Background: an optimization exercise with open tools, aiming at small area, a short achievable clock period and few clock cycles per item. Do not read the settings as production practice.
At most, simulation tests tie the RTL to the original design; equivalence was not proved.
Not every run is shown, and edits may drop behaviour that the tests do not exercise.
For runs 6, 7 and 13 to 15, only the layout was checked, not whether the RTL still works.

===== design/flow/run.sh =====
#!/bin/bash
# synth_recipe.tcl (not shown) runs the flow's synth.tcl, then flattens the netlist and writes it again
# the make line also repeats each setting of config.mk as NAME=value (left out here)
make -C /OpenROAD-flow-scripts/flow DESIGN_CONFIG=/design/flow/config.mk WORK_HOME=/design/flow/orfs CLKGATE_MAP_FILE= SYNTH_SCRIPT=/design/flow/synth_recipe.tcl finish

===== design/flow/config.mk =====
export PLATFORM = sky130hd
export DESIGN_NAME = minisys_ex
export DESIGN_NICKNAME = minisys_ex
export VERILOG_FILES = /design/flow/design.v
export SDC_FILE = /design/flow/constraint.sdc
export NUM_CORES = 4
export LEC_CHECK = 0
export CAP_MARGIN = 40
export CORE_MARGIN = 2
export CORE_UTILIZATION = 40
export SLEW_MARGIN = 45

===== design/flow/constraint.sdc =====
create_clock -name core_clock -period 14.0 [get_ports {clock}]
set_input_delay 2.8000 -clock core_clock [delete_from_list [all_inputs] [get_ports {clock}]]
set_output_delay 2.8000 -clock core_clock [all_outputs]
set_load 0.01 [all_outputs]

===== design/flow/design.v =====
`timescale 1ns / 1ps
module control32(
   input [31:0] Instruction,
   input [21:0] Alu_resultHigh,
   input clock, 
   input reset, 
   output Regdst, 
   output Alusrc, 
   output MemIOtoReg, 
   output RegWrite, 
   output MemWrite, 
   output MemRead, 
   output IORead, 
   output IOWrite, 
   output Wir, 
   output Waluresult, 
   output Jmp, 
   output Jal, 
   output Jalr, 
   output Jrn, 
   output Beq,
   output Bne,
   output Bgez,
   output Bgtz,
   output Blez,
   output Bltz,
   output Bgezal, 
   output Bltzal, 
   output Mfhi, 
   output Mflo, 
   output Mfc0, 
   output Mthi, 
   output Mtlo, 
   output Mtc0, 
   output I_format, 
   output S_format, 
   output L_format, 
   output Sftmd, 
   output Div, 
   output [1:0] ALUop, 
   output Mem_sign, 
   output [1:0] Mem_Dwidth, 
   output Break, 
   output Syscall, 
   output Eret, 
   output Rsvd 
 );
   reg[2:0] state;
   reg[2:0] next_state;
   parameter[2:0] sinit = 3'b000,
                    sif = 3'b001,
                    sid = 3'b010,
                    sex = 3'b011,
                    smem = 3'b100,
                    swb = 3'b101;
    wire R_format; 
    wire [5:0] op,func; 
    wire[4:0]   rs,rt;
    assign op = Instruction[31:26];
    assign func = Instruction[5:0];
    assign rs = Instruction[25:21];
    assign rt = Instruction[20:16];
    assign R_format = (op==6'b000000|| op==6'b010000); 
    assign Jrn = (op==6'b000000&&func==6'b001000);
    assign Jalr = (op==6'b000000&&func==6'b001001);
    assign Mfhi = (op==6'b000000&&func==6'b010000);
    assign Mflo = (op==6'b000000&&func==6'b010010);
    assign Mthi = (op==6'b000000&&func==6'b010001);
    assign Mtlo = (op==6'b000000&&func==6'b010011);
    assign Mfc0 = (op==6'b010000&&func[5:3]==3'b000);
    assign Mtc0 = (op==6'b010000&&func[5:3]==3'b000);
    assign Break = (op==6'b000000&&func==6'b001101);
    assign Syscall = (op==6'b000000&&func==6'b001100);
    assign Eret = (op==6'b010000&&func==6'b011000);
    assign I_format = (op[5:3]==3'b001); 
    assign L_format = (op[5:3]==3'b100); 
    assign S_format = (op[5:3]==3'b101); 
    assign Beq = (op==6'b000100);
    assign Bne = (op==6'b000101);
    assign Bgez = (op==6'b000001&&rt==5'b00001);
    assign Bgtz = (op==6'b000111&&rt==5'b00000);
    assign Blez = (op==6'b000110&&rt==5'b00000);
    assign Bltz = (op==6'b000001&&rt==5'b00000);
    assign Bgezal = (op==6'b000001&&rt==5'b10001);
    assign Bltzal = (op==6'b000001&&rt==5'b00000);
    assign Jmp = (op==6'b000010);
    assign Jal = (op==6'b000011);
     assign MemRead = L_format&&(Alu_resultHigh!=22'b1111111111111111111111);
     assign IORead = L_format&&(Alu_resultHigh==22'b1111111111111111111111);
     assign MemWrite = S_format&&(Alu_resultHigh!=22'b1111111111111111111111);
     assign IOWrite = S_format&&(Alu_resultHigh==22'b1111111111111111111111);
     assign MemIOtoReg = L_format;
     assign Sftmd = (op==6'b000000&&func[5:3]==3'b000);
     assign Div = (op==6'b000000&&func[5:1]==5'b01101);
     assign Mem_sign = !op[2]; 
     assign Mem_Dwidth = op[1:0]; 
     assign ALUop = {(R_format || I_format),(Beq || Bne || Bgez || Bgtz || Blez ||Bltz || Bgezal || Bltzal)}; 
     assign Alusrc = I_format||L_format||S_format;
     assign RegWrite = R_format? (func[5:3]==3'b100||func[5:1]==5'b10101||Jalr||Sftmd||Mfc0||Mfhi||Mflo):(I_format||L_format||Bgezal||Bltzal||Jal);
     assign Regdst = (R_format && !Mfc0);
     assign Rsvd = !(R_format||I_format||L_format||S_format||Beq || Bne || Bgez || Bgtz || Blez ||Bltz || Bgezal || Bltzal||Jmp||Jal);
endmodule
`timescale 1ns / 1ps
module executs32(
  input clock,
  input reset,
  input [31:0] EX_opcplus4,
  input [31:0] EX_A,
  input [31:0] EX_B,
  input [31:0] EX_IMM,
  input [5:0]  EX_func,
  input [5:0]  EX_op,
  input [4:0]  EX_shamt,
  input [4:0]  EX_write_address_0,
  input [4:0]  EX_write_address_1,
  input [1:0] EX_Aluop,
  input EX_Sftmd,
  input EX_Div,
  input EX_Alusrc,
  input [1:0] AluAsrc,
  input [1:0] AluBsrc,
  input EX_I_format,
  input EX_Jrn,
  input EX_Jalr,
  input EX_Jal,
  input EX_Regdst,
  input EX_Mfhi,
  input EX_Mflo,
  input EX_Mthi,
  input EX_Mtlo,
  input [31:0] EX_MEM_ALU_result,
  input [31:0] Wdata,
  output EX_stall,
  output Zero,
  output Overflow,
  output reg Div_0,
  output [4:0] Waddr,
  output reg [31:0] EX_ALU_result,
  output [31:0] EX_rt_data
);
  assign Waddr = EX_Regdst ? EX_write_address_1 :  EX_write_address_0;
  wire [31:0] A_input,B_input;
  assign A_input = (AluAsrc == 2'b00) ? EX_A : (AluAsrc == 2'b01) ? EX_MEM_ALU_result : Wdata;
  assign B_input = (EX_Alusrc == 1'b1) ? EX_IMM : (AluBsrc == 2'b00) ? EX_B : (AluBsrc == 2'b01) ? EX_MEM_ALU_result : Wdata;
  assign EX_rt_data = (AluBsrc == 2'b00) ? EX_B : (AluBsrc == 2'b01) ? EX_MEM_ALU_result : Wdata;
  reg [31:0] Sftmd_input;
  wire signed [31:0] S_A_input;
  wire signed [31:0] S_B_input;
  assign S_A_input = A_input;
  assign S_B_input = B_input;
  always @* begin
    if (EX_Sftmd)
      case (EX_func[2:0])
        3'b000: Sftmd_input = B_input << EX_shamt; 
        3'b010: Sftmd_input = B_input >> EX_shamt; 
        3'b011: Sftmd_input = S_B_input >>> EX_shamt; 
        3'b100: Sftmd_input = B_input << A_input; 
        3'b110: Sftmd_input = B_input >> A_input; 
        3'b111: Sftmd_input = S_B_input >>> A_input; 
        default: Sftmd_input = B_input;
       endcase
     else Sftmd_input = B_input;
  end
  wire[2:0] ALU_ctl;
  wire[5:0] Exe_code;
  assign Exe_code = (EX_I_format==0) ? EX_func:{3'b000,EX_op[2:0]};
  assign ALU_ctl = (EX_Aluop == 2'b10) ? Exe_code[2:0] : (EX_Aluop == 2'b01)? 3'b010 :3'b000;
  reg[32:0] Alu_output_mux;
  always @* begin
    case(ALU_ctl)
      3'b000: Alu_output_mux = S_A_input + S_B_input;
      3'b001: Alu_output_mux = A_input + B_input;
      3'b010: Alu_output_mux = S_A_input - S_B_input;
      3'b011: Alu_output_mux = A_input - B_input;
      3'b100: Alu_output_mux = A_input & B_input;
      3'b101: Alu_output_mux = A_input | B_input;
      3'b110: Alu_output_mux = A_input ^ B_input;
      3'b111: Alu_output_mux = ~(A_input | B_input);
      default: Alu_output_mux = 32'd0;
    endcase
  end
  assign Zero = (Alu_output_mux[31:0] == 32'd0) ? 1'b1 : 1'b0;
  assign Overflow = (ALU_ctl != 3'b000 && ALU_ctl != 3'b010) ? 1'b0 :
         (ALU_ctl == 3'b000) ? (S_A_input[31] == S_B_input[31] && S_A_input[31] != Alu_output_mux[31]):
         (S_A_input[31] != S_B_input[31] && S_B_input[31] != Alu_output_mux[31]);
  reg [31:0] HI;
  reg [31:0] LO;
  wire Mult,Multu,Div,Divu;
  assign Mult = (EX_op == 6'b000000 && EX_func == 6'b011000);
  assign Multu = (EX_op == 6'b000000 && EX_func == 6'b011001);
  assign Div = (EX_op == 6'b000000 && EX_func == 6'b011010);
  assign Divu = (EX_op == 6'b000000 && EX_func == 6'b011011);
  wire md_signed = Mult || Div;
  wire div_zero = (B_input == 32'd0);
  wire [31:0] md_a = (md_signed && A_input[31]) ? (~A_input + 32'd1) : A_input;
  wire [31:0] md_b = (md_signed && B_input[31]) ? (~B_input + 32'd1) : B_input;
  reg [31:0] md_hi;
  reg [31:0] md_lo;
  wire [35:0] mul_sum = {4'd0, md_hi} + md_a * md_lo[3:0];
  wire [32:0] div_trial = {md_hi, md_lo[31]} - {1'b0, md_b};
  wire [63:0] mul_p = {md_hi, md_lo};
  wire [63:0] Multi_result = (Mult && (A_input[31] ^ B_input[31])) ? (~mul_p + 64'd1) : mul_p;
  wire [31:0] div_qs = (Div && (A_input[31] ^ B_input[31])) ? (~md_lo + 32'd1) : md_lo;
  wire [31:0] div_rs = (Div && A_input[31]) ? (~md_hi + 32'd1) : md_hi;
  reg [5:0] md_count;
  wire md_op = Mult || Multu || Div || Divu;
  wire [5:0] md_last = (Div || Divu) ? 6'd33 : 6'd9;
  assign EX_stall = md_op && (md_count != md_last);
  always @(posedge clock) begin
    if (reset)
      md_count <= 6'd0;
    else if (EX_stall)
      md_count <= md_count + 6'd1;
    else
      md_count <= 6'd0;
  end
  always @(posedge clock) begin
    if (md_op && md_count == 6'd0) begin
      md_hi <= 32'd0;
      md_lo <= EX_Div ? md_a : md_b;
    end
    else if ((Mult || Multu) && md_count <= 6'd8) begin
      md_hi <= mul_sum[35:4];
      md_lo <= {mul_sum[3:0], md_lo[31:4]};
    end
    else if (EX_Div && md_count <= 6'd32) begin
      if (div_trial[32]) begin
        md_hi <= {md_hi[30:0], md_lo[31]};
        md_lo <= {md_lo[30:0], 1'b0};
      end
      else begin
        md_hi <= div_trial[31:0];
        md_lo <= {md_lo[30:0], 1'b1};
      end
    end
  end
  always @(posedge clock) begin
    if (reset)
      Div_0 <= 1'b0;
    else if (EX_Div)
      Div_0 <= div_zero;
  end
  always @(posedge clock) begin
    if (reset) begin
      HI <= 32'd0;
      LO <= 32'd0;
    end
    else if (EX_Mthi)
      HI <= A_input;
    else if (EX_Mtlo)
      LO <= A_input;
    else if (!EX_stall) begin
      if (Mult || Multu)
        {HI,LO} <= Multi_result;
      else if (EX_Div && !div_zero)
        {HI,LO} <= {div_qs, div_rs};
    end
  end
  always @* begin
    if (EX_Mfhi)
      EX_ALU_result = HI;
    else if (EX_Mflo)
      EX_ALU_result = LO;
    else if ((ALU_ctl == 3'b111) && (EX_I_format == 1'b1)) 
      EX_ALU_result = {B_input[15:0] , 16'd0};
    else if (EX_Sftmd)
      EX_ALU_result = Sftmd_input;
    else if ((ALU_ctl [2:1] == 2'b01) && (EX_Aluop[1] == 1'b1) && (Exe_code[5:3] != 3'b100)) 
      EX_ALU_result = {31'd0 , Alu_output_mux[32]};
    else if (EX_Jal || EX_Jalr)
      EX_ALU_result = EX_opcplus4;
    else
      EX_ALU_result = Alu_output_mux[31:0];
  end
endmodule
`timescale 1ns / 1ps
module minisys_ex(
  input clock,
  input reset,
  input [31:0] instr,           
  input [31:0] opcplus4,        
  input [31:0] rs_value,        
  input [31:0] rt_value,        
  input [1:0] fwd_a_sel,        
  input [1:0] fwd_b_sel,        
  input [31:0] mem_result,      
  input [31:0] wb_data,         
  output stall,
  output [31:0] alu_result,
  output zero,
  output overflow,
  output div_zero,
  output [4:0] waddr,
  output [31:0] rt_data
);
  wire [5:0] op = instr[31:26];
  wire [15:0] immediate = instr[15:0];
  wire [31:0] sign_extend = (op==6'b001100||op==6'b001101||op==6'b001110||op==6'b001011) ?
                            {16'd0,immediate} : {{16{immediate[15]}},immediate};
  wire Regdst, Alusrc, Jal, Jalr, Jrn, Mfhi, Mflo, Mthi, Mtlo, I_format, Sftmd, Div;
  wire [1:0] ALUop;
  control32 ctl(
    .Instruction(instr),
    .Alu_resultHigh(22'd0),
    .clock(clock),
    .reset(reset),
    .Regdst(Regdst),
    .Alusrc(Alusrc),
    .MemIOtoReg(),
    .RegWrite(),
    .MemWrite(),
    .MemRead(),
    .IORead(),
    .IOWrite(),
    .Wir(),
    .Waluresult(),
    .Jmp(),
    .Jal(Jal),
    .Jalr(Jalr),
    .Jrn(Jrn),
    .Beq(),
    .Bne(),
    .Bgez(),
    .Bgtz(),
    .Blez(),
    .Bltz(),
    .Bgezal(),
    .Bltzal(),
    .Mfhi(Mfhi),
    .Mflo(Mflo),
    .Mfc0(),
    .Mthi(Mthi),
    .Mtlo(Mtlo),
    .Mtc0(),
    .I_format(I_format),
    .S_format(),
    .L_format(),
    .Sftmd(Sftmd),
    .Div(Div),
    .ALUop(ALUop),
    .Mem_sign(),
    .Mem_Dwidth(),
    .Break(),
    .Syscall(),
    .Eret(),
    .Rsvd()
  );
  executs32 ex(
    .clock(clock),
    .reset(reset),
    .EX_opcplus4(opcplus4),
    .EX_A(rs_value),
    .EX_B(rt_value),
    .EX_IMM(sign_extend),
    .EX_func(instr[5:0]),
    .EX_op(op),
    .EX_shamt(instr[10:6]),
    .EX_write_address_0(instr[20:16]),
    .EX_write_address_1(instr[15:11]),
    .EX_Aluop(ALUop),
    .EX_Sftmd(Sftmd),
    .EX_Div(Div),
    .EX_Alusrc(Alusrc),
    .AluAsrc(fwd_a_sel),
    .AluBsrc(fwd_b_sel),
    .EX_I_format(I_format),
    .EX_Jrn(Jrn),
    .EX_Jalr(Jalr),
    .EX_Jal(Jal),
    .EX_Regdst(Regdst),
    .EX_Mfhi(Mfhi),
    .EX_Mflo(Mflo),
    .EX_Mthi(Mthi),
    .EX_Mtlo(Mtlo),
    .EX_MEM_ALU_result(mem_result),
    .Wdata(wb_data),
    .EX_stall(stall),
    .Zero(zero),
    .Overflow(overflow),
    .Div_0(div_zero),
    .Waddr(waddr),
    .EX_ALU_result(alu_result),
    .EX_rt_data(rt_data)
  );
endmodule

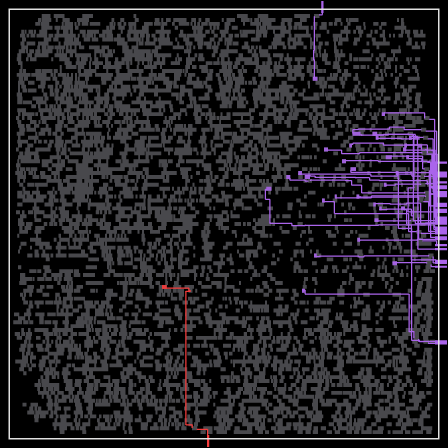
run_1/port_nets.png
- purple: `alu_result` (bits 32; direction output; edge 31 east, 1 north; end cells 32; wire 2610 um)
- red: `zero` (bits 1; direction output; edge south; end cells 1; wire 136 um)
number of port buffers: 265
# IOs: 271

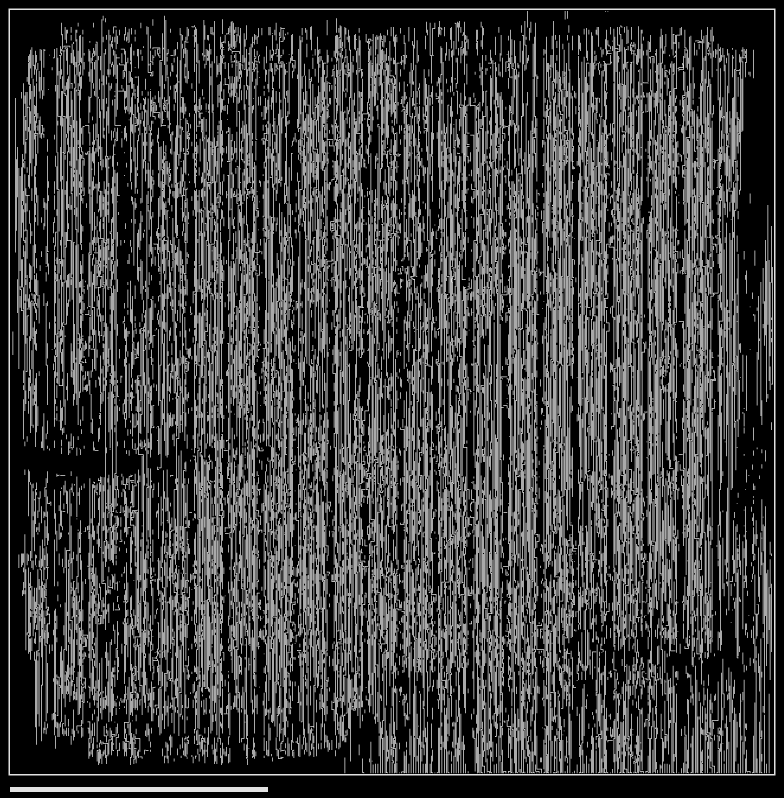
run_1/met2.png
The bar under the picture is 100 um long.
- wire length on this layer: 87.0 mm
- nets with wire on the layer: 4537
- main direction: vertical
- share of all routed wire: 39%
total wire length: 223 mm
met2 Track Usage GR: 68.0%
DR vias: 43100

==> flow_summary.ini, run 1 <==
[outcome]
run_status = no timing/DRC/antenna violations

[job]
drv_cap = 0

[yosys]
synth_fa_ha_area_share_pct = 13.2
netlist_top_cells_count = 552 x nand2_1, 515 x nor2_1, 359 x a21oi_1, 274 x o21ai_0, 259 x clkbuf_1
synthFlopType = dfxtp_1
synth-simple-area-share_pct = 22.7
synth_fp_nets = 5394
synth_seq_cells = 135
synth_compound_area_share_pct = 30.1
syn_area_per_cell_um2 = 7.00
synth_cell_type_count = 107
synthMuxAreaShare_pct = 9.92
async_reset_ff_share_pct = 0
synthXorXnorAreaFrac_pct = 8.34
synth_edf_count = 32
syn_area_um2 = 34200
ys_top_cells_by_area = ha_1 7.7%, mux2i_1 7.3%, xnor2_1 6.1%

[finish]
layout.nets = 5580
multi_input_area_share_pct = 73.6
seq_area_um2 = 3020
largest_class = multi-input combinational cells
n_clock_buffer = 17
layout_common_cells = 547 x nand2_1, 503 x nor2_1, 357 x a21oi_1

[critical_path]
crit_buf_inv = 6
startpoint_type = primary input
rrSetupSlack_ps = 8050
path_common_cell = buf_4
path_class = primary input to output pin

[placed_design]
gp_congestion = 1.12

[global_routing]
top_usage_layer = met2
grt_overflow = 0
grt_pass1_vias = 38800

[route]
firstDrtPassIters = 7
via_per_inst = 6.89
drtAntennaViolNets = 0
wl_met3_mm = 30.7
drc = 0

[sta]
tightest_slew_ps = 955

[floorplanning]
die_h_um = 297

[clock_network]
cts_sinks = 135
path_clk_slew_ps = 60
Testbench counts for the RTL of run 1, summed over its fixed seeds: cycles 36,522, instructions 12,000.
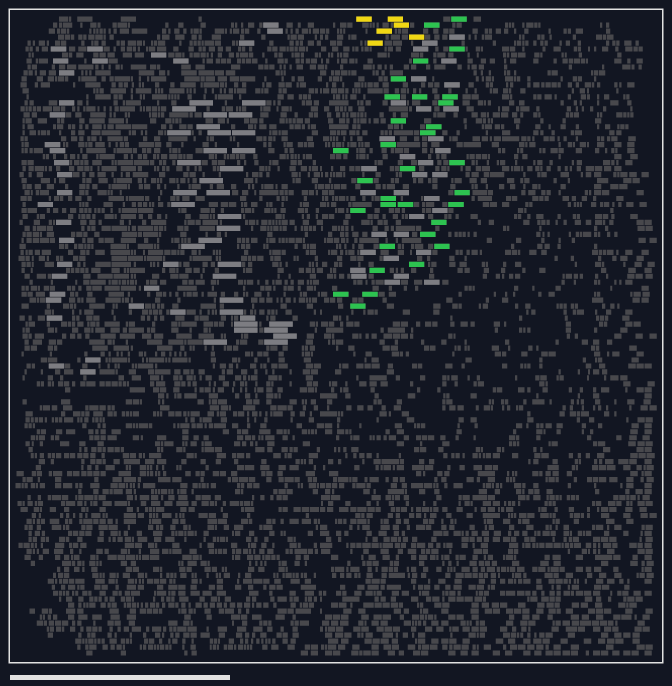
run_1/registers.png
The bar under the picture is 100 um long. Other sequential cells in the stronger gray, the rest of the logic in the fainter gray.
- green: `ex.LO` (placed flops 32)
- yellow: `ex.md_count` (placed flops 6; where north)
- not colored: 97
fin util: 46.9%
Seq/total area: 7.59%

## Run 2: files that changed since run 1, shown whole
==> design/flow/design.v <==
module skadd #(parameter N = 32) (
  input [N-1:0] a,
  input [N-1:0] b,
  input ci,
  output [N-1:0] s,
  output co
);
  localparam M = N + 1;
  localparam LV = (M <= 2) ? 1 : (M <= 4) ? 2 : (M <= 8) ? 3 : (M <= 16) ? 4 : (M <= 32) ? 5 : (M <= 64) ? 6 : 7;
  wire [M-1:0] g [0:LV];
  wire [M-1:0] p [0:LV];
  assign g[0] = {a & b, ci};
  assign p[0] = {a ^ b, 1'b0};
  genvar l, i;
  generate
    for (l = 0; l < LV; l = l + 1) begin : lv
      for (i = 0; i < M; i = i + 1) begin : bt
        if ((i >> l) & 1) begin : nd
          localparam integer J = ((i >> l) << l) - 1;
          assign g[l+1][i] = g[l][i] | (p[l][i] & g[l][J]);
          assign p[l+1][i] = p[l][i] & p[l][J];
        end else begin : ps
          assign g[l+1][i] = g[l][i];
          assign p[l+1][i] = p[l][i];
        end
      end
    end
  endgenerate
  assign s = p[0][N:1] ^ g[LV][N-1:0];
  assign co = g[LV][N];
endmodule
module inc32(
  input [31:0] x,
  input ci,
  output [31:0] y
);
  wire [8:0] bc;
  assign bc[0] = ci;
  genvar k;
  generate
    for (k = 0; k < 8; k = k + 1) begin : blk
      wire [3:0] xs = x[4*k+3:4*k];
      assign bc[k+1] = bc[k] & (&xs);
      assign y[4*k]   = xs[0] ^ bc[k];
      assign y[4*k+1] = xs[1] ^ (bc[k] & xs[0]);
      assign y[4*k+2] = xs[2] ^ (bc[k] & xs[0] & xs[1]);
      assign y[4*k+3] = xs[3] ^ (bc[k] & xs[0] & xs[1] & xs[2]);
    end
  endgenerate
endmodule
`timescale 1ns / 1ps
module minisys_ex(
  input clock,
  input reset,
  input [31:0] instr,
  input [31:0] opcplus4,
  input [31:0] rs_value,
  input [31:0] rt_value,
  input [1:0] fwd_a_sel,
  input [1:0] fwd_b_sel,
  input [31:0] mem_result,
  input [31:0] wb_data,
  output stall,
  output [31:0] alu_result,
  output zero,
  output overflow,
  output div_zero,
  output [4:0] waddr,
  output [31:0] rt_data
);
  wire [5:0] op = instr[31:26];
  wire [5:0] fn = instr[5:0];
  wire [4:0] rt = instr[20:16];
  wire op0   = (op == 6'h00);
  wire rfmt  = op0 | (op == 6'h10);
  wire ifmt  = (op[5:3] == 3'b001);
  wire lfmt  = (op[5:3] == 3'b100);
  wire sfmt  = (op[5:3] == 3'b101);
  wire br    = (op == 6'h04) | (op == 6'h05) |
               ((op == 6'h01) & ((rt == 5'd0) | (rt == 5'd1) | (rt == 5'd17))) |
               (((op == 6'h07) | (op == 6'h06)) & (rt == 5'd0));
  wire aluop1 = rfmt | ifmt;
  wire alusrc = ifmt | lfmt | sfmt;
  wire jal   = (op == 6'h03);
  wire jalr  = op0 & (fn == 6'h09);
  wire mfhi  = op0 & (fn == 6'h10);
  wire mflo  = op0 & (fn == 6'h12);
  wire mthi  = op0 & (fn == 6'h11);
  wire mtlo  = op0 & (fn == 6'h13);
  wire mfc0  = (op == 6'h10) & (fn[5:3] == 3'b000);
  wire sft   = op0 & (fn[5:3] == 3'b000);
  wire mdop  = op0 & (fn[5:2] == 4'b0110);
  wire isdiv = fn[1];
  wire mdsgn = ~fn[0];
  wire usehl = op0 & (fn[5:4] == 2'b01) & ~fn[2];
  wire zext  = (op == 6'h0c) | (op == 6'h0d) | (op == 6'h0e) | (op == 6'h0b);
  assign waddr = (rfmt & ~mfc0) ? instr[15:11] : instr[20:16];
  wire [2:0] exe_lo = ifmt ? op[2:0] : fn[2:0];
  wire [2:0] ctl = aluop1 ? exe_lo : (br ? 3'b010 : 3'b000);
  wire [31:0] a = (fwd_a_sel == 2'b00) ? rs_value : (fwd_a_sel == 2'b01) ? mem_result : wb_data;
  wire [31:0] bf = (fwd_b_sel == 2'b00) ? rt_value : (fwd_b_sel == 2'b01) ? mem_result : wb_data;
  wire [31:0] imm = {{16{instr[15] & ~zext}}, instr[15:0]};
  wire [31:0] b = alusrc ? imm : bf;
  assign rt_data = bf;
  wire sub = ctl[1];
  wire sgn = ~ctl[0];
  wire [32:0] xa = {sgn & a[31], a};
  wire [32:0] xb = {sgn & b[31], b} ^ {33{sub}};
  wire [32:0] sum;
  wire sum_co;
  skadd #(33) alu_add(.a(xa), .b(xb), .ci(sub), .s(sum), .co(sum_co));
  reg [31:0] lg;
  always @* begin
    case (ctl[1:0])
      2'b00: lg = a & b;
      2'b01: lg = a | b;
      2'b10: lg = a ^ b;
      default: lg = ~(a | b);
    endcase
  end
  wire [31:0] res = ctl[2] ? lg : sum[31:0];
  wire [31:0] hs = xa[31:0] ^ xb[31:0];
  wire [31:0] need = {xa[30:0] | xb[30:0], sub};
  wire zero_as = (hs == need);
  assign zero = ctl[2] ? (lg == 32'd0) : zero_as;
  assign overflow = (ctl == 3'b000) ? ((a[31] == b[31]) & (a[31] != sum[31])) :
                    (ctl == 3'b010) ? ((a[31] != b[31]) & (b[31] != sum[31])) : 1'b0;
  wire v11 = (fn[1:0] == 2'b01);                  
  wire [4:0] amt = v11 ? 5'd0 : (fn[2] ? a[4:0] : instr[10:6]);
  wire big = fn[2] & ~v11 & (|a[31:5]);
  wire left = ~fn[1];
  wire fill = fn[1] & fn[0] & bf[31];
  reg [31:0] brev, srev;
  integer i;
  always @* for (i = 0; i < 32; i = i + 1) brev[i] = bf[31 - i];
  wire [31:0] s0 = left ? brev : bf;
  wire [31:0] s1 = amt[0] ? {fill, s0[31:1]} : s0;
  wire [31:0] s2 = amt[1] ? {{2{fill}}, s1[31:2]} : s1;
  wire [31:0] s3 = amt[2] ? {{4{fill}}, s2[31:4]} : s2;
  wire [31:0] s4 = amt[3] ? {{8{fill}}, s3[31:8]} : s3;
  wire [31:0] s5 = amt[4] ? {{16{fill}}, s4[31:16]} : s4;
  always @* for (i = 0; i < 32; i = i + 1) srev[i] = s5[31 - i];
  reg [31:0] hi, lo, m;
  reg [4:0] cnt;
  reg dtop, dv, msg, sbr, fq, fr, div0, bprev, mfix;
  wire stepping = (cnt != 5'd0);
  wire fixing = fq | fr;
  wire busy = stepping | fixing;
  wire bz = (bf == 32'd0);
  wire sa = mdsgn & a[31];
  wire sb = mdsgn & bf[31];
  wire issue = mdop & ~busy & ~(isdiv & bz);
  wire fixc = ~stepping & fixing;
  assign stall = busy & usehl;
  assign div_zero = (mdop & isdiv) ? bz : div0;
  wire [31:0] nx = fixc ? (fq ? hi : lo) : a;
  wire ns = fixc | (mdop & isdiv & sa);
  wire [31:0] nu;
  inc32 neg_inc(.x(nx ^ {32{ns}}), .ci(ns), .y(nu));
  wire corr = mfix & (cnt == 5'd1);
  wire [3:0] mb = lo[3:0] & {4{~corr}};
  wire [33:0] mx = {{2{msg & m[31]}}, m};
  wire [2:0] bd0 = {mb[1], mb[0], bprev};
  wire [2:0] bd1 = {mb[3], mb[2], mb[1]};
  wire one0 = bd0[1] ^ bd0[0];
  wire two0 = (bd0 == 3'b100) | (bd0 == 3'b011);
  wire one1 = bd1[1] ^ bd1[0];
  wire two1 = (bd1 == 3'b100) | (bd1 == 3'b011);
  wire [33:0] pp0 = (({34{one0}} & mx) | ({34{two0}} & {mx[32:0], 1'b0})) ^ {34{bd0[2]}};
  wire [33:0] pp1 = (({34{one1}} & mx) | ({34{two1}} & {mx[32:0], 1'b0})) ^ {34{bd1[2]}};
  wire [35:0] x0 = {{4{hi[31]}}, hi};
  wire [35:0] x1 = {{2{pp0[33]}}, pp0};
  wire [35:0] x2 = {pp1, bd1[2], bd1[2]};
  wire [35:0] sv = x0 ^ x1 ^ x2;
  wire [35:0] cv = (x0 & x1) | (x0 & x2) | (x1 & x2);
  wire [35:0] macc;
  wire macc_co;
  skadd #(36) m_add(.a(sv), .b({cv[34:0], bd1[2]}), .ci(bd0[2]), .s(macc), .co(macc_co));
  wire [31:0] mhi = corr ? macc[31:0] : macc[35:4];
  wire [31:0] mlo = corr ? lo : {macc[3:0], lo[31:4]};
  wire [32:0] me = sbr ? {1'b1, m} : ~{1'b0, m};
  wire [32:0] w1 = {lo, dtop};
  wire [32:0] t1;
  wire c1;
  skadd #(33) d1(.a(w1), .b(me), .ci(~sbr), .s(t1), .co(c1));
  wire [31:0] r1 = c1 ? t1[31:0] : w1[31:0];
  wire [32:0] w2 = {r1, hi[31]};
  wire [32:0] t2;
  wire c2;
  skadd #(33) d2(.a(w2), .b(me), .ci(~sbr), .s(t2), .co(c2));
  wire [31:0] r2 = c2 ? t2[31:0] : w2[31:0];
  wire [32:0] w3 = {r2, hi[30]};
  wire [32:0] t3;
  wire c3;
  skadd #(33) d3(.a(w3), .b(me), .ci(~sbr), .s(t3), .co(c3));
  wire [31:0] r3 = c3 ? t3[31:0] : w3[31:0];
  always @(posedge clock) begin
    if (reset) begin
      hi <= 32'd0; lo <= 32'd0; cnt <= 5'd0; fq <= 1'b0; fr <= 1'b0; div0 <= 1'b0;
    end else begin
      if (mdop & isdiv) div0 <= bz;
      if (stepping) begin
        cnt <= cnt - 5'd1;
        if (dv) begin
          dtop <= hi[29];
          hi <= {hi[28:0], c1, c2, c3};
          lo <= r3;
        end else begin
          hi <= mhi;
          lo <= mlo;
          bprev <= mb[3] | (bprev & corr);
        end
      end else if (fixing) begin
        if (fq) begin hi <= nu; fq <= 1'b0; end
        else begin lo <= nu; fr <= 1'b0; end
      end else if (issue) begin
        m <= bf;
        dv <= isdiv;
        msg <= ~isdiv & mdsgn;
        sbr <= isdiv & sb;
        bprev <= 1'b0;
        mfix <= ~isdiv & ~mdsgn & a[31];
        if (isdiv) begin
          cnt <= 5'd11;
          dtop <= 1'b0;
          hi <= nu;
          lo <= 32'd0;
          fq <= sa ^ sb;
          fr <= sa;
        end else begin
          cnt <= (~mdsgn & a[31]) ? 5'd9 : 5'd8;
          hi <= 32'd0;
          lo <= nu;
        end
      end else if (mthi) begin
        hi <= nu;
      end else if (mtlo) begin
        lo <= nu;
      end
    end
  end
  wire slt = (ctl[2:1] == 2'b01) & aluop1 & ~(~ifmt & (fn[5:3] == 3'b100));
  wire s_hi = mfhi;
  wire s_lo = mflo;
  wire s_lui = ifmt & (op[2:0] == 3'b111);
  wire s_shl = sft & left & ~big;
  wire s_shr = sft & ~left & ~big;
  wire s_fill = sft & ~left & big & fill;
  wire s_slt = slt & ~sft & ~mflo;
  wire s_pc = jal | jalr;
  wire s_res = ~(s_hi | s_lo | s_lui | sft | s_slt | s_pc);
  assign alu_result = ({32{s_hi}} & hi) | ({32{s_lo}} & lo) | ({32{s_lui}} & {instr[15:0], 16'd0}) |
                      ({32{s_shl}} & srev) | ({32{s_shr}} & s5) | {32{s_fill}} |
                      {31'd0, s_slt & sum[32]} | ({32{s_pc}} & opcplus4) | ({32{s_res}} & res);
endmodule
==> design/flow/config.mk <==
export PLATFORM = sky130hd
export DESIGN_NAME = minisys_ex
export DESIGN_NICKNAME = minisys_ex
export VERILOG_FILES = /design/flow/design.v
export SDC_FILE = /design/flow/constraint.sdc
export NUM_CORES = 4
export LEC_CHECK = 0
export CAP_MARGIN = 40
export CORE_MARGIN = 2
export CORE_UTILIZATION = 60
export SETUP_SLACK_MARGIN = 5
export SLEW_MARGIN = 45
export TNS_END_PERCENT = 100
==> run 2 against run 1 <==
The run now fails in 5_1_grt. Area after synthesis decreased by 23%. Synthesized cell count decreased by 31%.
==> flow_summary.ini, run 2 <==
[global_routing]
grt_use_total_pct = 72.0
gr-usage-met1_pct = 71.8
top_usage_layer = met2
grt_max_degree = 68
grt_overflow = 19
met2_usage_pct = 87.8
gr-usage-met3_pct = 59.5

[yosys]
ys_top_cells_by_area = ha_1 14%, xnor2_1 7.5%, mux2i_1 7.1%
synth_edf_count = 38
async_reset_ff_share_pct = 0
netlist_top_cells_count = 285 x ha_1, 284 x nand2_1, 251 x nor2_1, 226 x o21ai_0, 225 x xnor2_1
syn_area_um2 = 26200
synth_top_area_share_pct = 13.6
syn_area_per_cell_um2 = 7.78
synth-simple-area-share_pct = 14.9
synth_warnings = 3
synth_compound_area_share_pct = 26.0
synthFlopType = dfxtp_1
synth_seq_cells = 110
synth_top_family_by_area = compound AO/OA/AOI/OAI gates
synth_fp_nets = 3906
synthMuxAreaShare_pct = 13.9
ys_seq_area_share_pct = 9.86
synth_fa_ha_area_share_pct = 18.0
netlist_instances = 3366
synth_cell_type_count = 84
yosys.area.top_type = ha_1
synth_most_common_cell = ha_1
synthXorXnorAreaFrac_pct = 11.3

[clock_network]
cts_resized = 559
htreeDepth = 3
cts_sinks = 110
cts_made_buffers = 9
post_cts_buffers = 132
hold_buffers = 0
clockRootBuffer = clkbuf_16
cts_buffer_depth = 2

[placed_design]
post-place-ws_ps = 1900
gp_congestion = 1.14
dp.cells = 4079
io_buffers = 265
postPlaceCellArea_um2 = 29700
post-dp-hpwl_mm = 99.3

[floorplanning]
die_h_um = 213
initial_core_util_pct = 60.8
io_pins = 271
dieWidth_um = 213
rows = 76

[outcome]
lastStage = 5_1_grt
first-error = [ERROR GRT-0232] Routing congestion too high. Check the congestion heatmap in the GUI.
run_status = stopped before the end
Testbench counts for the RTL of run 2, summed over its fixed seeds: cycles 20,197, instructions 12,000.
==> run 2 -> run 3 <==
--- a/design/flow/config.mk
+++ b/design/flow/config.mk
@@ -7,7 +7,7 @@
 export LEC_CHECK = 0
 export CAP_MARGIN = 40
 export CORE_MARGIN = 2
-export CORE_UTILIZATION = 60
+export CORE_UTILIZATION = 48
 export SETUP_SLACK_MARGIN = 5
 export SLEW_MARGIN = 45
 export TNS_END_PERCENT = 100
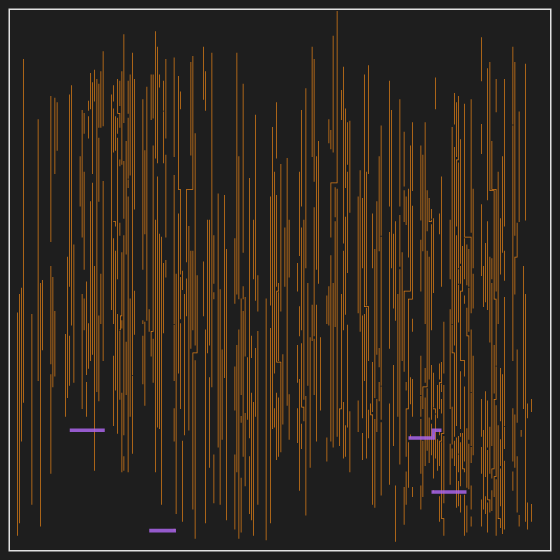
run_3/metal_stack.png
Only two layers are drawn.
- purple: met5 (wire length 54.0 um)
- orange: met4 (wire length 17500 um)
DR vias: 31800
total wire length: 148 mm

==> run 3 against run 2 <==
Area after synthesis did not move. Now fails the layout checks on capacitance limit, slew limit. Synthesized cell count is the same.
==> flow_summary.ini, run 3 <==
[outcome]
run_status = finished with violations
check.faults = capacitance limit, slew limit

[floorplanning]
dieWidth_um = 238
initial_core_util_pct = 48.6
io_pins = 271
rows = 85
die_h_um = 238

[global_routing]
gr-usage-met1_pct = 55.2
grt_first_pass_wirelength_mm = 198
met2_usage_pct = 72.9
grt_pass1_vias = 29200
grt_use_total_pct = 47.6
grt_overflow = 0
gr-usage-met3_pct = 12.5
top_usage_layer = met2
grt_max_degree = 68

[yosys]
synth_edf_count = 38
synth_compound_area_share_pct = 26.0
synth_cell_type_count = 84
synthFlopType = dfxtp_1
netlist_instances = 3366
yosys.area.top_type = ha_1
synth-simple-area-share_pct = 14.9
synth_seq_cells = 110
ys_top_cells_by_area = ha_1 14%, xnor2_1 7.5%, mux2i_1 7.1%
ys_seq_area_share_pct = 9.86
synthXorXnorAreaFrac_pct = 11.3
synth_fa_ha_area_share_pct = 18.0
synthMuxAreaShare_pct = 13.9
synth_most_common_cell = ha_1
netlist_top_cells_count = 285 x ha_1, 284 x nand2_1, 251 x nor2_1, 226 x o21ai_0, 225 x xnor2_1
synth_top_area_share_pct = 13.6
syn_area_um2 = 26200
syn_area_per_cell_um2 = 7.78
synth_fp_nets = 3906
async_reset_ff_share_pct = 0
synth_warnings = 3
synth_top_family_by_area = compound AO/OA/AOI/OAI gates

[clock_network]
cts_resized = 436
path_clk_slew_ps = 80
post_cts_buffers = 89
htreeDepth = 3
cts_sinks = 110
hold_buffers = 0
cts_buffer_depth = 2
cts_made_buffers = 9

[finish]
syn2layout_area_growth_pct = 34.5
num-nonclk-inverters = 188
post-route-util_pct = 65.3
layout_commonest_cell = nand2_1
nonClkBufAreaFrac_pct = 15.9
insertedDiodeCount = 3
seq_area_um2 = 2580
layout_common_cells = 273 x nand2_1, 249 x ha_1, 239 x buf_4

[critical_path]
cp_data_arrival_time_ps = 7730
rrSetupSlack_ps = 4200
endpoint_kind = output pin
crit_slowest_cell = o211ai_1
max_stage_delay_ps = 470

[placed_design]
post-dp-hpwl_mm = 107
post-place-ws_ps = 1600
postPlaceCellArea_um2 = 30000
gp_congestion = 1.10
dp.cells = 4205
io_buffers = 265

[sta]
final.min_clock_period_ps = 10530
finClkSkew_ps = 15.0
final_max_slew_viol_count = 4
setup_viol = 0

[hold_path]
hold_start = cnt[4]

[route]
top_layer = met5
via_per_inst = 7.14
wl_per_cell_um = 33.2

[job]
drv_cap = 1
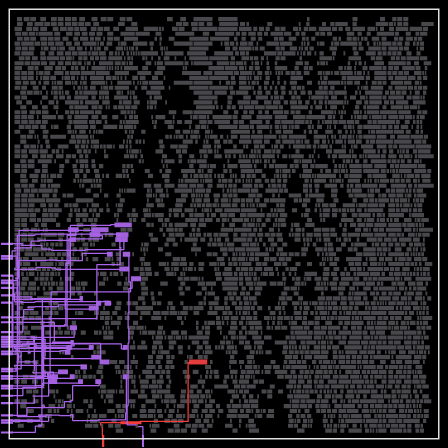
run_3/port_nets.png
- purple: `alu_result` (bits 32; direction output; edge 31 west, 1 south; end cells 32; wire 2480 um)
- red: `zero` (bits 1; direction output; edge south; end cells 1; wire 92.2 um)

run_3/registers.png
The bar under the picture is 50 um long. Other sequential cells in the stronger gray, the rest of the logic in the fainter gray.
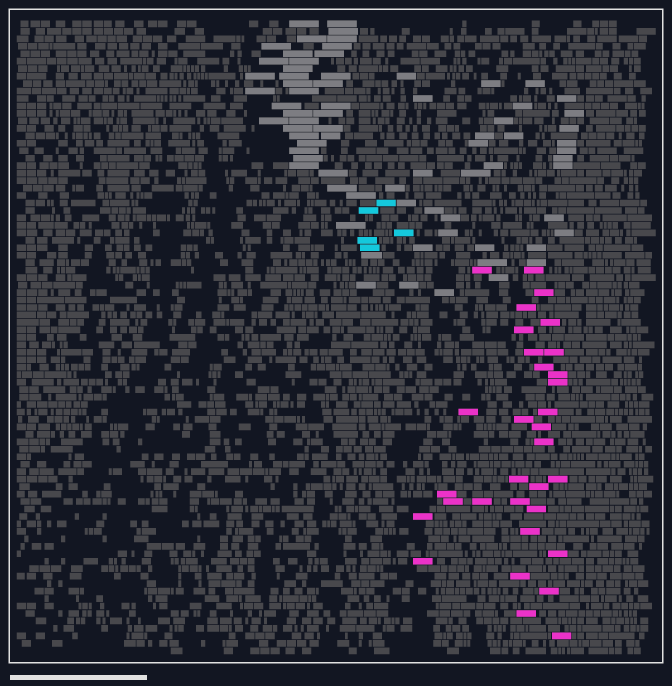

==> run 3 -> run 4 <==
--- a/design/flow/config.mk
+++ b/design/flow/config.mk
@@ -7,7 +7,6 @@
 export LEC_CHECK = 0
 export CAP_MARGIN = 40
 export CORE_MARGIN = 2
-export CORE_UTILIZATION = 48
-export SETUP_SLACK_MARGIN = 5
+export CORE_UTILIZATION = 40
+export SETUP_SLACK_MARGIN = 4
 export SLEW_MARGIN = 45
-export TNS_END_PERCENT = 100
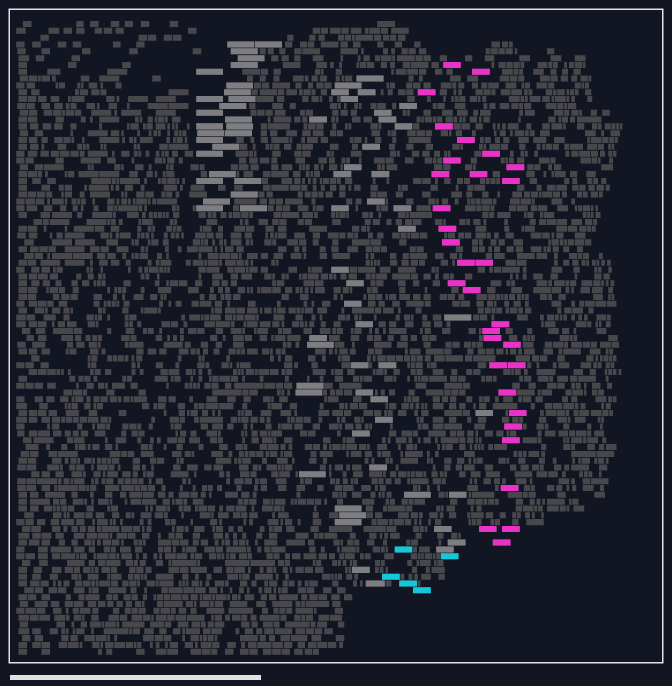
run_4/registers.png
The bar under the picture is 100 um long. Other sequential cells in the stronger gray, the rest of the logic in the fainter gray.
- magenta: `lo` (placed flops 32)
- cyan: `cnt` (placed flops 5; where south)
- not colored: 73

==> run 4 against run 3 <==
Global-route usage is 11 points lower. Now clean on timing, DRC and antenna. Non-clock buffer count is 151 lower. Largest cell class unchanged.
==> flow_summary.ini, run 4 <==
[outcome]
run_status = no timing/DRC/antenna violations

[finish]
insertedDiodeCount = 4
clk_share_pct = 0.875
multi_input_area_um2 = 23300
num-nonclk-inverters = 188
final_cell_area_um2 = 32200
non_clock_buffer_count = 432
nFlopsAndLatches = 110
largest_class = multi-input combinational cells
syn2layout_area_growth_pct = 22.9
layout_commonest_cell = ha_1
nonClkBufAreaFrac_pct = 13.1
post-route-util_pct = 49.8
drive_gt1_share_pct = 15.0
seq_area_um2 = 2580
layout_common_cells = 279 x ha_1, 278 x nand2_1, 233 x nor2_1

[critical_path]
endpoint_kind = output pin
reg2reg_depth = 36
rrSetupSlack_ps = 4470
path_max_fanout = 6
cp_data_arrival_time_ps = 7420
path_common_cell = a21o_1
startpoint_type = primary input
path_delay_family = compound AO/OA/AOI/OAI gates
crit_start = wb_data[4]
critical_path_depth = 22
max_stage_delay_ps = 520
crit_slowest_cell = dlygate4sd2_1
r2r_start = sbr
crit_required_ps = 11200

[placed_design]
postPlaceCellArea_um2 = 29900
dp.cells = 4356
io_buffers = 265
post-place-ws_ps = 2100
gp_congestion = 1.09
post-dp-hpwl_mm = 99.8

[global_routing]
gr-usage-met1_pct = 42.7
grt_max_degree = 68
grt_use_total_pct = 36.1
met2_usage_pct = 56.9
grt_overflow = 0
top_usage_layer = met2
grt_first_pass_wirelength_mm = 181
gr-usage-met3_pct = 8.27
grt_pass1_vias = 26800

[hold_path]
hold_path_end = cnt[4]
hold_start = cnt[4]

[floorplanning]
initial_core_util_pct = 40.6
dieArea_um2 = 67600
rows = 93
die_h_um = 260
io_pins = 271
dieWidth_um = 260

[yosys]
synth_fp_nets = 3906
synth_top_family_by_area = compound AO/OA/AOI/OAI gates
synth_warnings = 3
ys_seq_area_share_pct = 9.86
synth_compound_area_share_pct = 26.0
synthFlopType = dfxtp_1
synth_top_area_share_pct = 13.6
yosys.area.top_type = ha_1
syn_area_per_cell_um2 = 7.78
synth_edf_count = 38
synth_most_common_cell = ha_1
synth_seq_cells = 110
synthMuxAreaShare_pct = 13.9
synth_cell_type_count = 84
ys_top_cells_by_area = ha_1 14%, xnor2_1 7.5%, mux2i_1 7.1%
async_reset_ff_share_pct = 0
syn_area_um2 = 26200
netlist_instances = 3366
synth-simple-area-share_pct = 14.9
synth_fa_ha_area_share_pct = 18.0
synthXorXnorAreaFrac_pct = 11.3
netlist_top_cells_count = 285 x ha_1, 284 x nand2_1, 251 x nor2_1, 226 x o21ai_0, 225 x xnor2_1

[clock_network]
worst_skew_pair.late_latency_ps = 400
cts_resized = 224
hold_buffers = 0
htreeDepth = 3
cts_buffer_depth = 2
cts_tree = built
post_cts_buffers = 46
path_clk_slew_ps = 70
cts_made_buffers = 9
cts_sinks = 110

[route]
top_layer = met5
wl_met1_mm = 46.6
vias = 28400
drc = 0
wl_per_cell_um = 28.1
wirelength_mm = 125
via_per_inst = 6.37

[sta]
final_max_slew_viol_count = 0
setup_viol = 0
finalCritPeriodShare_pct = 73.0
final.min_clock_period_ps = 10220
finClkSkew_ps = 15.2

[job]
drv_cap = 0
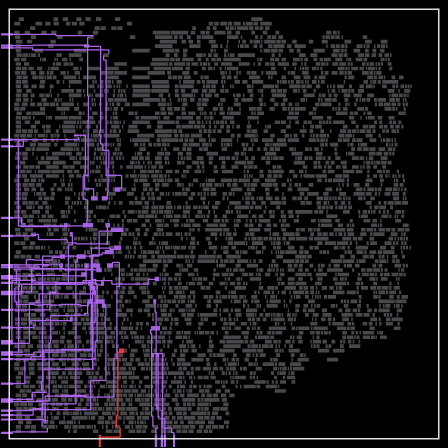
run_4/port_nets.png
- purple: `alu_result` (bits 32; direction output; edge 28 west, 4 south; end cells 32; wire 3170 um)
- red: `zero` (bits 1; direction output; edge south; end cells 1; wire 66.0 um)

run_4/final_clocks.png
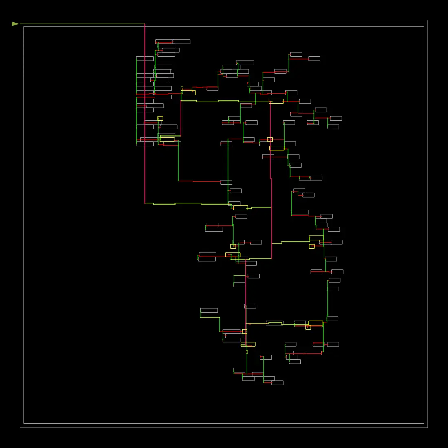

==> run 4 -> run 5 <==
==> design/flow/flow/run.sh (new file) <==
#!/bin/bash
set -euo pipefail
export BUFFER_PORTS_ARGS="-buffer_cell sky130_fd_sc_hd__buf_2"
bash standard.sh finish > standard_make.log 2>&1
==> design/flow/standard.sh (new file) <==
#!/bin/bash
# synth_recipe.tcl (not shown) runs the flow's synth.tcl, then flattens the netlist and writes it again
# the make line also repeats each setting of config.mk as NAME=value (left out here)
make -C /OpenROAD-flow-scripts/flow DESIGN_CONFIG=/design/flow/config.mk WORK_HOME=/design/flow/orfs CLKGATE_MAP_FILE= SYNTH_SCRIPT=/design/flow/synth_recipe.tcl "${@:-finish}"
removed: design/flow/run.sh
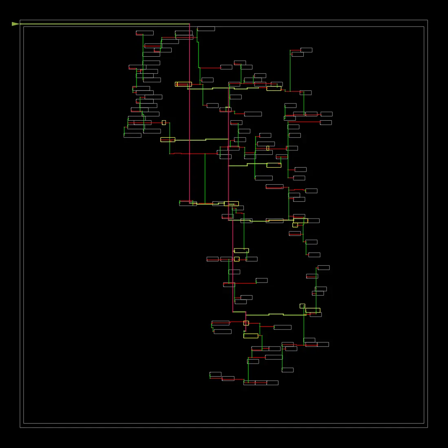
run_5/final_clocks.png
sequential cells: 110
Clock Buffer Count: 11

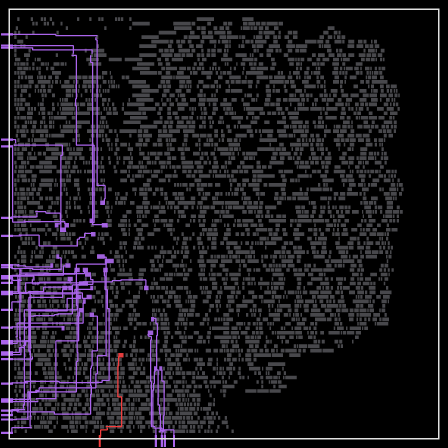
run_5/port_nets.png
- red: `zero` (bits 1; direction output; edge south; end cells 1; wire 65.6 um)
- purple: `alu_result` (bits 32; direction output; edge 28 west, 4 south; end cells 32; wire 2800 um)

==> run 5 against run 4 <==
Critical endpoint unchanged. Count of clock-buffer cells in the layout grew 1. Synthesized cell count is the same. Via count grew 0.65%. Wire length is essentially flat. Worst setup slack lost 47 ps. Die area is the same.
==> flow_summary.ini, run 5 <==
[yosys]
yosys.area.top_type = ha_1
synthMuxAreaShare_pct = 13.9
synth-simple-area-share_pct = 14.9
synth_top_family_by_area = compound AO/OA/AOI/OAI gates
synth_edf_count = 38
ys_top_cells_by_area = ha_1 14%, xnor2_1 7.5%, mux2i_1 7.1%
synthXorXnorAreaFrac_pct = 11.3
syn_area_per_cell_um2 = 7.78
synth_top_area_share_pct = 13.6
synth_warnings = 3
synth_fp_nets = 3906
netlist_instances = 3366
synth_fa_ha_area_share_pct = 18.0
async_reset_ff_share_pct = 0
synth_compound_area_share_pct = 26.0
ys_seq_area_share_pct = 9.86

[global_routing]
grt_use_total_pct = 36.1
grt_pass1_vias = 26800
grt_first_pass_wirelength_mm = 181
grt_max_degree = 65
grt_overflow = 0

[finish]
multi_input_area_um2 = 22800
post-route-util_pct = 46.7
clk_share_pct = 0.908
syn2layout_area_growth_pct = 15.1
layout_common_cells = 283 x ha_1, 282 x nand2_1, 256 x buf_2
insertedDiodeCount = 8
nonClkBufAreaFrac_pct = 8.79
final_cell_area_um2 = 30200
drive_gt1_share_pct = 19.7
seq_area_um2 = 2580
layout_commonest_cell = ha_1

[floorplanning]
io_pins = 271
dieWidth_um = 260
rows = 93
initial_core_util_pct = 40.6
dieArea_um2 = 67600
die_h_um = 260

[outcome]
run_status = no timing/DRC/antenna violations

[route]
vias = 28600
via_per_inst = 6.43
wl_per_cell_um = 28.2
wirelength_mm = 125
drc = 0
wl_met1_mm = 46.1

[clock_network]
cts_resized = 114
cts_buffer_depth = 2
worst_skew_pair.late_latency_ps = 400
hold_buffers = 0
cts_made_buffers = 9
cts_tree = built
post_cts_buffers = 41
cts_sinks = 110
path_clk_slew_ps = 70

[critical_path]
cp_data_arrival_time_ps = 7470
r2r_start = sbr
crit_required_ps = 11200
path_max_fanout = 37
critical_path_depth = 19
endpoint_kind = output pin
path_delay_family = compound AO/OA/AOI/OAI gates
reg2reg_depth = 38
rrSetupSlack_ps = 4470

[sta]
final.min_clock_period_ps = 10270
finClkSkew_ps = 15.0

[placed_design]
post-dp-hpwl_mm = 100
postPlaceCellArea_um2 = 28600
post-place-ws_ps = 2730

[job]
drv_cap = 0

[hold_path]
hold_start = cnt[4]
run_5/met2.png
The bar under the picture is 100 um long.
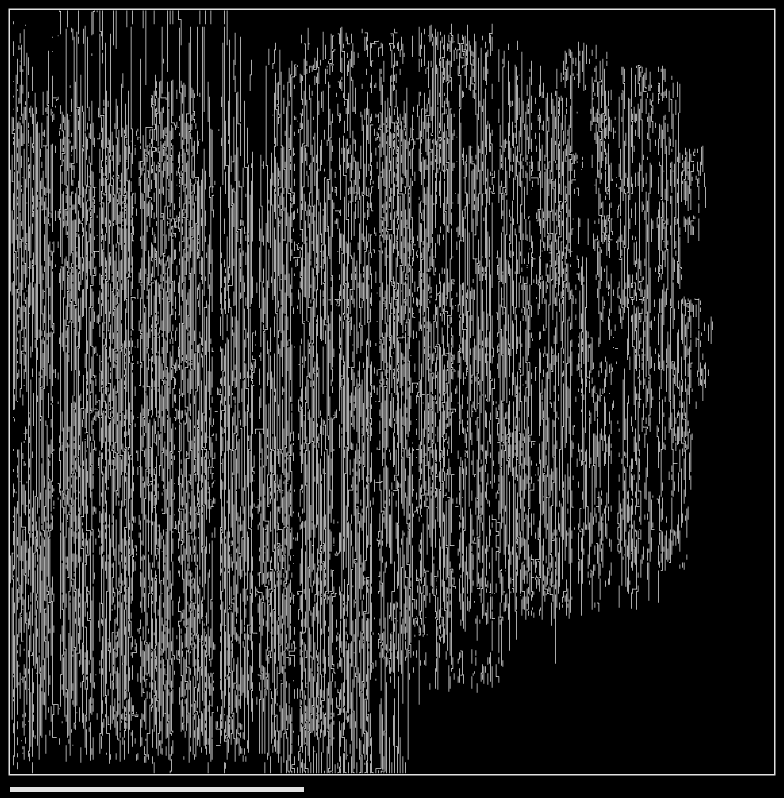

==> run 5 -> run 6 <==
--- a/design/flow/design.v
+++ b/design/flow/design.v
@@ -140,6 +140,28 @@
   wire [31:0] s4 = amt[3] ? {{8{fill}}, s3[31:8]} : s3;
   wire [31:0] s5 = amt[4] ? {{16{fill}}, s4[31:16]} : s4;
   always @* for (i = 0; i < 32; i = i + 1) srev[i] = s5[31 - i];
+  function [36:0] skf;
+    input [35:0] x;
+    input [35:0] y;
+    input ci;
+    reg [36:0] g, p, gn, pn;
+    integer l, k, j;
+    begin
+      g = {x & y, ci};
+      p = {x ^ y, 1'b0};
+      for (l = 0; l < 6; l = l + 1) begin
+        gn = g; pn = p;
+        for (k = 0; k < 37; k = k + 1)
+          if ((k >> l) & 1) begin
+            j = ((k >> l) << l) - 1;
+            gn[k] = g[k] | (p[k] & g[j]);
+            pn[k] = p[k] & p[j];
+          end
+        g = gn; p = pn;
+      end
+      skf = {g[36], (x ^ y) ^ g[35:0]};
+    end
+  endfunction
   reg [31:0] hi, lo, m;
   reg [4:0] cnt;
   reg dtop, dv, msg, sbr, fq, fr, div0, bprev, mfix;
@@ -173,26 +195,25 @@
   wire [35:0] x2 = {pp1, bd1[2], bd1[2]};
   wire [35:0] sv = x0 ^ x1 ^ x2;
   wire [35:0] cv = (x0 & x1) | (x0 & x2) | (x1 & x2);
-  wire [35:0] macc;
-  wire macc_co;
-  skadd #(36) m_add(.a(sv), .b({cv[34:0], bd1[2]}), .ci(bd0[2]), .s(macc), .co(macc_co));
+  wire [36:0] maccf = skf(sv, {cv[34:0], bd1[2]}, bd0[2]);
+  wire [35:0] macc = maccf[35:0];
   wire [31:0] mhi = corr ? macc[31:0] : macc[35:4];
   wire [31:0] mlo = corr ? lo : {macc[3:0], lo[31:4]};
   wire [32:0] me = sbr ? {1'b1, m} : ~{1'b0, m};
   wire [32:0] w1 = {lo, dtop};
-  wire [32:0] t1;
-  wire c1;
-  skadd #(33) d1(.a(w1), .b(me), .ci(~sbr), .s(t1), .co(c1));
+  wire [36:0] f1 = skf({3'b000, w1}, {3'b000, me}, ~sbr);
+  wire [32:0] t1 = f1[32:0];
+  wire c1 = f1[33];
   wire [31:0] r1 = c1 ? t1[31:0] : w1[31:0];
   wire [32:0] w2 = {r1, hi[31]};
-  wire [32:0] t2;
-  wire c2;
-  skadd #(33) d2(.a(w2), .b(me), .ci(~sbr), .s(t2), .co(c2));
+  wire [36:0] f2 = skf({3'b000, w2}, {3'b000, me}, ~sbr);
+  wire [32:0] t2 = f2[32:0];
+  wire c2 = f2[33];
   wire [31:0] r2 = c2 ? t2[31:0] : w2[31:0];
   wire [32:0] w3 = {r2, hi[30]};
-  wire [32:0] t3;
-  wire c3;
-  skadd #(33) d3(.a(w3), .b(me), .ci(~sbr), .s(t3), .co(c3));
+  wire [36:0] f3 = skf({3'b000, w3}, {3'b000, me}, ~sbr);
+  wire [32:0] t3 = f3[32:0];
+  wire c3 = f3[33];
   wire [31:0] r3 = c3 ? t3[31:0] : w3[31:0];
   always @(posedge clock) begin
     if (reset) begin
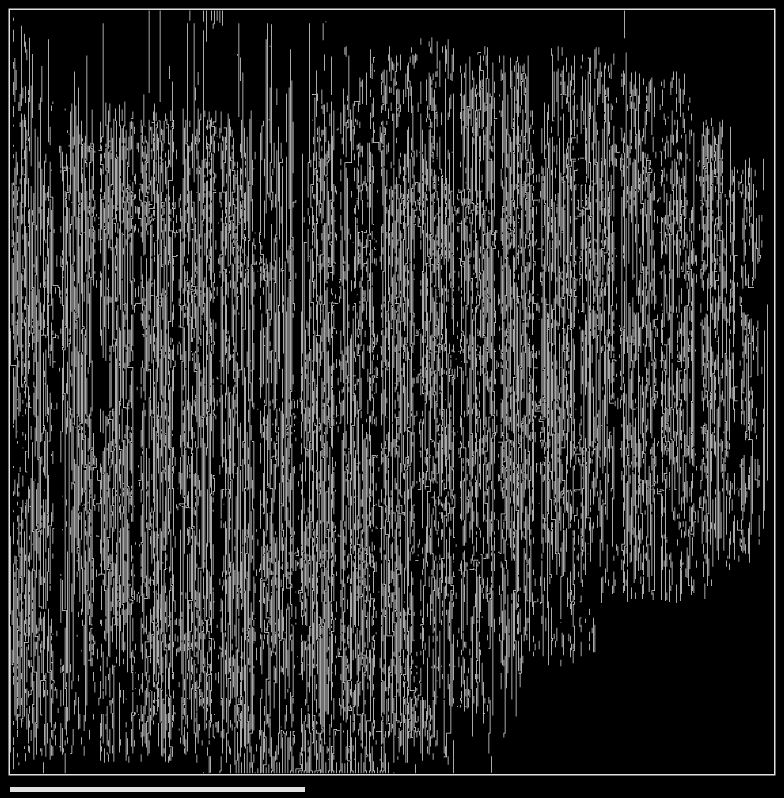
run_6/met2.png
The bar under the picture is 100 um long.
- main direction: vertical
- wire length on this layer: 56.2 mm
met2 Track Usage GR: 58.8%
DR vias: 28500

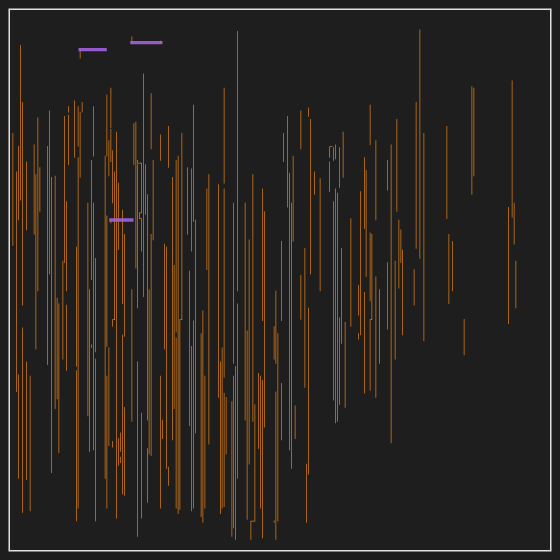
run_6/metal_stack.png
Only two layers are drawn.
- orange: met4 (wire length 11200 um)
- purple: met5 (wire length 35.9 um)

==> run 6 against run 5 <==
Still clean on timing, DRC and antenna. Sequential share of layout area is 0.091 points lower. Critical path depth increased by 7. First-iteration DRC count down 6.7%. Synthesized cell count is 1.0% higher. Critical endpoint is now alu_result[31].
==> flow_summary.ini, run 6 <==
[yosys]
synth_fp_nets = 3940
synth_warnings = 2
synth_top_family_by_area = compound AO/OA/AOI/OAI gates
synthMuxAreaShare_pct = 12.5
ys_seq_area_share_pct = 9.95
synth-simple-area-share_pct = 15.9
synth_fa_ha_area_share_pct = 18.1
netlist_instances = 3400
synthXorXnorAreaFrac_pct = 11.7
synth_edf_count = 38
syn_area_per_cell_um2 = 7.63

[critical_path]
cp_data_arrival_time_ps = 7800
reg2reg_depth = 37
rrSetupSlack_ps = 4340
critical_path_depth = 26
r2r_start = sbr
endpoint_kind = output pin
path_delay_family = compound AO/OA/AOI/OAI gates
crit_required_ps = 11200

[outcome]
run_status = no timing/DRC/antenna violations

[clock_network]
cts_made_buffers = 9
post_cts_buffers = 41
cts_buffer_depth = 2
cts_tree = built
worst_skew_pair.late_latency_ps = 390
cts_resized = 109
cts_sinks = 110

[finish]
drive_gt1_share_pct = 19.4
layout_commonest_cell = nor2_1
nonClkBufAreaFrac_pct = 9.99
final_cell_area_um2 = 30500
clk_share_pct = 1.00
multi_input_area_um2 = 22800
syn2layout_area_growth_pct = 17.5
nFlopsAndLatches = 110
post-route-util_pct = 47.4
seq_area_um2 = 2580

[global_routing]
grt_max_degree = 79
grt_use_total_pct = 37.6

[floorplanning]
io_pins = 271
rows = 93
die_h_um = 259
dieArea_um2 = 66900

[placed_design]
post-place-ws_ps = 2030
post-dp-hpwl_mm = 101

[route]
wl_per_cell_um = 28.7
wirelength_mm = 129

[job]
drv_cap = 0
run_6/registers.png
The bar under the picture is 100 um long. Other sequential cells in the stronger gray, the rest of the logic in the fainter gray.
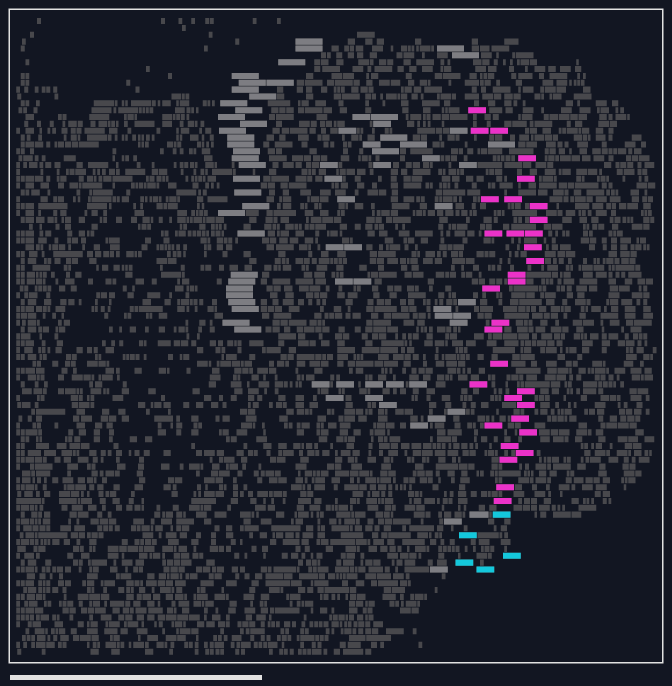

==> run 6 -> run 7 <==
--- a/design/flow/config.mk
+++ b/design/flow/config.mk
@@ -10,3 +10,4 @@
 export CORE_UTILIZATION = 40
 export SETUP_SLACK_MARGIN = 4
 export SLEW_MARGIN = 45
+export SYNTH_HIERARCHICAL = 1
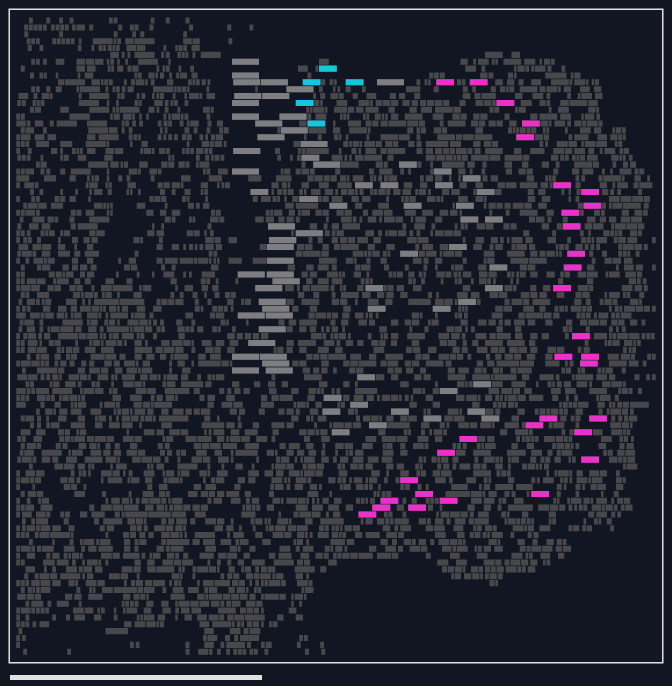
run_7/registers.png
The bar under the picture is 100 um long. Other sequential cells in the stronger gray, the rest of the logic in the fainter gray.
- cyan: `cnt` (placed flops 5; where north)
- magenta: `lo` (placed flops 32)
- not colored: 73

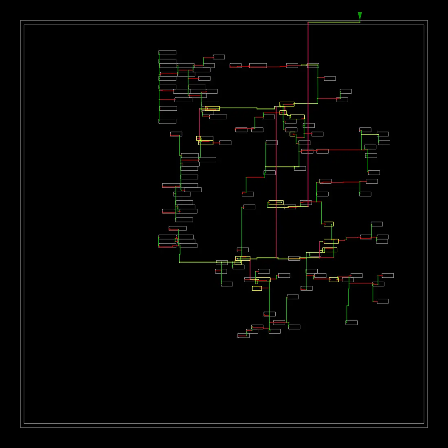
run_7/final_clocks.png
final clock skew: 18.2 ps
Clock Buffer Count: 9
CTS Buf Count: 9

==> run 7 against run 6 <==
Critical path depth shrank 3. Still clean. Synthesized cell count fell by 3.4%. Hold slack got worse by 55 ps. Critical endpoint unchanged. Area after synthesis is 0.15% lower. Utilization fell by 0.61 points.
==> flow_summary.ini, run 7 <==
[outcome]
run_status = no timing/DRC/antenna violations

[placed_design]
dp.cells = 4281
post-dp-hpwl_mm = 102
io_buffers = 265
postPlaceCellArea_um2 = 28200
post-place-ws_ps = 2640

[finish]
multi_input_area_share_pct = 76.0
seq_area_um2 = 2580
insertedDiodeCount = 5
multi_input_area_um2 = 22800
sh_seq_area_pct = 8.60
largest_class = multi-input combinational cells
multi_input_gates = 2772
final_cell_area_um2 = 30000
nonClkBufAreaFrac_pct = 8.19
drive_gt1_share_pct = 21.5
clk_share_pct = 1.04
num-nonclk-inverters = 199
nFillCells = 6486
layout.nets = 4027
non_clock_buffer_count = 394
syn2layout_area_growth_pct = 15.9
nFlopsAndLatches = 110
layout_common_cells = 273 x ha_1, 263 x buf_2, 255 x xnor2_1
layout_commonest_cell = ha_1
post-route-util_pct = 46.8

[floorplanning]
coreArea_um2 = 64200
rows = 93
dieWidth_um = 259
io_pins = 271
dieArea_um2 = 66800
die_h_um = 259
num_tap_cells = 855
initial_core_util_pct = 40.3

[clock_network]
post_cts_buffers = 31
cts_tree = built
path_clk_slew_ps = 90
worst_skew_pair.late_latency_ps = 390
htreeDepth = 3
hold_buffers = 0
cts_buffer_depth = 2
cts_resized = 137
cts_sinks = 110

[route]
wl_per_cell_um = 29.3
drtAntennaViolNets = 0
vias = 27900
drtIter0Drc = 3506
wl_met2_mm = 54.3
wl_met1_mm = 49.4
top_layer = met5
via_per_inst = 6.40
wirelength_mm = 127

[global_routing]
gr-usage-met1_pct = 46.2
grt_pass1_vias = 26300
grt_overflow = 0
grt_max_degree = 69
antenna_found_initial = 8
grt_first_pass_wirelength_mm = 182
grt_use_total_pct = 36.8
met2_usage_pct = 56.7

[critical_path]
path_class = primary input to output pin
reg2reg_depth = 36
critPathCapture = alu_result[31]
path_max_fanout = 6
r2r_start = sbr
startpoint_type = primary input
crit_slowest_cell = fa_2
cp_data_arrival_time_ps = 7330
path_delay_family = compound AO/OA/AOI/OAI gates
cp_cell_sequence = buf_2, nor2_4, nand2_4, mux2i_4, a21oi_2, a31oi_4, buf_8, buf_12, buf_12, buf_8, xor2_2, ha_1, o211ai_1, a21o_4, a21o_1, a31oi_4, o21ai_4, o221ai_4, fa_2, mux2i_4, o2111ai_2, a221o_1, buf_2
r2r-end = lo[5]
rrSetupSlack_ps = 4450
critical_path_depth = 23
endpoint_kind = output pin
crit_buf_inv = 6
max_stage_delay_ps = 510
crit_start = instr[30]
crit_required_ps = 11200

[hold_path]
min_path_type = register to register
min_path_cells = 2
hold_start = cnt[1]
hold_path_end = cnt[1]

[sta]
final_max_slew_viol_count = 0
rsz0062_at_grt = yes
setup_viol = 0
tightest_slew_ps = 901
relSlewSlack_pct = 39.9
fmax_mhz = 98.7
finalCritPeriodShare_pct = 72.4
worst_slack_ps = 3870

[yosys]
syn_area_per_cell_um2 = 7.89
netlist_instances = 3284
syn_area_um2 = 25900
synth_warnings = 8
synth_fp_nets = 3825

[job]
drv_cap = 0
run_7/port_nets.png
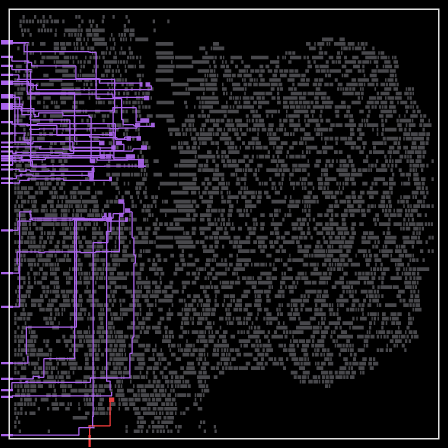

==> run 7 -> run 8 <==
--- a/design/flow/design.v
+++ b/design/flow/design.v
@@ -3,6 +3,7 @@
   input [N-1:0] b,
   input ci,
   output [N-1:0] s,
+  output [N-1:0] cy,
   output co
 );
   localparam M = N + 1;
@@ -27,6 +28,7 @@
     end
   endgenerate
   assign s = p[0][N:1] ^ g[LV][N-1:0];
+  assign cy = g[LV][N-1:0];
   assign co = g[LV][N];
 endmodule
 module inc32(
@@ -107,8 +109,9 @@
   wire [32:0] xa = {sgn & a[31], a};
   wire [32:0] xb = {sgn & b[31], b} ^ {33{sub}};
   wire [32:0] sum;
+  wire [32:0] cy;
   wire sum_co;
-  skadd #(33) alu_add(.a(xa), .b(xb), .ci(sub), .s(sum), .co(sum_co));
+  skadd #(33) alu_add(.a(xa), .b(xb), .ci(sub), .s(sum), .cy(cy), .co(sum_co));
   reg [31:0] lg;
   always @* begin
     case (ctl[1:0])
@@ -123,8 +126,8 @@
   wire [31:0] need = {xa[30:0] | xb[30:0], sub};
   wire zero_as = (hs == need);
   assign zero = ctl[2] ? (lg == 32'd0) : zero_as;
-  assign overflow = (ctl == 3'b000) ? ((a[31] == b[31]) & (a[31] != sum[31])) :
-                    (ctl == 3'b010) ? ((a[31] != b[31]) & (b[31] != sum[31])) : 1'b0;
+  assign overflow = (ctl == 3'b000) ? ((a[31] == b[31]) & (a[31] != cy[31])) :
+                    (ctl == 3'b010) ? ((a[31] != b[31]) & (b[31] != cy[31])) : 1'b0;
   wire v11 = (fn[1:0] == 2'b01);                  
   wire [4:0] amt = v11 ? 5'd0 : (fn[2] ? a[4:0] : instr[10:6]);
   wire big = fn[2] & ~v11 & (|a[31:5]);
--- a/design/flow/config.mk
+++ b/design/flow/config.mk
@@ -8,6 +8,6 @@
 export CAP_MARGIN = 40
 export CORE_MARGIN = 2
 export CORE_UTILIZATION = 40
-export SETUP_SLACK_MARGIN = 4
+export SETUP_SLACK_MARGIN = 3
 export SLEW_MARGIN = 45
 export SYNTH_HIERARCHICAL = 1
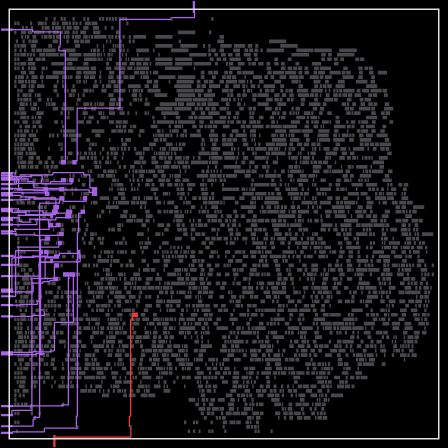
run_8/port_nets.png
- red: `zero` (bits 1; direction output; edge south; end cells 1; wire 121 um)
- purple: `alu_result` (bits 32; direction output; edge 31 west, 1 north; end cells 32; wire 2030 um)

==> run 8 against run 7 <==
Count of clock-buffer cells in the layout is 1 higher. Fmax is 7.2% lower. Worst setup slack worse by 790 ps. Critical endpoint is now alu_result[0]. Still clean on timing, DRC and antenna.
==> flow_summary.ini, run 8 <==
[outcome]
run_status = no timing/DRC/antenna violations

[critical_path]
path_max_fanout = 18
path_delay_family = compound AO/OA/AOI/OAI gates
crit_buf_inv = 4
crit_slowest_cell = mux2i_2
crit_required_ps = 11200
cp_data_arrival_time_ps = 8120
critPathCapture = alu_result[0]
path_class = primary input to output pin
critical_path_depth = 22
r2r-end = lo[10]
rrSetupSlack_ps = 3370
startpoint_type = primary input
r2r_start = sbr
cp_cell_sequence = buf_2, buf_4, mux2_2, mux2i_2, inv_1, ha_1, nand2_1, nor2_1, a211oi_4, a2111oi_4, o31a_4, a221o_1, nand2_2, nand2b_4, fa_1, xor2_1, nand2_1, nor3_1, a21oi_1, nand3_1, a211o_1, buf_2

[yosys]
synth_fp_nets = 3844
syn_area_per_cell_um2 = 7.92
netlist_instances = 3303
syn_area_um2 = 26200
synth_warnings = 8

[route]
drtIter0Drc = 3214
wl_met2_mm = 55.5
top_layer = met5
wl_per_cell_um = 29.0
drtAntennaViolNets = 0
via_per_inst = 6.43

[hold_path]
hold_path_end = cnt[4]
min_path_type = register to register
min_path_cells = 2

[floorplanning]
die_h_um = 260
initial_core_util_pct = 40.5
num_tap_cells = 855
io_pins = 271
rows = 93
coreArea_um2 = 64600

[placed_design]
dp.cells = 4298
post-dp-hpwl_mm = 102
postPlaceCellArea_um2 = 28600
io_buffers = 265

[sta]
final_max_slew_viol_count = 0
finClkSkew_ps = 15.3
fmax_mhz = 91.6
relSlewSlack_pct = 37.4
rsz0062_at_grt = yes
setup_viol = 0
worst_slack_ps = 3080
finalCritPeriodShare_pct = 78.0

[finish]
multi_input_area_share_pct = 76.4
post-route-util_pct = 45.5
nonClkBufAreaFrac_pct = 7.36
multi_input_gates = 2775
largest_class = multi-input combinational cells
layout_commonest_cell = ha_1
nFlopsAndLatches = 110
sh_seq_area_pct = 8.80
non_clock_buffer_count = 362
layout.nets = 4007
num-nonclk-inverters = 208
syn2layout_area_growth_pct = 12.3
clk_share_pct = 1.08
nFillCells = 6686
insertedDiodeCount = 2

[clock_network]
cts_buffer_depth = 2
path_clk_slew_ps = 90
post_cts_buffers = 0
cts_sinks = 110
hold_buffers = 0
htreeDepth = 3
cts_made_buffers = 9

[global_routing]
grt_max_degree = 66
gr-usage-met1_pct = 43.4
grt_use_total_pct = 36.2
grt_first_pass_wirelength_mm = 181
grt_pass1_vias = 26600

[job]
drv_cap = 0
Testbench counts for the RTL of run 8, summed over its fixed seeds: cycles 20,197, instructions 12,000.
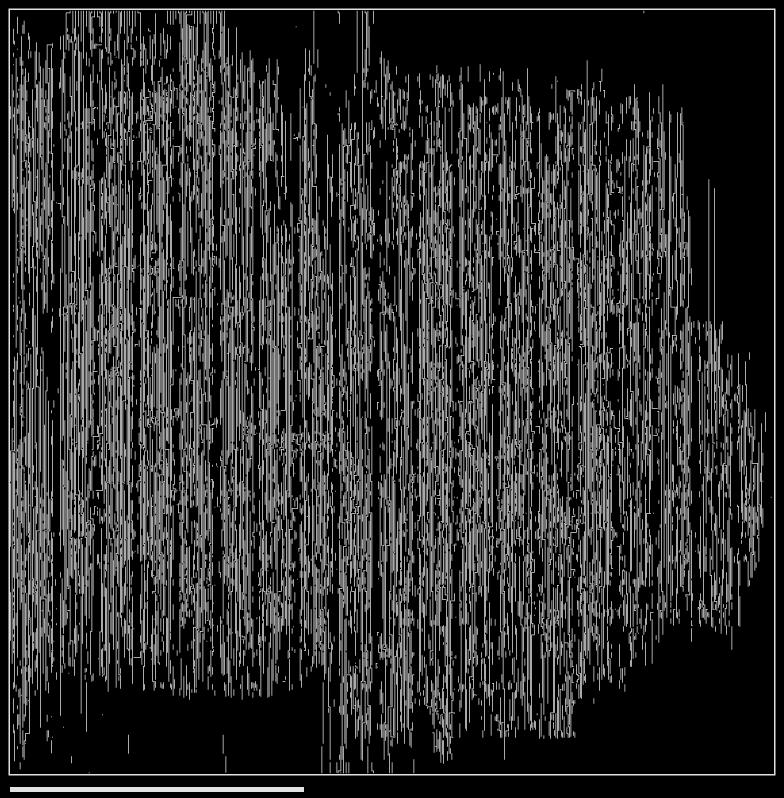
run_8/met2.png
The bar under the picture is 100 um long.
- wire length on this layer: 55.5 mm
- longest straight run: 123 um
- main direction: vertical
total wire length: 126 mm
met2 Track Usage GR: 58.0%
DR vias: 27800

run_8/metal_stack.png
Only two layers are drawn.
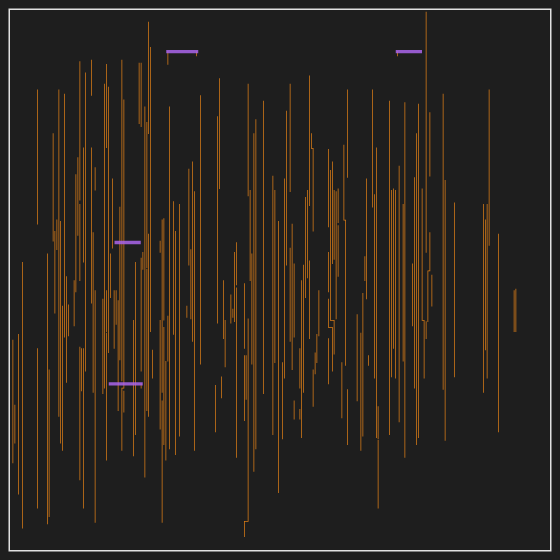

==> run 8 -> run 9 <==
--- a/design/flow/config.mk
+++ b/design/flow/config.mk
@@ -8,6 +8,6 @@
 export CAP_MARGIN = 40
 export CORE_MARGIN = 2
 export CORE_UTILIZATION = 40
-export SETUP_SLACK_MARGIN = 3
+export SETUP_SLACK_MARGIN = 4.5
 export SLEW_MARGIN = 45
 export SYNTH_HIERARCHICAL = 1
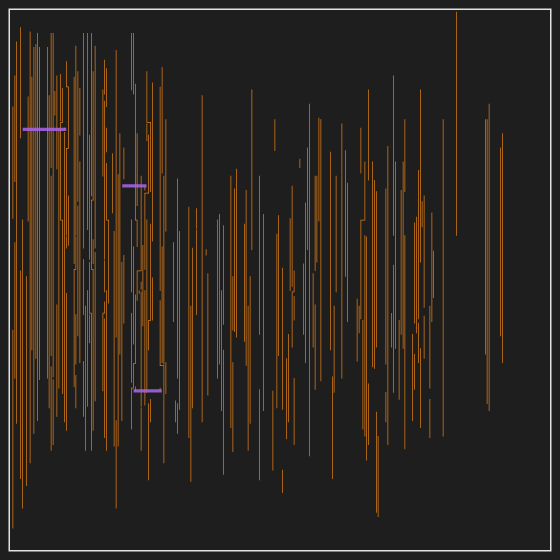
run_9/metal_stack.png
Only two layers are drawn.
- orange: met4 (wire length 14200 um)
- purple: met5 (wire length 41.4 um)

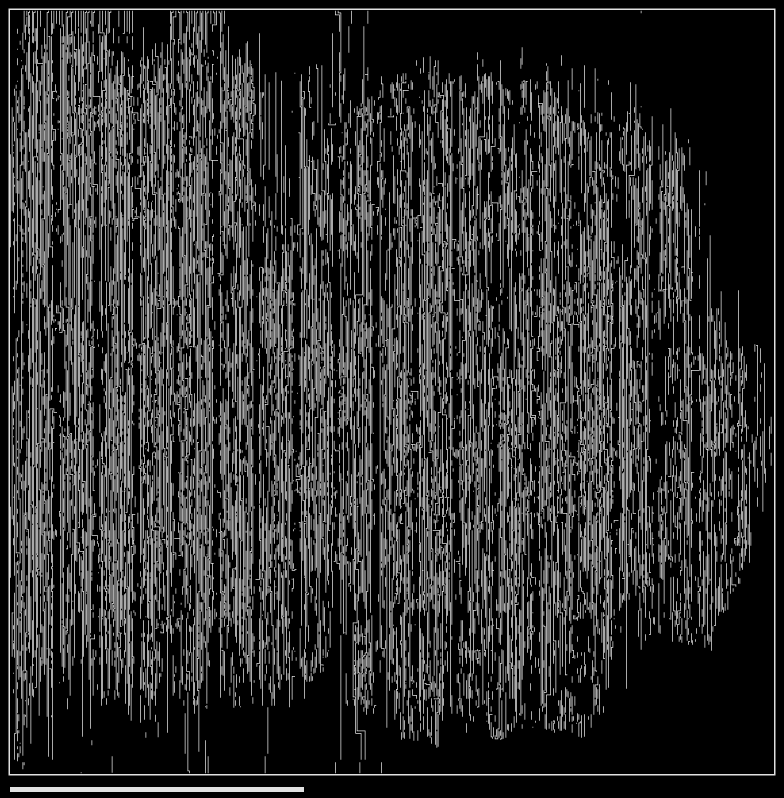
run_9/met2.png
The bar under the picture is 100 um long.
- longest straight run: 148 um
- wire length on this layer: 55.9 mm
- main direction: vertical
- nets with wire on the layer: 3382
- share of all routed wire: 43%

==> run 9 against run 8 <==
Sequential share of layout area decreased by 0.40 points. Cell area increased by 4.8%. Register-to-register slack improved by 1500 ps. Highest routed layer unchanged.
==> flow_summary.ini, run 9 <==
[sta]
fmax_mhz = 94.1
final_max_slew_viol_count = 0
worst_slack_ps = 3370
finClkSkew_ps = 16.4
relSlewSlack_pct = 40.0
rsz0062_at_grt = yes
finalCritPeriodShare_pct = 75.9
setup_viol = 0

[placed_design]
postPlaceCellArea_um2 = 28600
dp.cells = 4293
post-dp-hpwl_mm = 105
io_buffers = 265

[yosys]
syn_area_um2 = 26200
synth_fp_nets = 3844
netlist_instances = 3303
synth_warnings = 8
syn_area_per_cell_um2 = 7.92

[finish]
largest_class = multi-input combinational cells
insertedDiodeCount = 8
clk_share_pct = 0.959
non_clock_buffer_count = 415
layout_commonest_cell = ha_1
multi_input_area_share_pct = 75.5
num-nonclk-inverters = 208
nFlopsAndLatches = 110
syn2layout_area_growth_pct = 17.7
multi_input_gates = 2776
layout.nets = 4061
nFillCells = 6499
post-route-util_pct = 47.7
nonClkBufAreaFrac_pct = 9.02

[critical_path]
startpoint_type = primary input
crit_buf_inv = 4
r2r-end = lo[30]
r2r_start = sbr
path_class = primary input to output pin
rrSetupSlack_ps = 4920
crit_required_ps = 11200
critPathCapture = alu_result[0]
path_delay_family = compound AO/OA/AOI/OAI gates
crit_slowest_cell = or4_4
critical_path_depth = 25
cp_data_arrival_time_ps = 7830

[outcome]
run_status = no timing/DRC/antenna violations

[route]
vias = 28600
wl_per_cell_um = 29.9
drtIter0Drc = 3412
top_layer = met5
drtAntennaViolNets = 0
wl_met2_mm = 55.9
via_per_inst = 6.52

[hold_path]
hold_path_end = cnt[4]
min_path_cells = 2

[global_routing]
grt_use_total_pct = 37.8
gr-usage-met1_pct = 44.0
met2_usage_pct = 58.4
grt_max_degree = 66
grt_pass1_vias = 27200
grt_first_pass_wirelength_mm = 186

[clock_network]
htreeDepth = 3
hold_buffers = 0
cts_sinks = 110
cts_made_buffers = 9
post_cts_buffers = 41
cts_buffer_depth = 2

[floorplanning]
rows = 93
coreArea_um2 = 64600
io_pins = 271
die_h_um = 260
initial_core_util_pct = 40.5
num_tap_cells = 855

[job]
drv_cap = 0
run_9/registers.png
The bar under the picture is 100 um long. Other sequential cells in the stronger gray, the rest of the logic in the fainter gray.
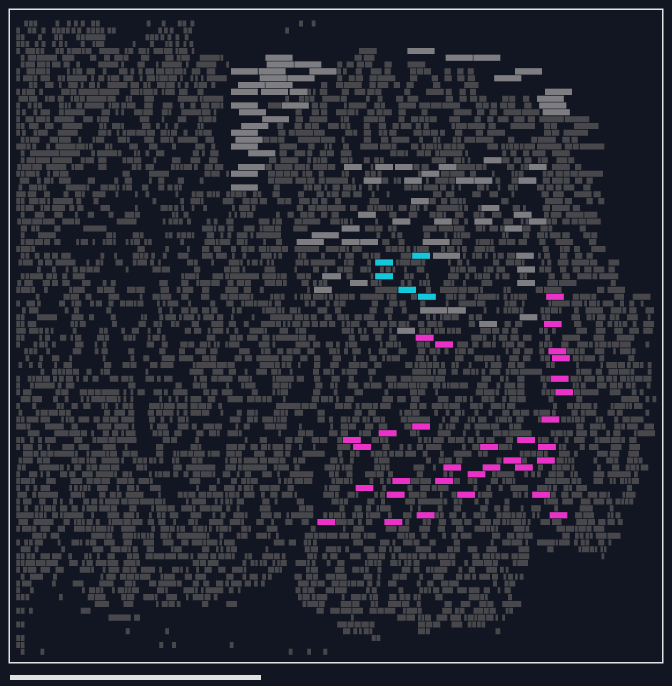

==> run 9 -> run 10 <==
--- a/design/flow/config.mk
+++ b/design/flow/config.mk
@@ -8,6 +8,6 @@
 export CAP_MARGIN = 40
 export CORE_MARGIN = 2
 export CORE_UTILIZATION = 40
-export SETUP_SLACK_MARGIN = 4.5
+export SETUP_SLACK_MARGIN = 4
 export SLEW_MARGIN = 45
 export SYNTH_HIERARCHICAL = 1
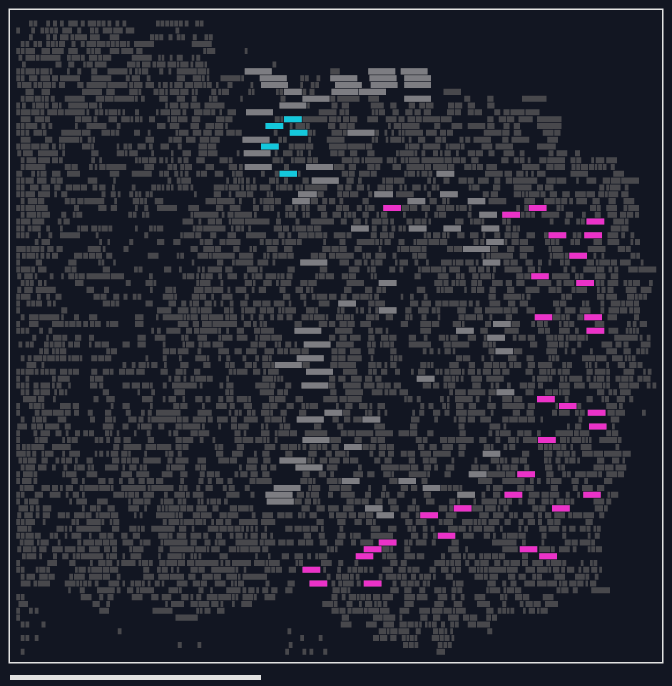
run_10/registers.png
The bar under the picture is 100 um long. Other sequential cells in the stronger gray, the rest of the logic in the fainter gray.
- magenta: `lo` (placed flops 32)
- cyan: `cnt` (placed flops 5; where north)
- not colored: 73
fin util: 47.2%
Seq/total area: 8.47%
register area: 2580 um^2

==> run 10 against run 9 <==
Still clean. Clock skew up 11 ps. Utilization down 0.41 points. Count of clock-buffer cells in the layout unchanged. Via count down 0.51%. Wire length down 2.6%. Cell area down 0.86%. Hold slack worse by 2.8 ps. Sequential cell count unchanged. Non-clock buffer count down 11. Sequential share of layout area up 0.077 points. Critical endpoint is now overflow. Highest routed layer unchanged.
==> flow_summary.ini, run 10 <==
[critical_path]
path_delay_family = compound AO/OA/AOI/OAI gates
critical_path_depth = 26
crit_required_ps = 11200
critPathCapture = overflow
rrSetupSlack_ps = 4410
path_class = primary input to output pin
crit_slowest_cell = or4_4
startpoint_type = primary input
r2r-end = lo[0]

[placed_design]
postPlaceCellArea_um2 = 28600
io_buffers = 265
post-dp-hpwl_mm = 102

[outcome]
run_status = no timing/DRC/antenna violations

[finish]
layout_commonest_cell = ha_1
insertedDiodeCount = 7
nonClkBufAreaFrac_pct = 8.46
syn2layout_area_growth_pct = 16.6
nFlopsAndLatches = 110
layout.nets = 4049
non_clock_buffer_count = 404
multi_input_gates = 2775
largest_class = multi-input combinational cells
clk_share_pct = 0.988
num-nonclk-inverters = 208

[yosys]
syn_area_um2 = 26200
netlist_instances = 3303
syn_area_per_cell_um2 = 7.92
synth_warnings = 8
synth_fp_nets = 3844

[floorplanning]
num_tap_cells = 855
rows = 93
initial_core_util_pct = 40.5
die_h_um = 260

[route]
drtIter0Drc = 3328
wl_per_cell_um = 29.3
drtAntennaViolNets = 0
via_per_inst = 6.50
vias = 28500
wl_met1_mm = 48.7
top_layer = met5

[global_routing]
grt_first_pass_wirelength_mm = 183
gr-usage-met1_pct = 44.5
grt_pass1_vias = 26700
met2_usage_pct = 58.0
grt_use_total_pct = 36.7
grt_max_degree = 88

[clock_network]
cts_buffer_depth = 2
post_cts_buffers = 37
cts_sinks = 110
cts_made_buffers = 9
hold_buffers = 0

[sta]
relSlewSlack_pct = 40.3
worst_slack_ps = 3110
fmax_mhz = 91.8
rsz0062_at_grt = yes
setup_viol = 0
finalCritPeriodShare_pct = 77.8
finClkSkew_ps = 27.7
final_max_slew_viol_count = 0

[hold_path]
min_path_cells = 2
hold_path_end = cnt[4]

[job]
drv_cap = 0
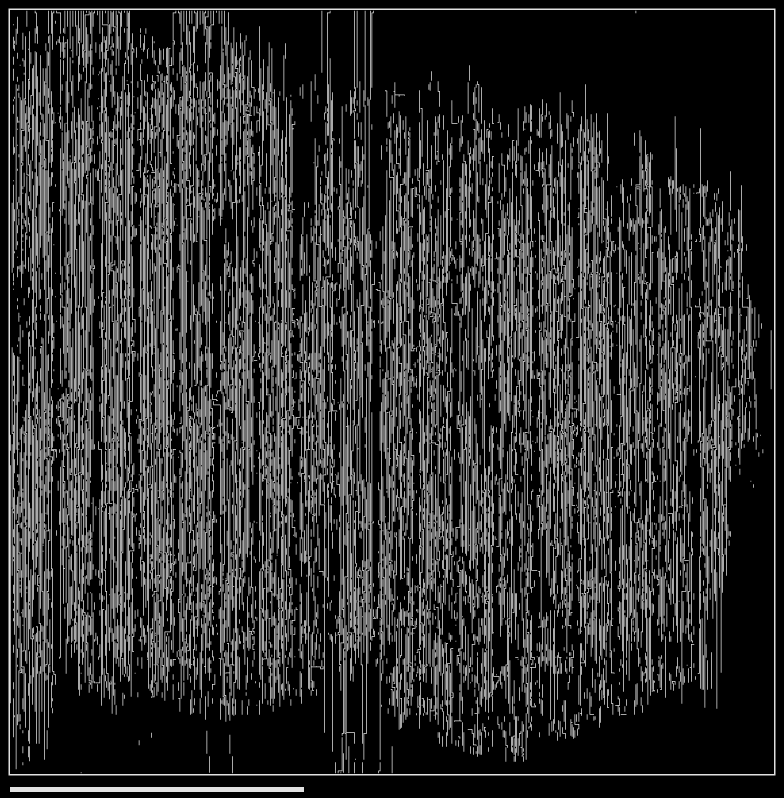
run_10/met2.png
The bar under the picture is 100 um long.
- nets with wire on the layer: 3345
- longest straight run: 116 um
- main direction: vertical

run_10/final_clocks.png
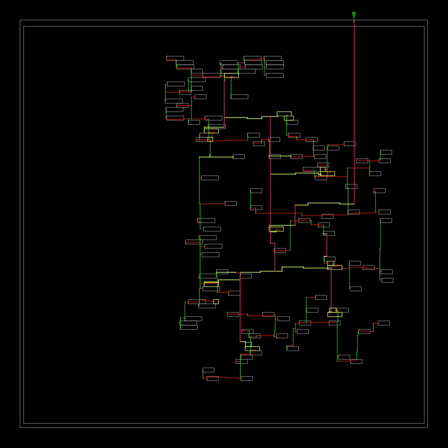

==> run 10 -> run 11 <==
--- a/design/flow/design.v
+++ b/design/flow/design.v
@@ -106,12 +106,14 @@
   assign rt_data = bf;
   wire sub = ctl[1];
   wire sgn = ~ctl[0];
-  wire [32:0] xa = {sgn & a[31], a};
-  wire [32:0] xb = {sgn & b[31], b} ^ {33{sub}};
-  wire [32:0] sum;
-  wire [32:0] cy;
-  wire sum_co;
-  skadd #(33) alu_add(.a(xa), .b(xb), .ci(sub), .s(sum), .cy(cy), .co(sum_co));
+  wire [31:0] sadd;
+  wire [31:0] cadd;
+  wire coadd;
+  skadd #(32) alu_add(.a(a), .b(b), .ci(1'b0), .s(sadd), .cy(cadd), .co(coadd));
+  wire [32:0] ssub;
+  wire [32:0] csub;
+  wire cosub;
+  skadd #(33) alu_sub(.a({sgn & a[31], a}), .b(~{sgn & b[31], b}), .ci(1'b1), .s(ssub), .cy(csub), .co(cosub));
   reg [31:0] lg;
   always @* begin
     case (ctl[1:0])
@@ -121,13 +123,11 @@
       default: lg = ~(a | b);
     endcase
   end
-  wire [31:0] res = ctl[2] ? lg : sum[31:0];
-  wire [31:0] hs = xa[31:0] ^ xb[31:0];
-  wire [31:0] need = {xa[30:0] | xb[30:0], sub};
-  wire zero_as = (hs == need);
-  assign zero = ctl[2] ? (lg == 32'd0) : zero_as;
-  assign overflow = (ctl == 3'b000) ? ((a[31] == b[31]) & (a[31] != cy[31])) :
-                    (ctl == 3'b010) ? ((a[31] != b[31]) & (b[31] != cy[31])) : 1'b0;
+  wire zero_add = ((a ^ b) == {a[30:0] | b[30:0], 1'b0});
+  wire zero_sub = (a == b);
+  assign zero = ctl[2] ? (lg == 32'd0) : (sub ? zero_sub : zero_add);
+  assign overflow = (ctl == 3'b000) ? ((a[31] == b[31]) & (a[31] != cadd[31])) :
+                    (ctl == 3'b010) ? ((a[31] != b[31]) & (b[31] != csub[31])) : 1'b0;
   wire v11 = (fn[1:0] == 2'b01);                  
   wire [4:0] amt = v11 ? 5'd0 : (fn[2] ? a[4:0] : instr[10:6]);
   wire big = fn[2] & ~v11 & (|a[31:5]);
@@ -273,7 +273,12 @@
   wire s_slt = slt & ~sft & ~mflo;
   wire s_pc = jal | jalr;
   wire s_res = ~(s_hi | s_lo | s_lui | sft | s_slt | s_pc);
-  assign alu_result = ({32{s_hi}} & hi) | ({32{s_lo}} & lo) | ({32{s_lui}} & {instr[15:0], 16'd0}) |
+  wire s_add = s_res & ~ctl[2] & ~sub;
+  wire s_sub = s_res & ~ctl[2] & sub;
+  wire s_lg = s_res & ctl[2];
+  wire [31:0] early = ({32{s_hi}} & hi) | ({32{s_lo}} & lo) | ({32{s_lui}} & {instr[15:0], 16'd0}) |
                       ({32{s_shl}} & srev) | ({32{s_shr}} & s5) | {32{s_fill}} |
-                      {31'd0, s_slt & sum[32]} | ({32{s_pc}} & opcplus4) | ({32{s_res}} & res);
+                      ({32{s_pc}} & opcplus4) | ({32{s_lg}} & lg);
+  assign alu_result = early | ({32{s_add}} & sadd) | ({32{s_sub}} & ssub[31:0]) |
+                      {31'd0, s_slt & ssub[32]};
 endmodule
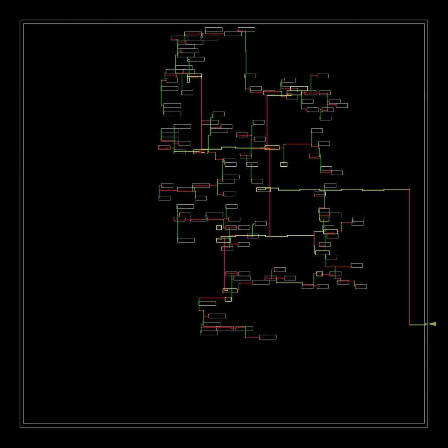
run_11/final_clocks.png
clk sinks: 110
Clock Buffer Count: 10

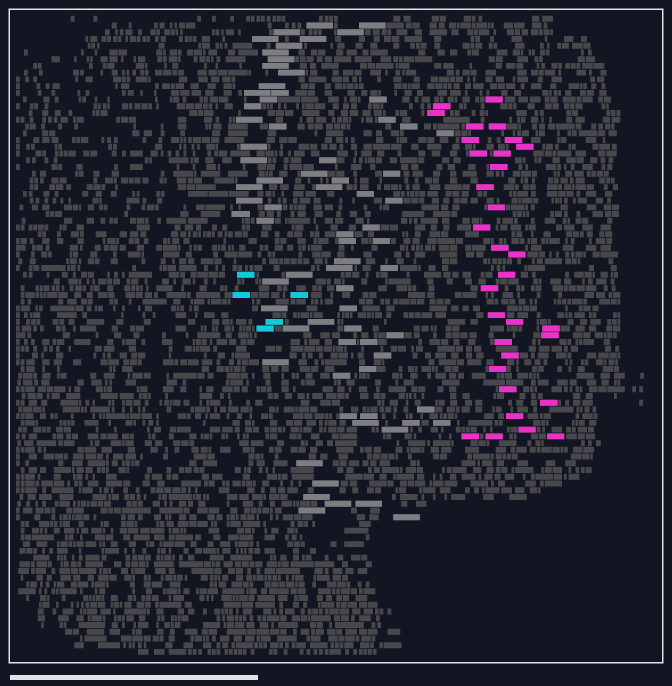
run_11/registers.png
The bar under the picture is 100 um long. Other sequential cells in the stronger gray, the rest of the logic in the fainter gray.
- magenta: `lo` (placed flops 32)
- cyan: `cnt` (placed flops 5; where center)
- not colored: 73
Seq/total area: 8.13%
fin util: 47.5%
register area: 2580 um^2

==> run 11 against run 10 <==
Critical endpoint is now alu_result[31]. First-iteration DRC count is 20% higher. Cell area is 4.1% higher. Wire length is 1.1% higher.
==> flow_summary.ini, run 11 <==
[critical_path]
path_class = primary input to output pin
startpoint_type = primary input
crit_required_ps = 11200
path_delay_family = compound AO/OA/AOI/OAI gates
endpoint_kind = output pin
rrSetupSlack_ps = 4570
r2r-end = lo[25]
critical_path_depth = 23
critPathCapture = alu_result[31]
crit_slowest_cell = a2111o_1

[yosys]
syn_area_per_cell_um2 = 7.68
netlist_instances = 3500
synth_warnings = 9
synth_fp_nets = 4046
syn_area_um2 = 26900

[route]
firstDrtPassIters = 9
top_layer = met4
drtAntennaViolNets = 0
via_per_inst = 6.48
drtIter0Drc = 3999
wl_met1_mm = 51.6
vias = 29900
wl_per_cell_um = 28.0

[finish]
layout_commonest_cell = nand2_1
clk_share_pct = 1.00
nonClkBufAreaFrac_pct = 9.26
insertedDiodeCount = 2
multi_input_area_share_pct = 75.8
nFlopsAndLatches = 110
non_clock_buffer_count = 438
syn2layout_area_growth_pct = 18.1
multi_input_gates = 2998
num-nonclk-inverters = 182
largest_class = multi-input combinational cells
layout.nets = 4285
multi_input_area_um2 = 24100

[floorplanning]
num_tap_cells = 873
initial_core_util_pct = 40.2
rows = 95

[global_routing]
gr-usage-met1_pct = 46.7
grt_pass1_vias = 28000
grt_first_pass_wirelength_mm = 188
grt_max_degree = 68
met2_usage_pct = 55.5

[sta]
finalCritPeriodShare_pct = 73.1
finClkSkew_ps = 17.0
fmax_mhz = 97.8
worst_slack_ps = 3770
final_max_slew_viol_count = 0
relSlewSlack_pct = 41.4
setup_viol = 0
hold_ws_ps = 527
rsz0062_at_grt = yes

[clock_network]
cts_made_buffers = 9
post_cts_buffers = 65
cts_buffer_depth = 2
clockRootBuffer = clkbuf_16
hold_buffers = 0
cts_tree = built

[outcome]
run_status = no timing/DRC/antenna violations

[placed_design]
io_buffers = 265
post-dp-hpwl_mm = 103
postPlaceCellArea_um2 = 29300

[hold_path]
hold_path_end = cnt[4]
Testbench counts for the RTL of run 11, summed over its fixed seeds: cycles 20,197, instructions 12,000.
run_11/met2.png
The bar under the picture is 100 um long.
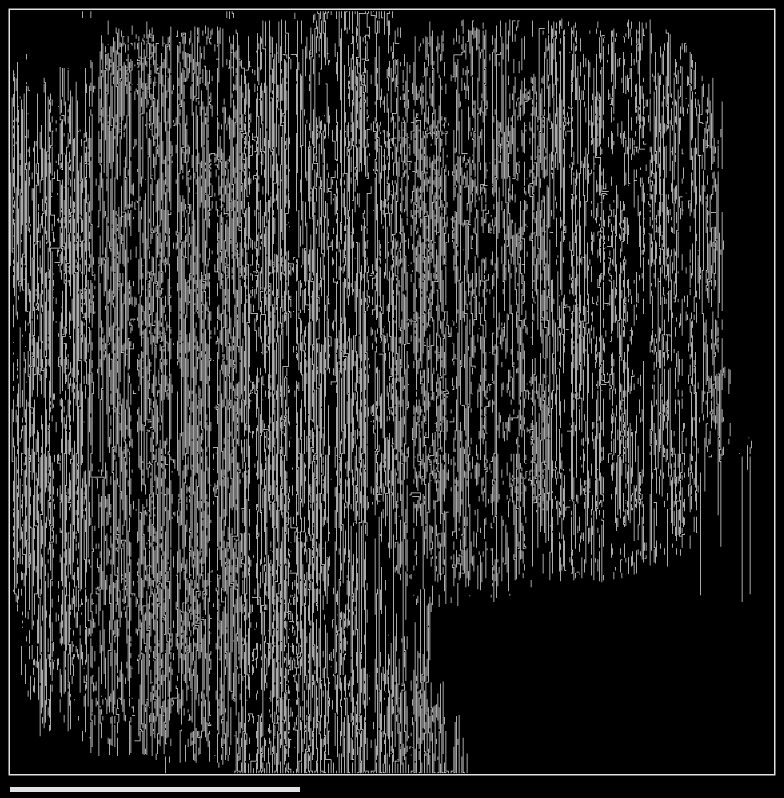

==> run 11 -> run 12 <==
--- a/design/flow/config.mk
+++ b/design/flow/config.mk
@@ -10,4 +10,3 @@
 export CORE_UTILIZATION = 40
 export SETUP_SLACK_MARGIN = 4
 export SLEW_MARGIN = 45
-export SYNTH_HIERARCHICAL = 1
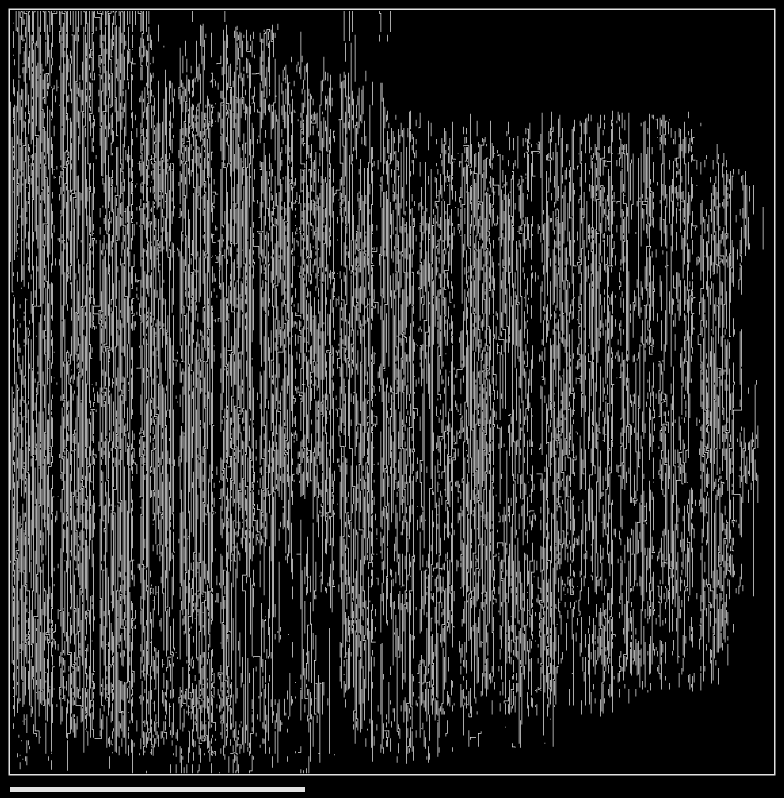
run_12/met2.png
The bar under the picture is 100 um long.
- share of all routed wire: 42%
- longest straight run: 100 um

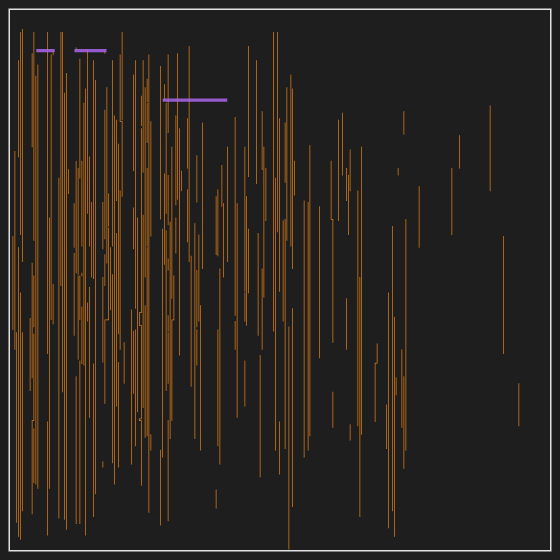
run_12/metal_stack.png
Only two layers are drawn.
- orange: met4 (wire length 12800 um)
- purple: met5 (wire length 50.6 um)
total track usage: 38.9%
total wire length: 135 mm
DR WL/cell: 30.6 um
DR vias: 28800

==> run 12 against run 11 <==
Clock skew rose by 8.0 ps. First-iteration DRC count decreased by 13%. Cell count shrank 4.0%. Utilization decreased by 0.63 points. Area after synthesis fell by 3.1%. Wire length rose by 4.6%. Fmax increased by 2.1%. Global-route usage up 3.0 points. Critical endpoint is now alu_result[22].
==> flow_summary.ini, run 12 <==
[outcome]
run_status = no timing/DRC/antenna violations

[yosys]
synth_cell_type_count = 108
synth_compound_area_share_pct = 27.3
synth_fa_ha_area_share_pct = 16.9
netlist_instances = 3389
ys_top_cells_by_area = ha_1 12%, xnor2_1 8.3%, mux2i_1 7.2%
syn_area_um2 = 26000
synth_fp_nets = 3902
synth_warnings = 3
syn_area_per_cell_um2 = 7.69
synth_top_area_share_pct = 12.2
async_reset_ff_share_pct = 0
synth_most_common_cell = nand2_1

[sta]
relSlewSlack_pct = 41.4
hold_ws_ps = 525
fmax_mhz = 99.8
setup_viol = 0
finClkSkew_ps = 25.0
finalHoldViolCount = 0
tightest_slew_ps = 870
finalCritPeriodShare_pct = 71.6
rsz0062_at_grt = yes
final_max_slew_viol_count = 0
worst_slack_ps = 3980

[clock_network]
worst_skew_pair.late_latency_ps = 400
htreeDepth = 3
clockRootBuffer = clkbuf_16
cts_resized = 133
cts_made_buffers = 9
post_cts_buffers = 22
cts_sinks = 110
cts_buffer_depth = 2
cts_tree = built
hold_buffers = 0

[critical_path]
cp_cell_sequence = buf_16, buf_12, buf_12, mux2_2, mux2i_2, nand4_1, nor3_1, a41oi_1, and2_1, or3_1, nor2_4, a22oi_1, nand4_1, buf_2
critPathCapture = alu_result[22]
rrSetupSlack_ps = 4240
cp_data_arrival_time_ps = 7220
r2r_start = sbr
critical_path_depth = 14
crit_buf_inv = 4
r2r-end = hi[0]
crit_required_ps = 11200
endpoint_kind = output pin
startpoint_type = primary input
path_class = primary input to output pin
crit_slowest_cell = or3_1
path_delay_family = simple AND/OR/NAND/NOR gates

[route]
wl_met1_mm = 52.5
firstDrtPassIters = 7
via_per_inst = 6.50
top_layer = met5
wl_met3_mm = 13.1
drtIter0Drc = 3475
wl_met2_mm = 57.1
drtAntennaViolNets = 0

[floorplanning]
initial_core_util_pct = 40.4
die_h_um = 259
io_pins = 271
coreArea_um2 = 64500
rows = 93
num_tap_cells = 855

[finish]
nFlopsAndLatches = 110
seq_area_um2 = 2580
nFillCells = 6632
sh_seq_area_pct = 8.56
clk_share_pct = 1.04
n_clock_buffer = 9
syn2layout_area_growth_pct = 15.9
insertedDiodeCount = 3
multi_input_gates = 2878
stdcell_count = 4433
largest_class = multi-input combinational cells
layout_commonest_cell = nand2_1
num-nonclk-inverters = 173
multi_input_area_um2 = 22900
nonClkBufAreaFrac_pct = 8.82
post-route-util_pct = 46.8
non_clock_buffer_count = 398
multi_input_area_share_pct = 75.8
layout.nets = 4083

[global_routing]
grt_max_degree = 70
gr-usage-met1_pct = 48.5
grt_first_pass_wirelength_mm = 191
grt_pass1_vias = 26900
met2_usage_pct = 59.0

[placed_design]
io_buffers = 265
post-dp-hpwl_mm = 108
postPlaceCellArea_um2 = 28300

[hold_path]
min_path_type = register to register
hold_path_end = cnt[4]
run_12/final_clocks.png
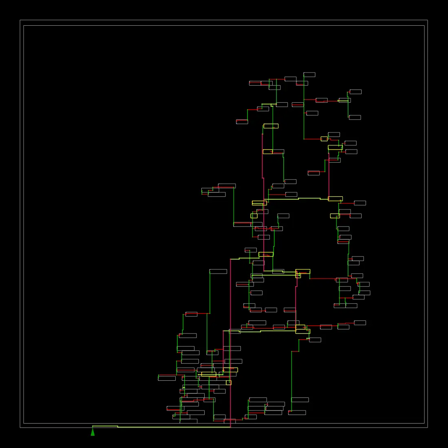

==> run 12 -> run 13 <==
--- a/design/flow/design.v
+++ b/design/flow/design.v
@@ -130,7 +130,11 @@
                     (ctl == 3'b010) ? ((a[31] != b[31]) & (b[31] != csub[31])) : 1'b0;
   wire v11 = (fn[1:0] == 2'b01);                  
   wire [4:0] amt = v11 ? 5'd0 : (fn[2] ? a[4:0] : instr[10:6]);
-  wire big = fn[2] & ~v11 & (|a[31:5]);
+  wire a_hi_rs = |rs_value[31:5];
+  wire a_hi_mem = |mem_result[31:5];
+  wire a_hi_wb = |wb_data[31:5];
+  wire a_hi = (fwd_a_sel == 2'b00) ? a_hi_rs : (fwd_a_sel == 2'b01) ? a_hi_mem : a_hi_wb;
+  wire big = fn[2] & ~v11 & a_hi;
   wire left = ~fn[1];
   wire fill = fn[1] & fn[0] & bf[31];
   reg [31:0] brev, srev;
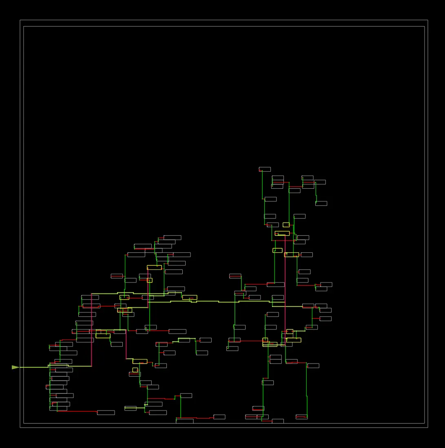
run_13/final_clocks.png
Worst-Skew Late Latency: 390 ps

==> run 13 against run 12 <==
Still clean. Cell count rose by 1.8%. Cell area rose by 1.4%. Global-route usage fell by 1.0 points. Count of clock-buffer cells in the layout did not move.
==> flow_summary.ini, run 13 <==
[floorplanning]
io_pins = 271
die_h_um = 260
initial_core_util_pct = 40.5
rows = 93
coreArea_um2 = 64600
num_tap_cells = 855

[critical_path]
cp_data_arrival_time_ps = 7210
crit_buf_inv = 3
critical_path_depth = 19
crit_slowest_cell = or4_4
crit_required_ps = 11200
path_delay_family = compound AO/OA/AOI/OAI gates
path_class = primary input to output pin
rrSetupSlack_ps = 4320
r2r_start = m[4]

[placed_design]
post-dp-hpwl_mm = 105
io_buffers = 265

[yosys]
synth_most_common_cell = a21oi_1
synth_top_area_share_pct = 12.2
synth_warnings = 3
synth_fa_ha_area_share_pct = 16.8
ys_top_cells_by_area = ha_1 12%, mux2i_1 6.9%, xnor2_1 6.8%
synth_compound_area_share_pct = 27.9
syn_area_per_cell_um2 = 7.57
synth_fp_nets = 3969
syn_area_um2 = 26200

[sta]
finClkSkew_ps = 16.8
tightest_slew_ps = 896
hold_ws_ps = 537
finalHoldViolCount = 0
finalCritPeriodShare_pct = 71.5
relSlewSlack_pct = 40.3
setup_viol = 0
final_max_slew_viol_count = 0

[clock_network]
htreeDepth = 3
cts_buffer_depth = 2
cts_resized = 142
hold_buffers = 0
cts_tree = built
clockRootBuffer = clkbuf_16
cts_made_buffers = 9
cts_sinks = 110

[outcome]
run_status = no timing/DRC/antenna violations

[finish]
post-route-util_pct = 47.4
multi_input_gates = 2931
multi_input_area_um2 = 23100
largest_class = multi-input combinational cells
num-nonclk-inverters = 179
non_clock_buffer_count = 415
clk_share_pct = 1.00
syn2layout_area_growth_pct = 17.0
nFillCells = 6499

[route]
drtAntennaViolNets = 0
via_per_inst = 6.67
wl_met2_mm = 55.0
wl_met1_mm = 49.3

[global_routing]
grt_pass1_vias = 27600
gr-usage-met1_pct = 46.3
grt_use_total_pct = 37.9
met2_usage_pct = 56.5
grt_max_degree = 68
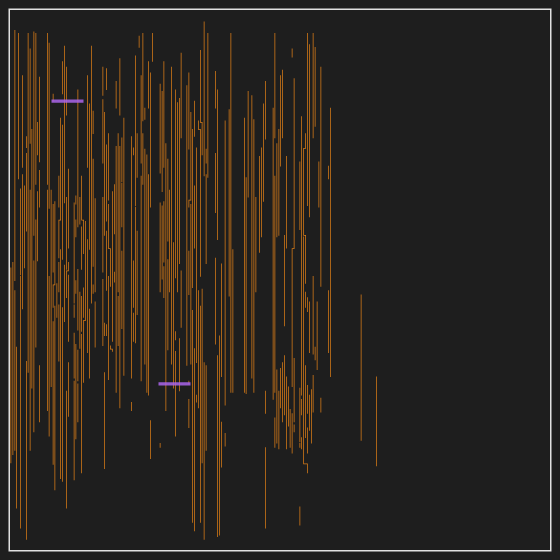
run_13/metal_stack.png
Only two layers are drawn.
- orange: met4 (wire length 13100 um)
- purple: met5 (wire length 27.6 um)
DR WL/cell: 29.6 um
total wire length: 133 mm
DR vias: 30100

run_13/met2.png
The bar under the picture is 100 um long.
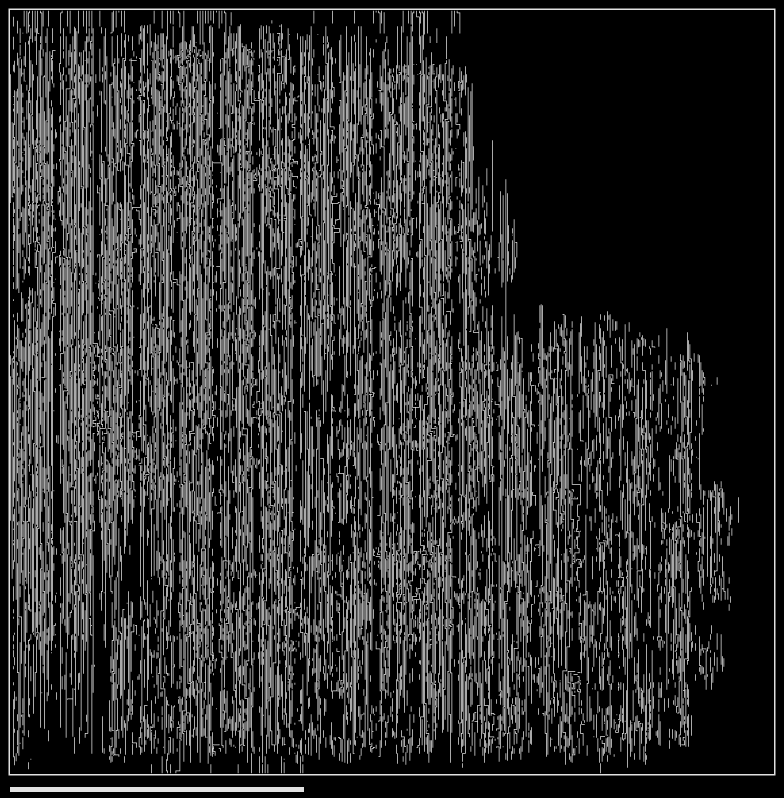

==> run 13 -> run 14 <==
--- a/design/flow/config.mk
+++ b/design/flow/config.mk
@@ -8,5 +8,5 @@
 export CAP_MARGIN = 40
 export CORE_MARGIN = 2
 export CORE_UTILIZATION = 40
-export SETUP_SLACK_MARGIN = 4
+export SETUP_SLACK_MARGIN = 4.5
 export SLEW_MARGIN = 45
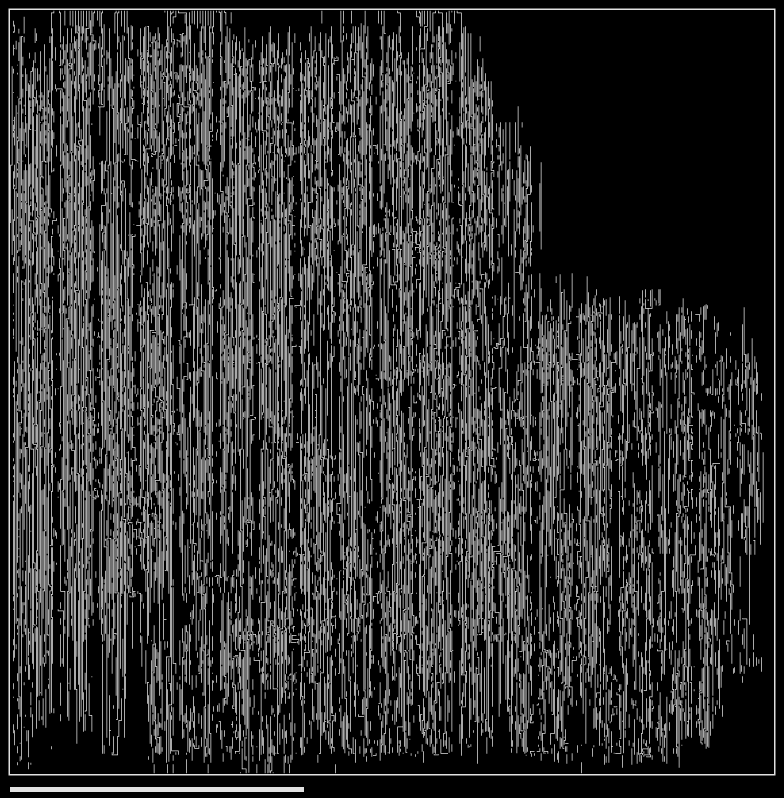
run_14/met2.png
The bar under the picture is 100 um long.
- share of all routed wire: 42%
- longest straight run: 105 um
- main direction: vertical
- nets with wire on the layer: 3463
DR vias: 30200
total wire length: 138 mm

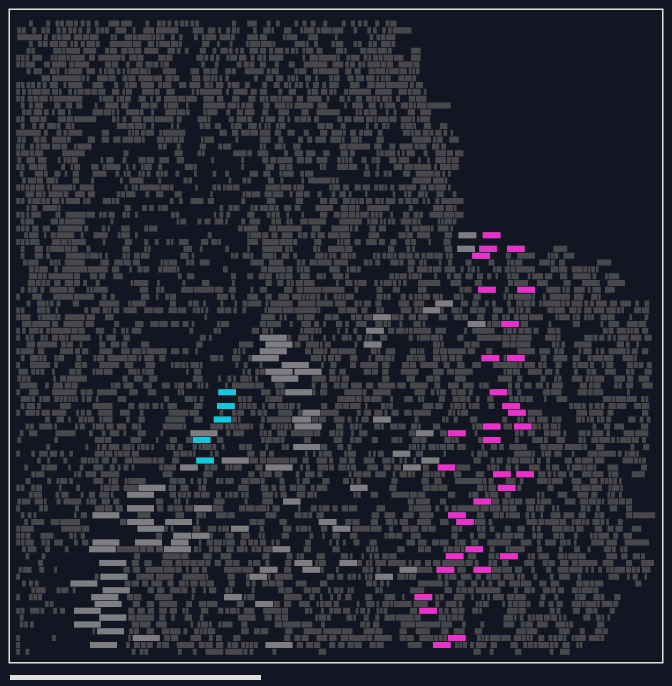
run_14/registers.png
The bar under the picture is 100 um long. Other sequential cells in the stronger gray, the rest of the logic in the fainter gray.
- cyan: `cnt` (placed flops 5)
- magenta: `lo` (placed flops 32)
- not colored: 73

==> run 14 against run 13 <==
Still clean on timing, DRC and antenna. Critical path depth is 2 lower. Sequential cell count stayed put. Utilization is 1.9 points higher. Die area stayed put. Area after synthesis stayed put. Critical endpoint unchanged.
==> flow_summary.ini, run 14 <==
[outcome]
run_status = no timing/DRC/antenna violations

[clock_network]
hold_buffers = 0
htreeDepth = 3
cts_tree = built
post_cts_buffers = 87
clockRootBuffer = clkbuf_16
worst_skew_pair.late_latency_ps = 400
path_clk_slew_ps = 80
cts_made_buffers = 9
cts_resized = 232

[finish]
multi_input_area_um2 = 23700
post-route-util_pct = 49.3
largest_class = multi-input combinational cells
num-nonclk-inverters = 179
seq_area_um2 = 2580
nFillCells = 6485
clk_share_pct = 0.978
multi_input_gates = 2931
non_clock_buffer_count = 487
syn2layout_area_growth_pct = 21.8

[sta]
finClkSkew_ps = 18.3
final_max_slew_viol_count = 0
hold_ws_ps = 512
tightest_slew_ps = 886
finalHoldViolCount = 0
finalCritPeriodShare_pct = 72.5
setup_viol = 0
relSlewSlack_pct = 40.9

[floorplanning]
coreArea_um2 = 64600
die_h_um = 260
num_tap_cells = 855
io_pins = 271
rows = 93

[yosys]
synth_seq_cells = 110
synthFlopType = dfxtp_1
synth_most_common_cell = a21oi_1
synth_fp_nets = 3969
synthXorXnorAreaFrac_pct = 10.6
syn_area_per_cell_um2 = 7.57
ys_top_cells_by_area = ha_1 12%, mux2i_1 6.9%, xnor2_1 6.8%
syn_area_um2 = 26200
synth_warnings = 3
synth_top_area_share_pct = 12.2
synth_fa_ha_area_share_pct = 16.8
netlist_instances = 3456
synth_compound_area_share_pct = 27.9

[critical_path]
rrSetupSlack_ps = 4800
startpoint_type = primary input
cp_data_arrival_time_ps = 7350
r2r_start = sbr
crit_buf_inv = 2
crit_required_ps = 11200
crit_slowest_cell = or4_1
path_class = primary input to output pin
critical_path_depth = 17
path_delay_family = compound AO/OA/AOI/OAI gates

[route]
wl_met1_mm = 52.3
top_layer = met5
via_per_inst = 6.60
wl_per_cell_um = 30.1
wl_met2_mm = 57.8

[placed_design]
post-dp-hpwl_mm = 107
io_buffers = 265

[hold_path]
hold_path_end = cnt[4]

[global_routing]
grt_pass1_vias = 27900
gr-usage-met1_pct = 49.8
grt_max_degree = 68
met2_usage_pct = 58.7
grt_use_total_pct = 39.2

[job]
drv_cap = 0
run_14/final_clocks.png
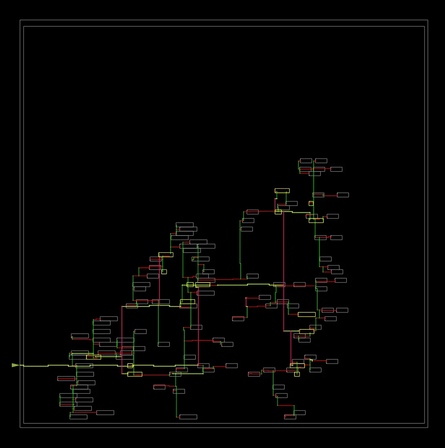

==> run 14 -> run 15 <==
--- a/design/flow/config.mk
+++ b/design/flow/config.mk
@@ -7,6 +7,6 @@
 export LEC_CHECK = 0
 export CAP_MARGIN = 40
 export CORE_MARGIN = 2
-export CORE_UTILIZATION = 40
-export SETUP_SLACK_MARGIN = 4.5
+export CORE_UTILIZATION = 50
+export SETUP_SLACK_MARGIN = 4
 export SLEW_MARGIN = 45
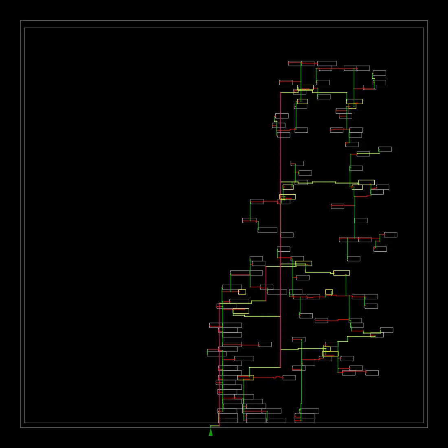
run_15/final_clocks.png
Worst-Skew Late Latency: 400 ps
final clock skew: 14.4 ps
Clock Buffer Count: 9

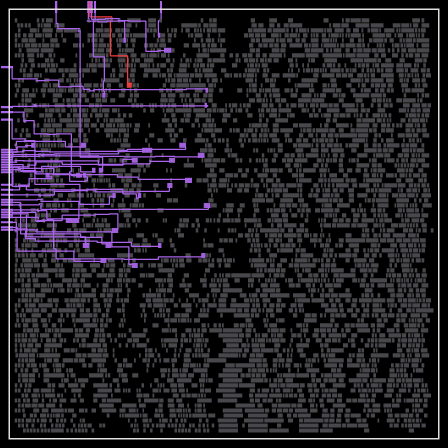
run_15/port_nets.png
- red: `zero` (bits 1; direction output; edge north; end cells 1; wire 62.6 um)
- purple: `alu_result` (bits 32; direction output; edge 27 west, 5 north; end cells 32; wire 2440 um)

==> run 15 against run 14 <==
Clock skew decreased by 3.9 ps. Synthesized cell count stayed put. Worst setup slack worse by 6.6 ps. Critical path depth rose by 9. Die area is 20% lower. Cell count is 4.8% lower. Critical endpoint unchanged. Hold slack worse by 8.5 ps. Sequential share of layout area grew 0.35 points. Area after synthesis did not move. Non-clock buffer count is 47 lower. Still clean.
==> flow_summary.ini, run 15 <==
[finish]
multi_input_area_um2 = 23200
clk_share_pct = 1.04
post-route-util_pct = 59.3
nFillCells = 4736
num-nonclk-inverters = 179
non_clock_buffer_count = 440

[critical_path]
crit_required_ps = 11200
path_delay_family = compound AO/OA/AOI/OAI gates
crit_slowest_cell = fa_1
path_class = primary input to output pin
cp_data_arrival_time_ps = 7360
r2r_start = sbr

[route]
vias = 30800
wl_met2_mm = 59.1
wirelength_mm = 138
via_per_inst = 7.06
wl_met1_mm = 47.1
wl_per_cell_um = 31.6

[sta]
setup_viol = 0
final_max_slew_viol_count = 0
relSlewSlack_pct = 42.1
hold_ws_ps = 504
finalCritPeriodShare_pct = 72.6
tightest_slew_ps = 868

[clock_network]
cts_made_buffers = 9
cts_resized = 197
cts_tree = built
path_clk_slew_ps = 90
clockRootBuffer = clkbuf_16
hold_buffers = 0
post_cts_buffers = 63

[floorplanning]
io_pins = 271
rows = 83
die_h_um = 233

[placed_design]
io_buffers = 265
post-dp-hpwl_mm = 109

[yosys]
synth_seq_cells = 110
synthFlopType = dfxtp_1
synth_top_area_share_pct = 12.2
syn_area_per_cell_um2 = 7.57
synth_most_common_cell = a21oi_1
syn_area_um2 = 26200
ys_top_cells_by_area = ha_1 12%, mux2i_1 6.9%, xnor2_1 6.8%
synth_fa_ha_area_share_pct = 16.8
synth_compound_area_share_pct = 27.9
netlist_instances = 3456
synth_warnings = 3

[global_routing]
met2_usage_pct = 77.9
gr-usage-met1_pct = 54.8
grt_use_total_pct = 49.3

[outcome]
run_status = no timing/DRC/antenna violations

[hold_path]
hold_path_end = cnt[4]

[job]
drv_cap = 0

[static timing again, ports no longer ideal]
No port has a modelled driver above. Below, the same layouts with a new extraction and two added sets of constraints. Step 1 assumes that a clkbuf_16 drives the clock port and a buf_2 every other input. Step 2 times the ports against the registers' clock, not the clock port: input delays grow and output delays shrink by t, the midpoint of the rising clock arrivals with the driver on. a / b / c = no drivers / after step 1 / after step 2; a / b = the first two.
| run | shift t [ns] | setup WS [ns] | worst data-port slew with drivers (ns) |
|---|---|---|---|
| run 1 | 0.501 | 0.387 / 0.339 / 0.339 | 0.07 |
| run 3 | 0.432 | 3.466 / 3.419 / 3.419 | 0.09 |
| run 4 | 0.451 | 3.778 / 3.734 / 3.734 | 0.11 |
| run 5 | 0.448 | 3.731 / 3.707 / 3.707 | 0.11 |
| run 6 | 0.440 | 3.397 / 3.296 / 3.296 | 0.11 |
| run 7 | 0.429 | 3.867 / 3.842 / 3.842 | 0.12 |
| run 8 | 0.423 | 3.080 / 3.054 / 3.054 | 0.09 |
| run 9 | 0.431 | 3.372 / 3.326 / 3.326 | 0.09 |
| run 10 | 0.455 | 3.110 / 3.040 / 3.040 | 0.12 |
| run 11 | 0.439 | 3.771 / 3.708 / 3.708 | 0.07 |
| run 12 | 0.450 | 3.978 / 3.885 / 3.885 | 0.15 |
| run 13 | 0.434 | 3.994 / 3.844 / 3.844 | 0.16 |
| run 14 | 0.445 | 3.846 / 3.707 / 3.707 | 0.14 |
| run 15 | 0.443 | 3.839 / 3.777 / 3.777 | 0.24 |
The setup slack of run 13, which loses most, moves by -0.150 ns with the drivers and by -0.150 ns with both steps.
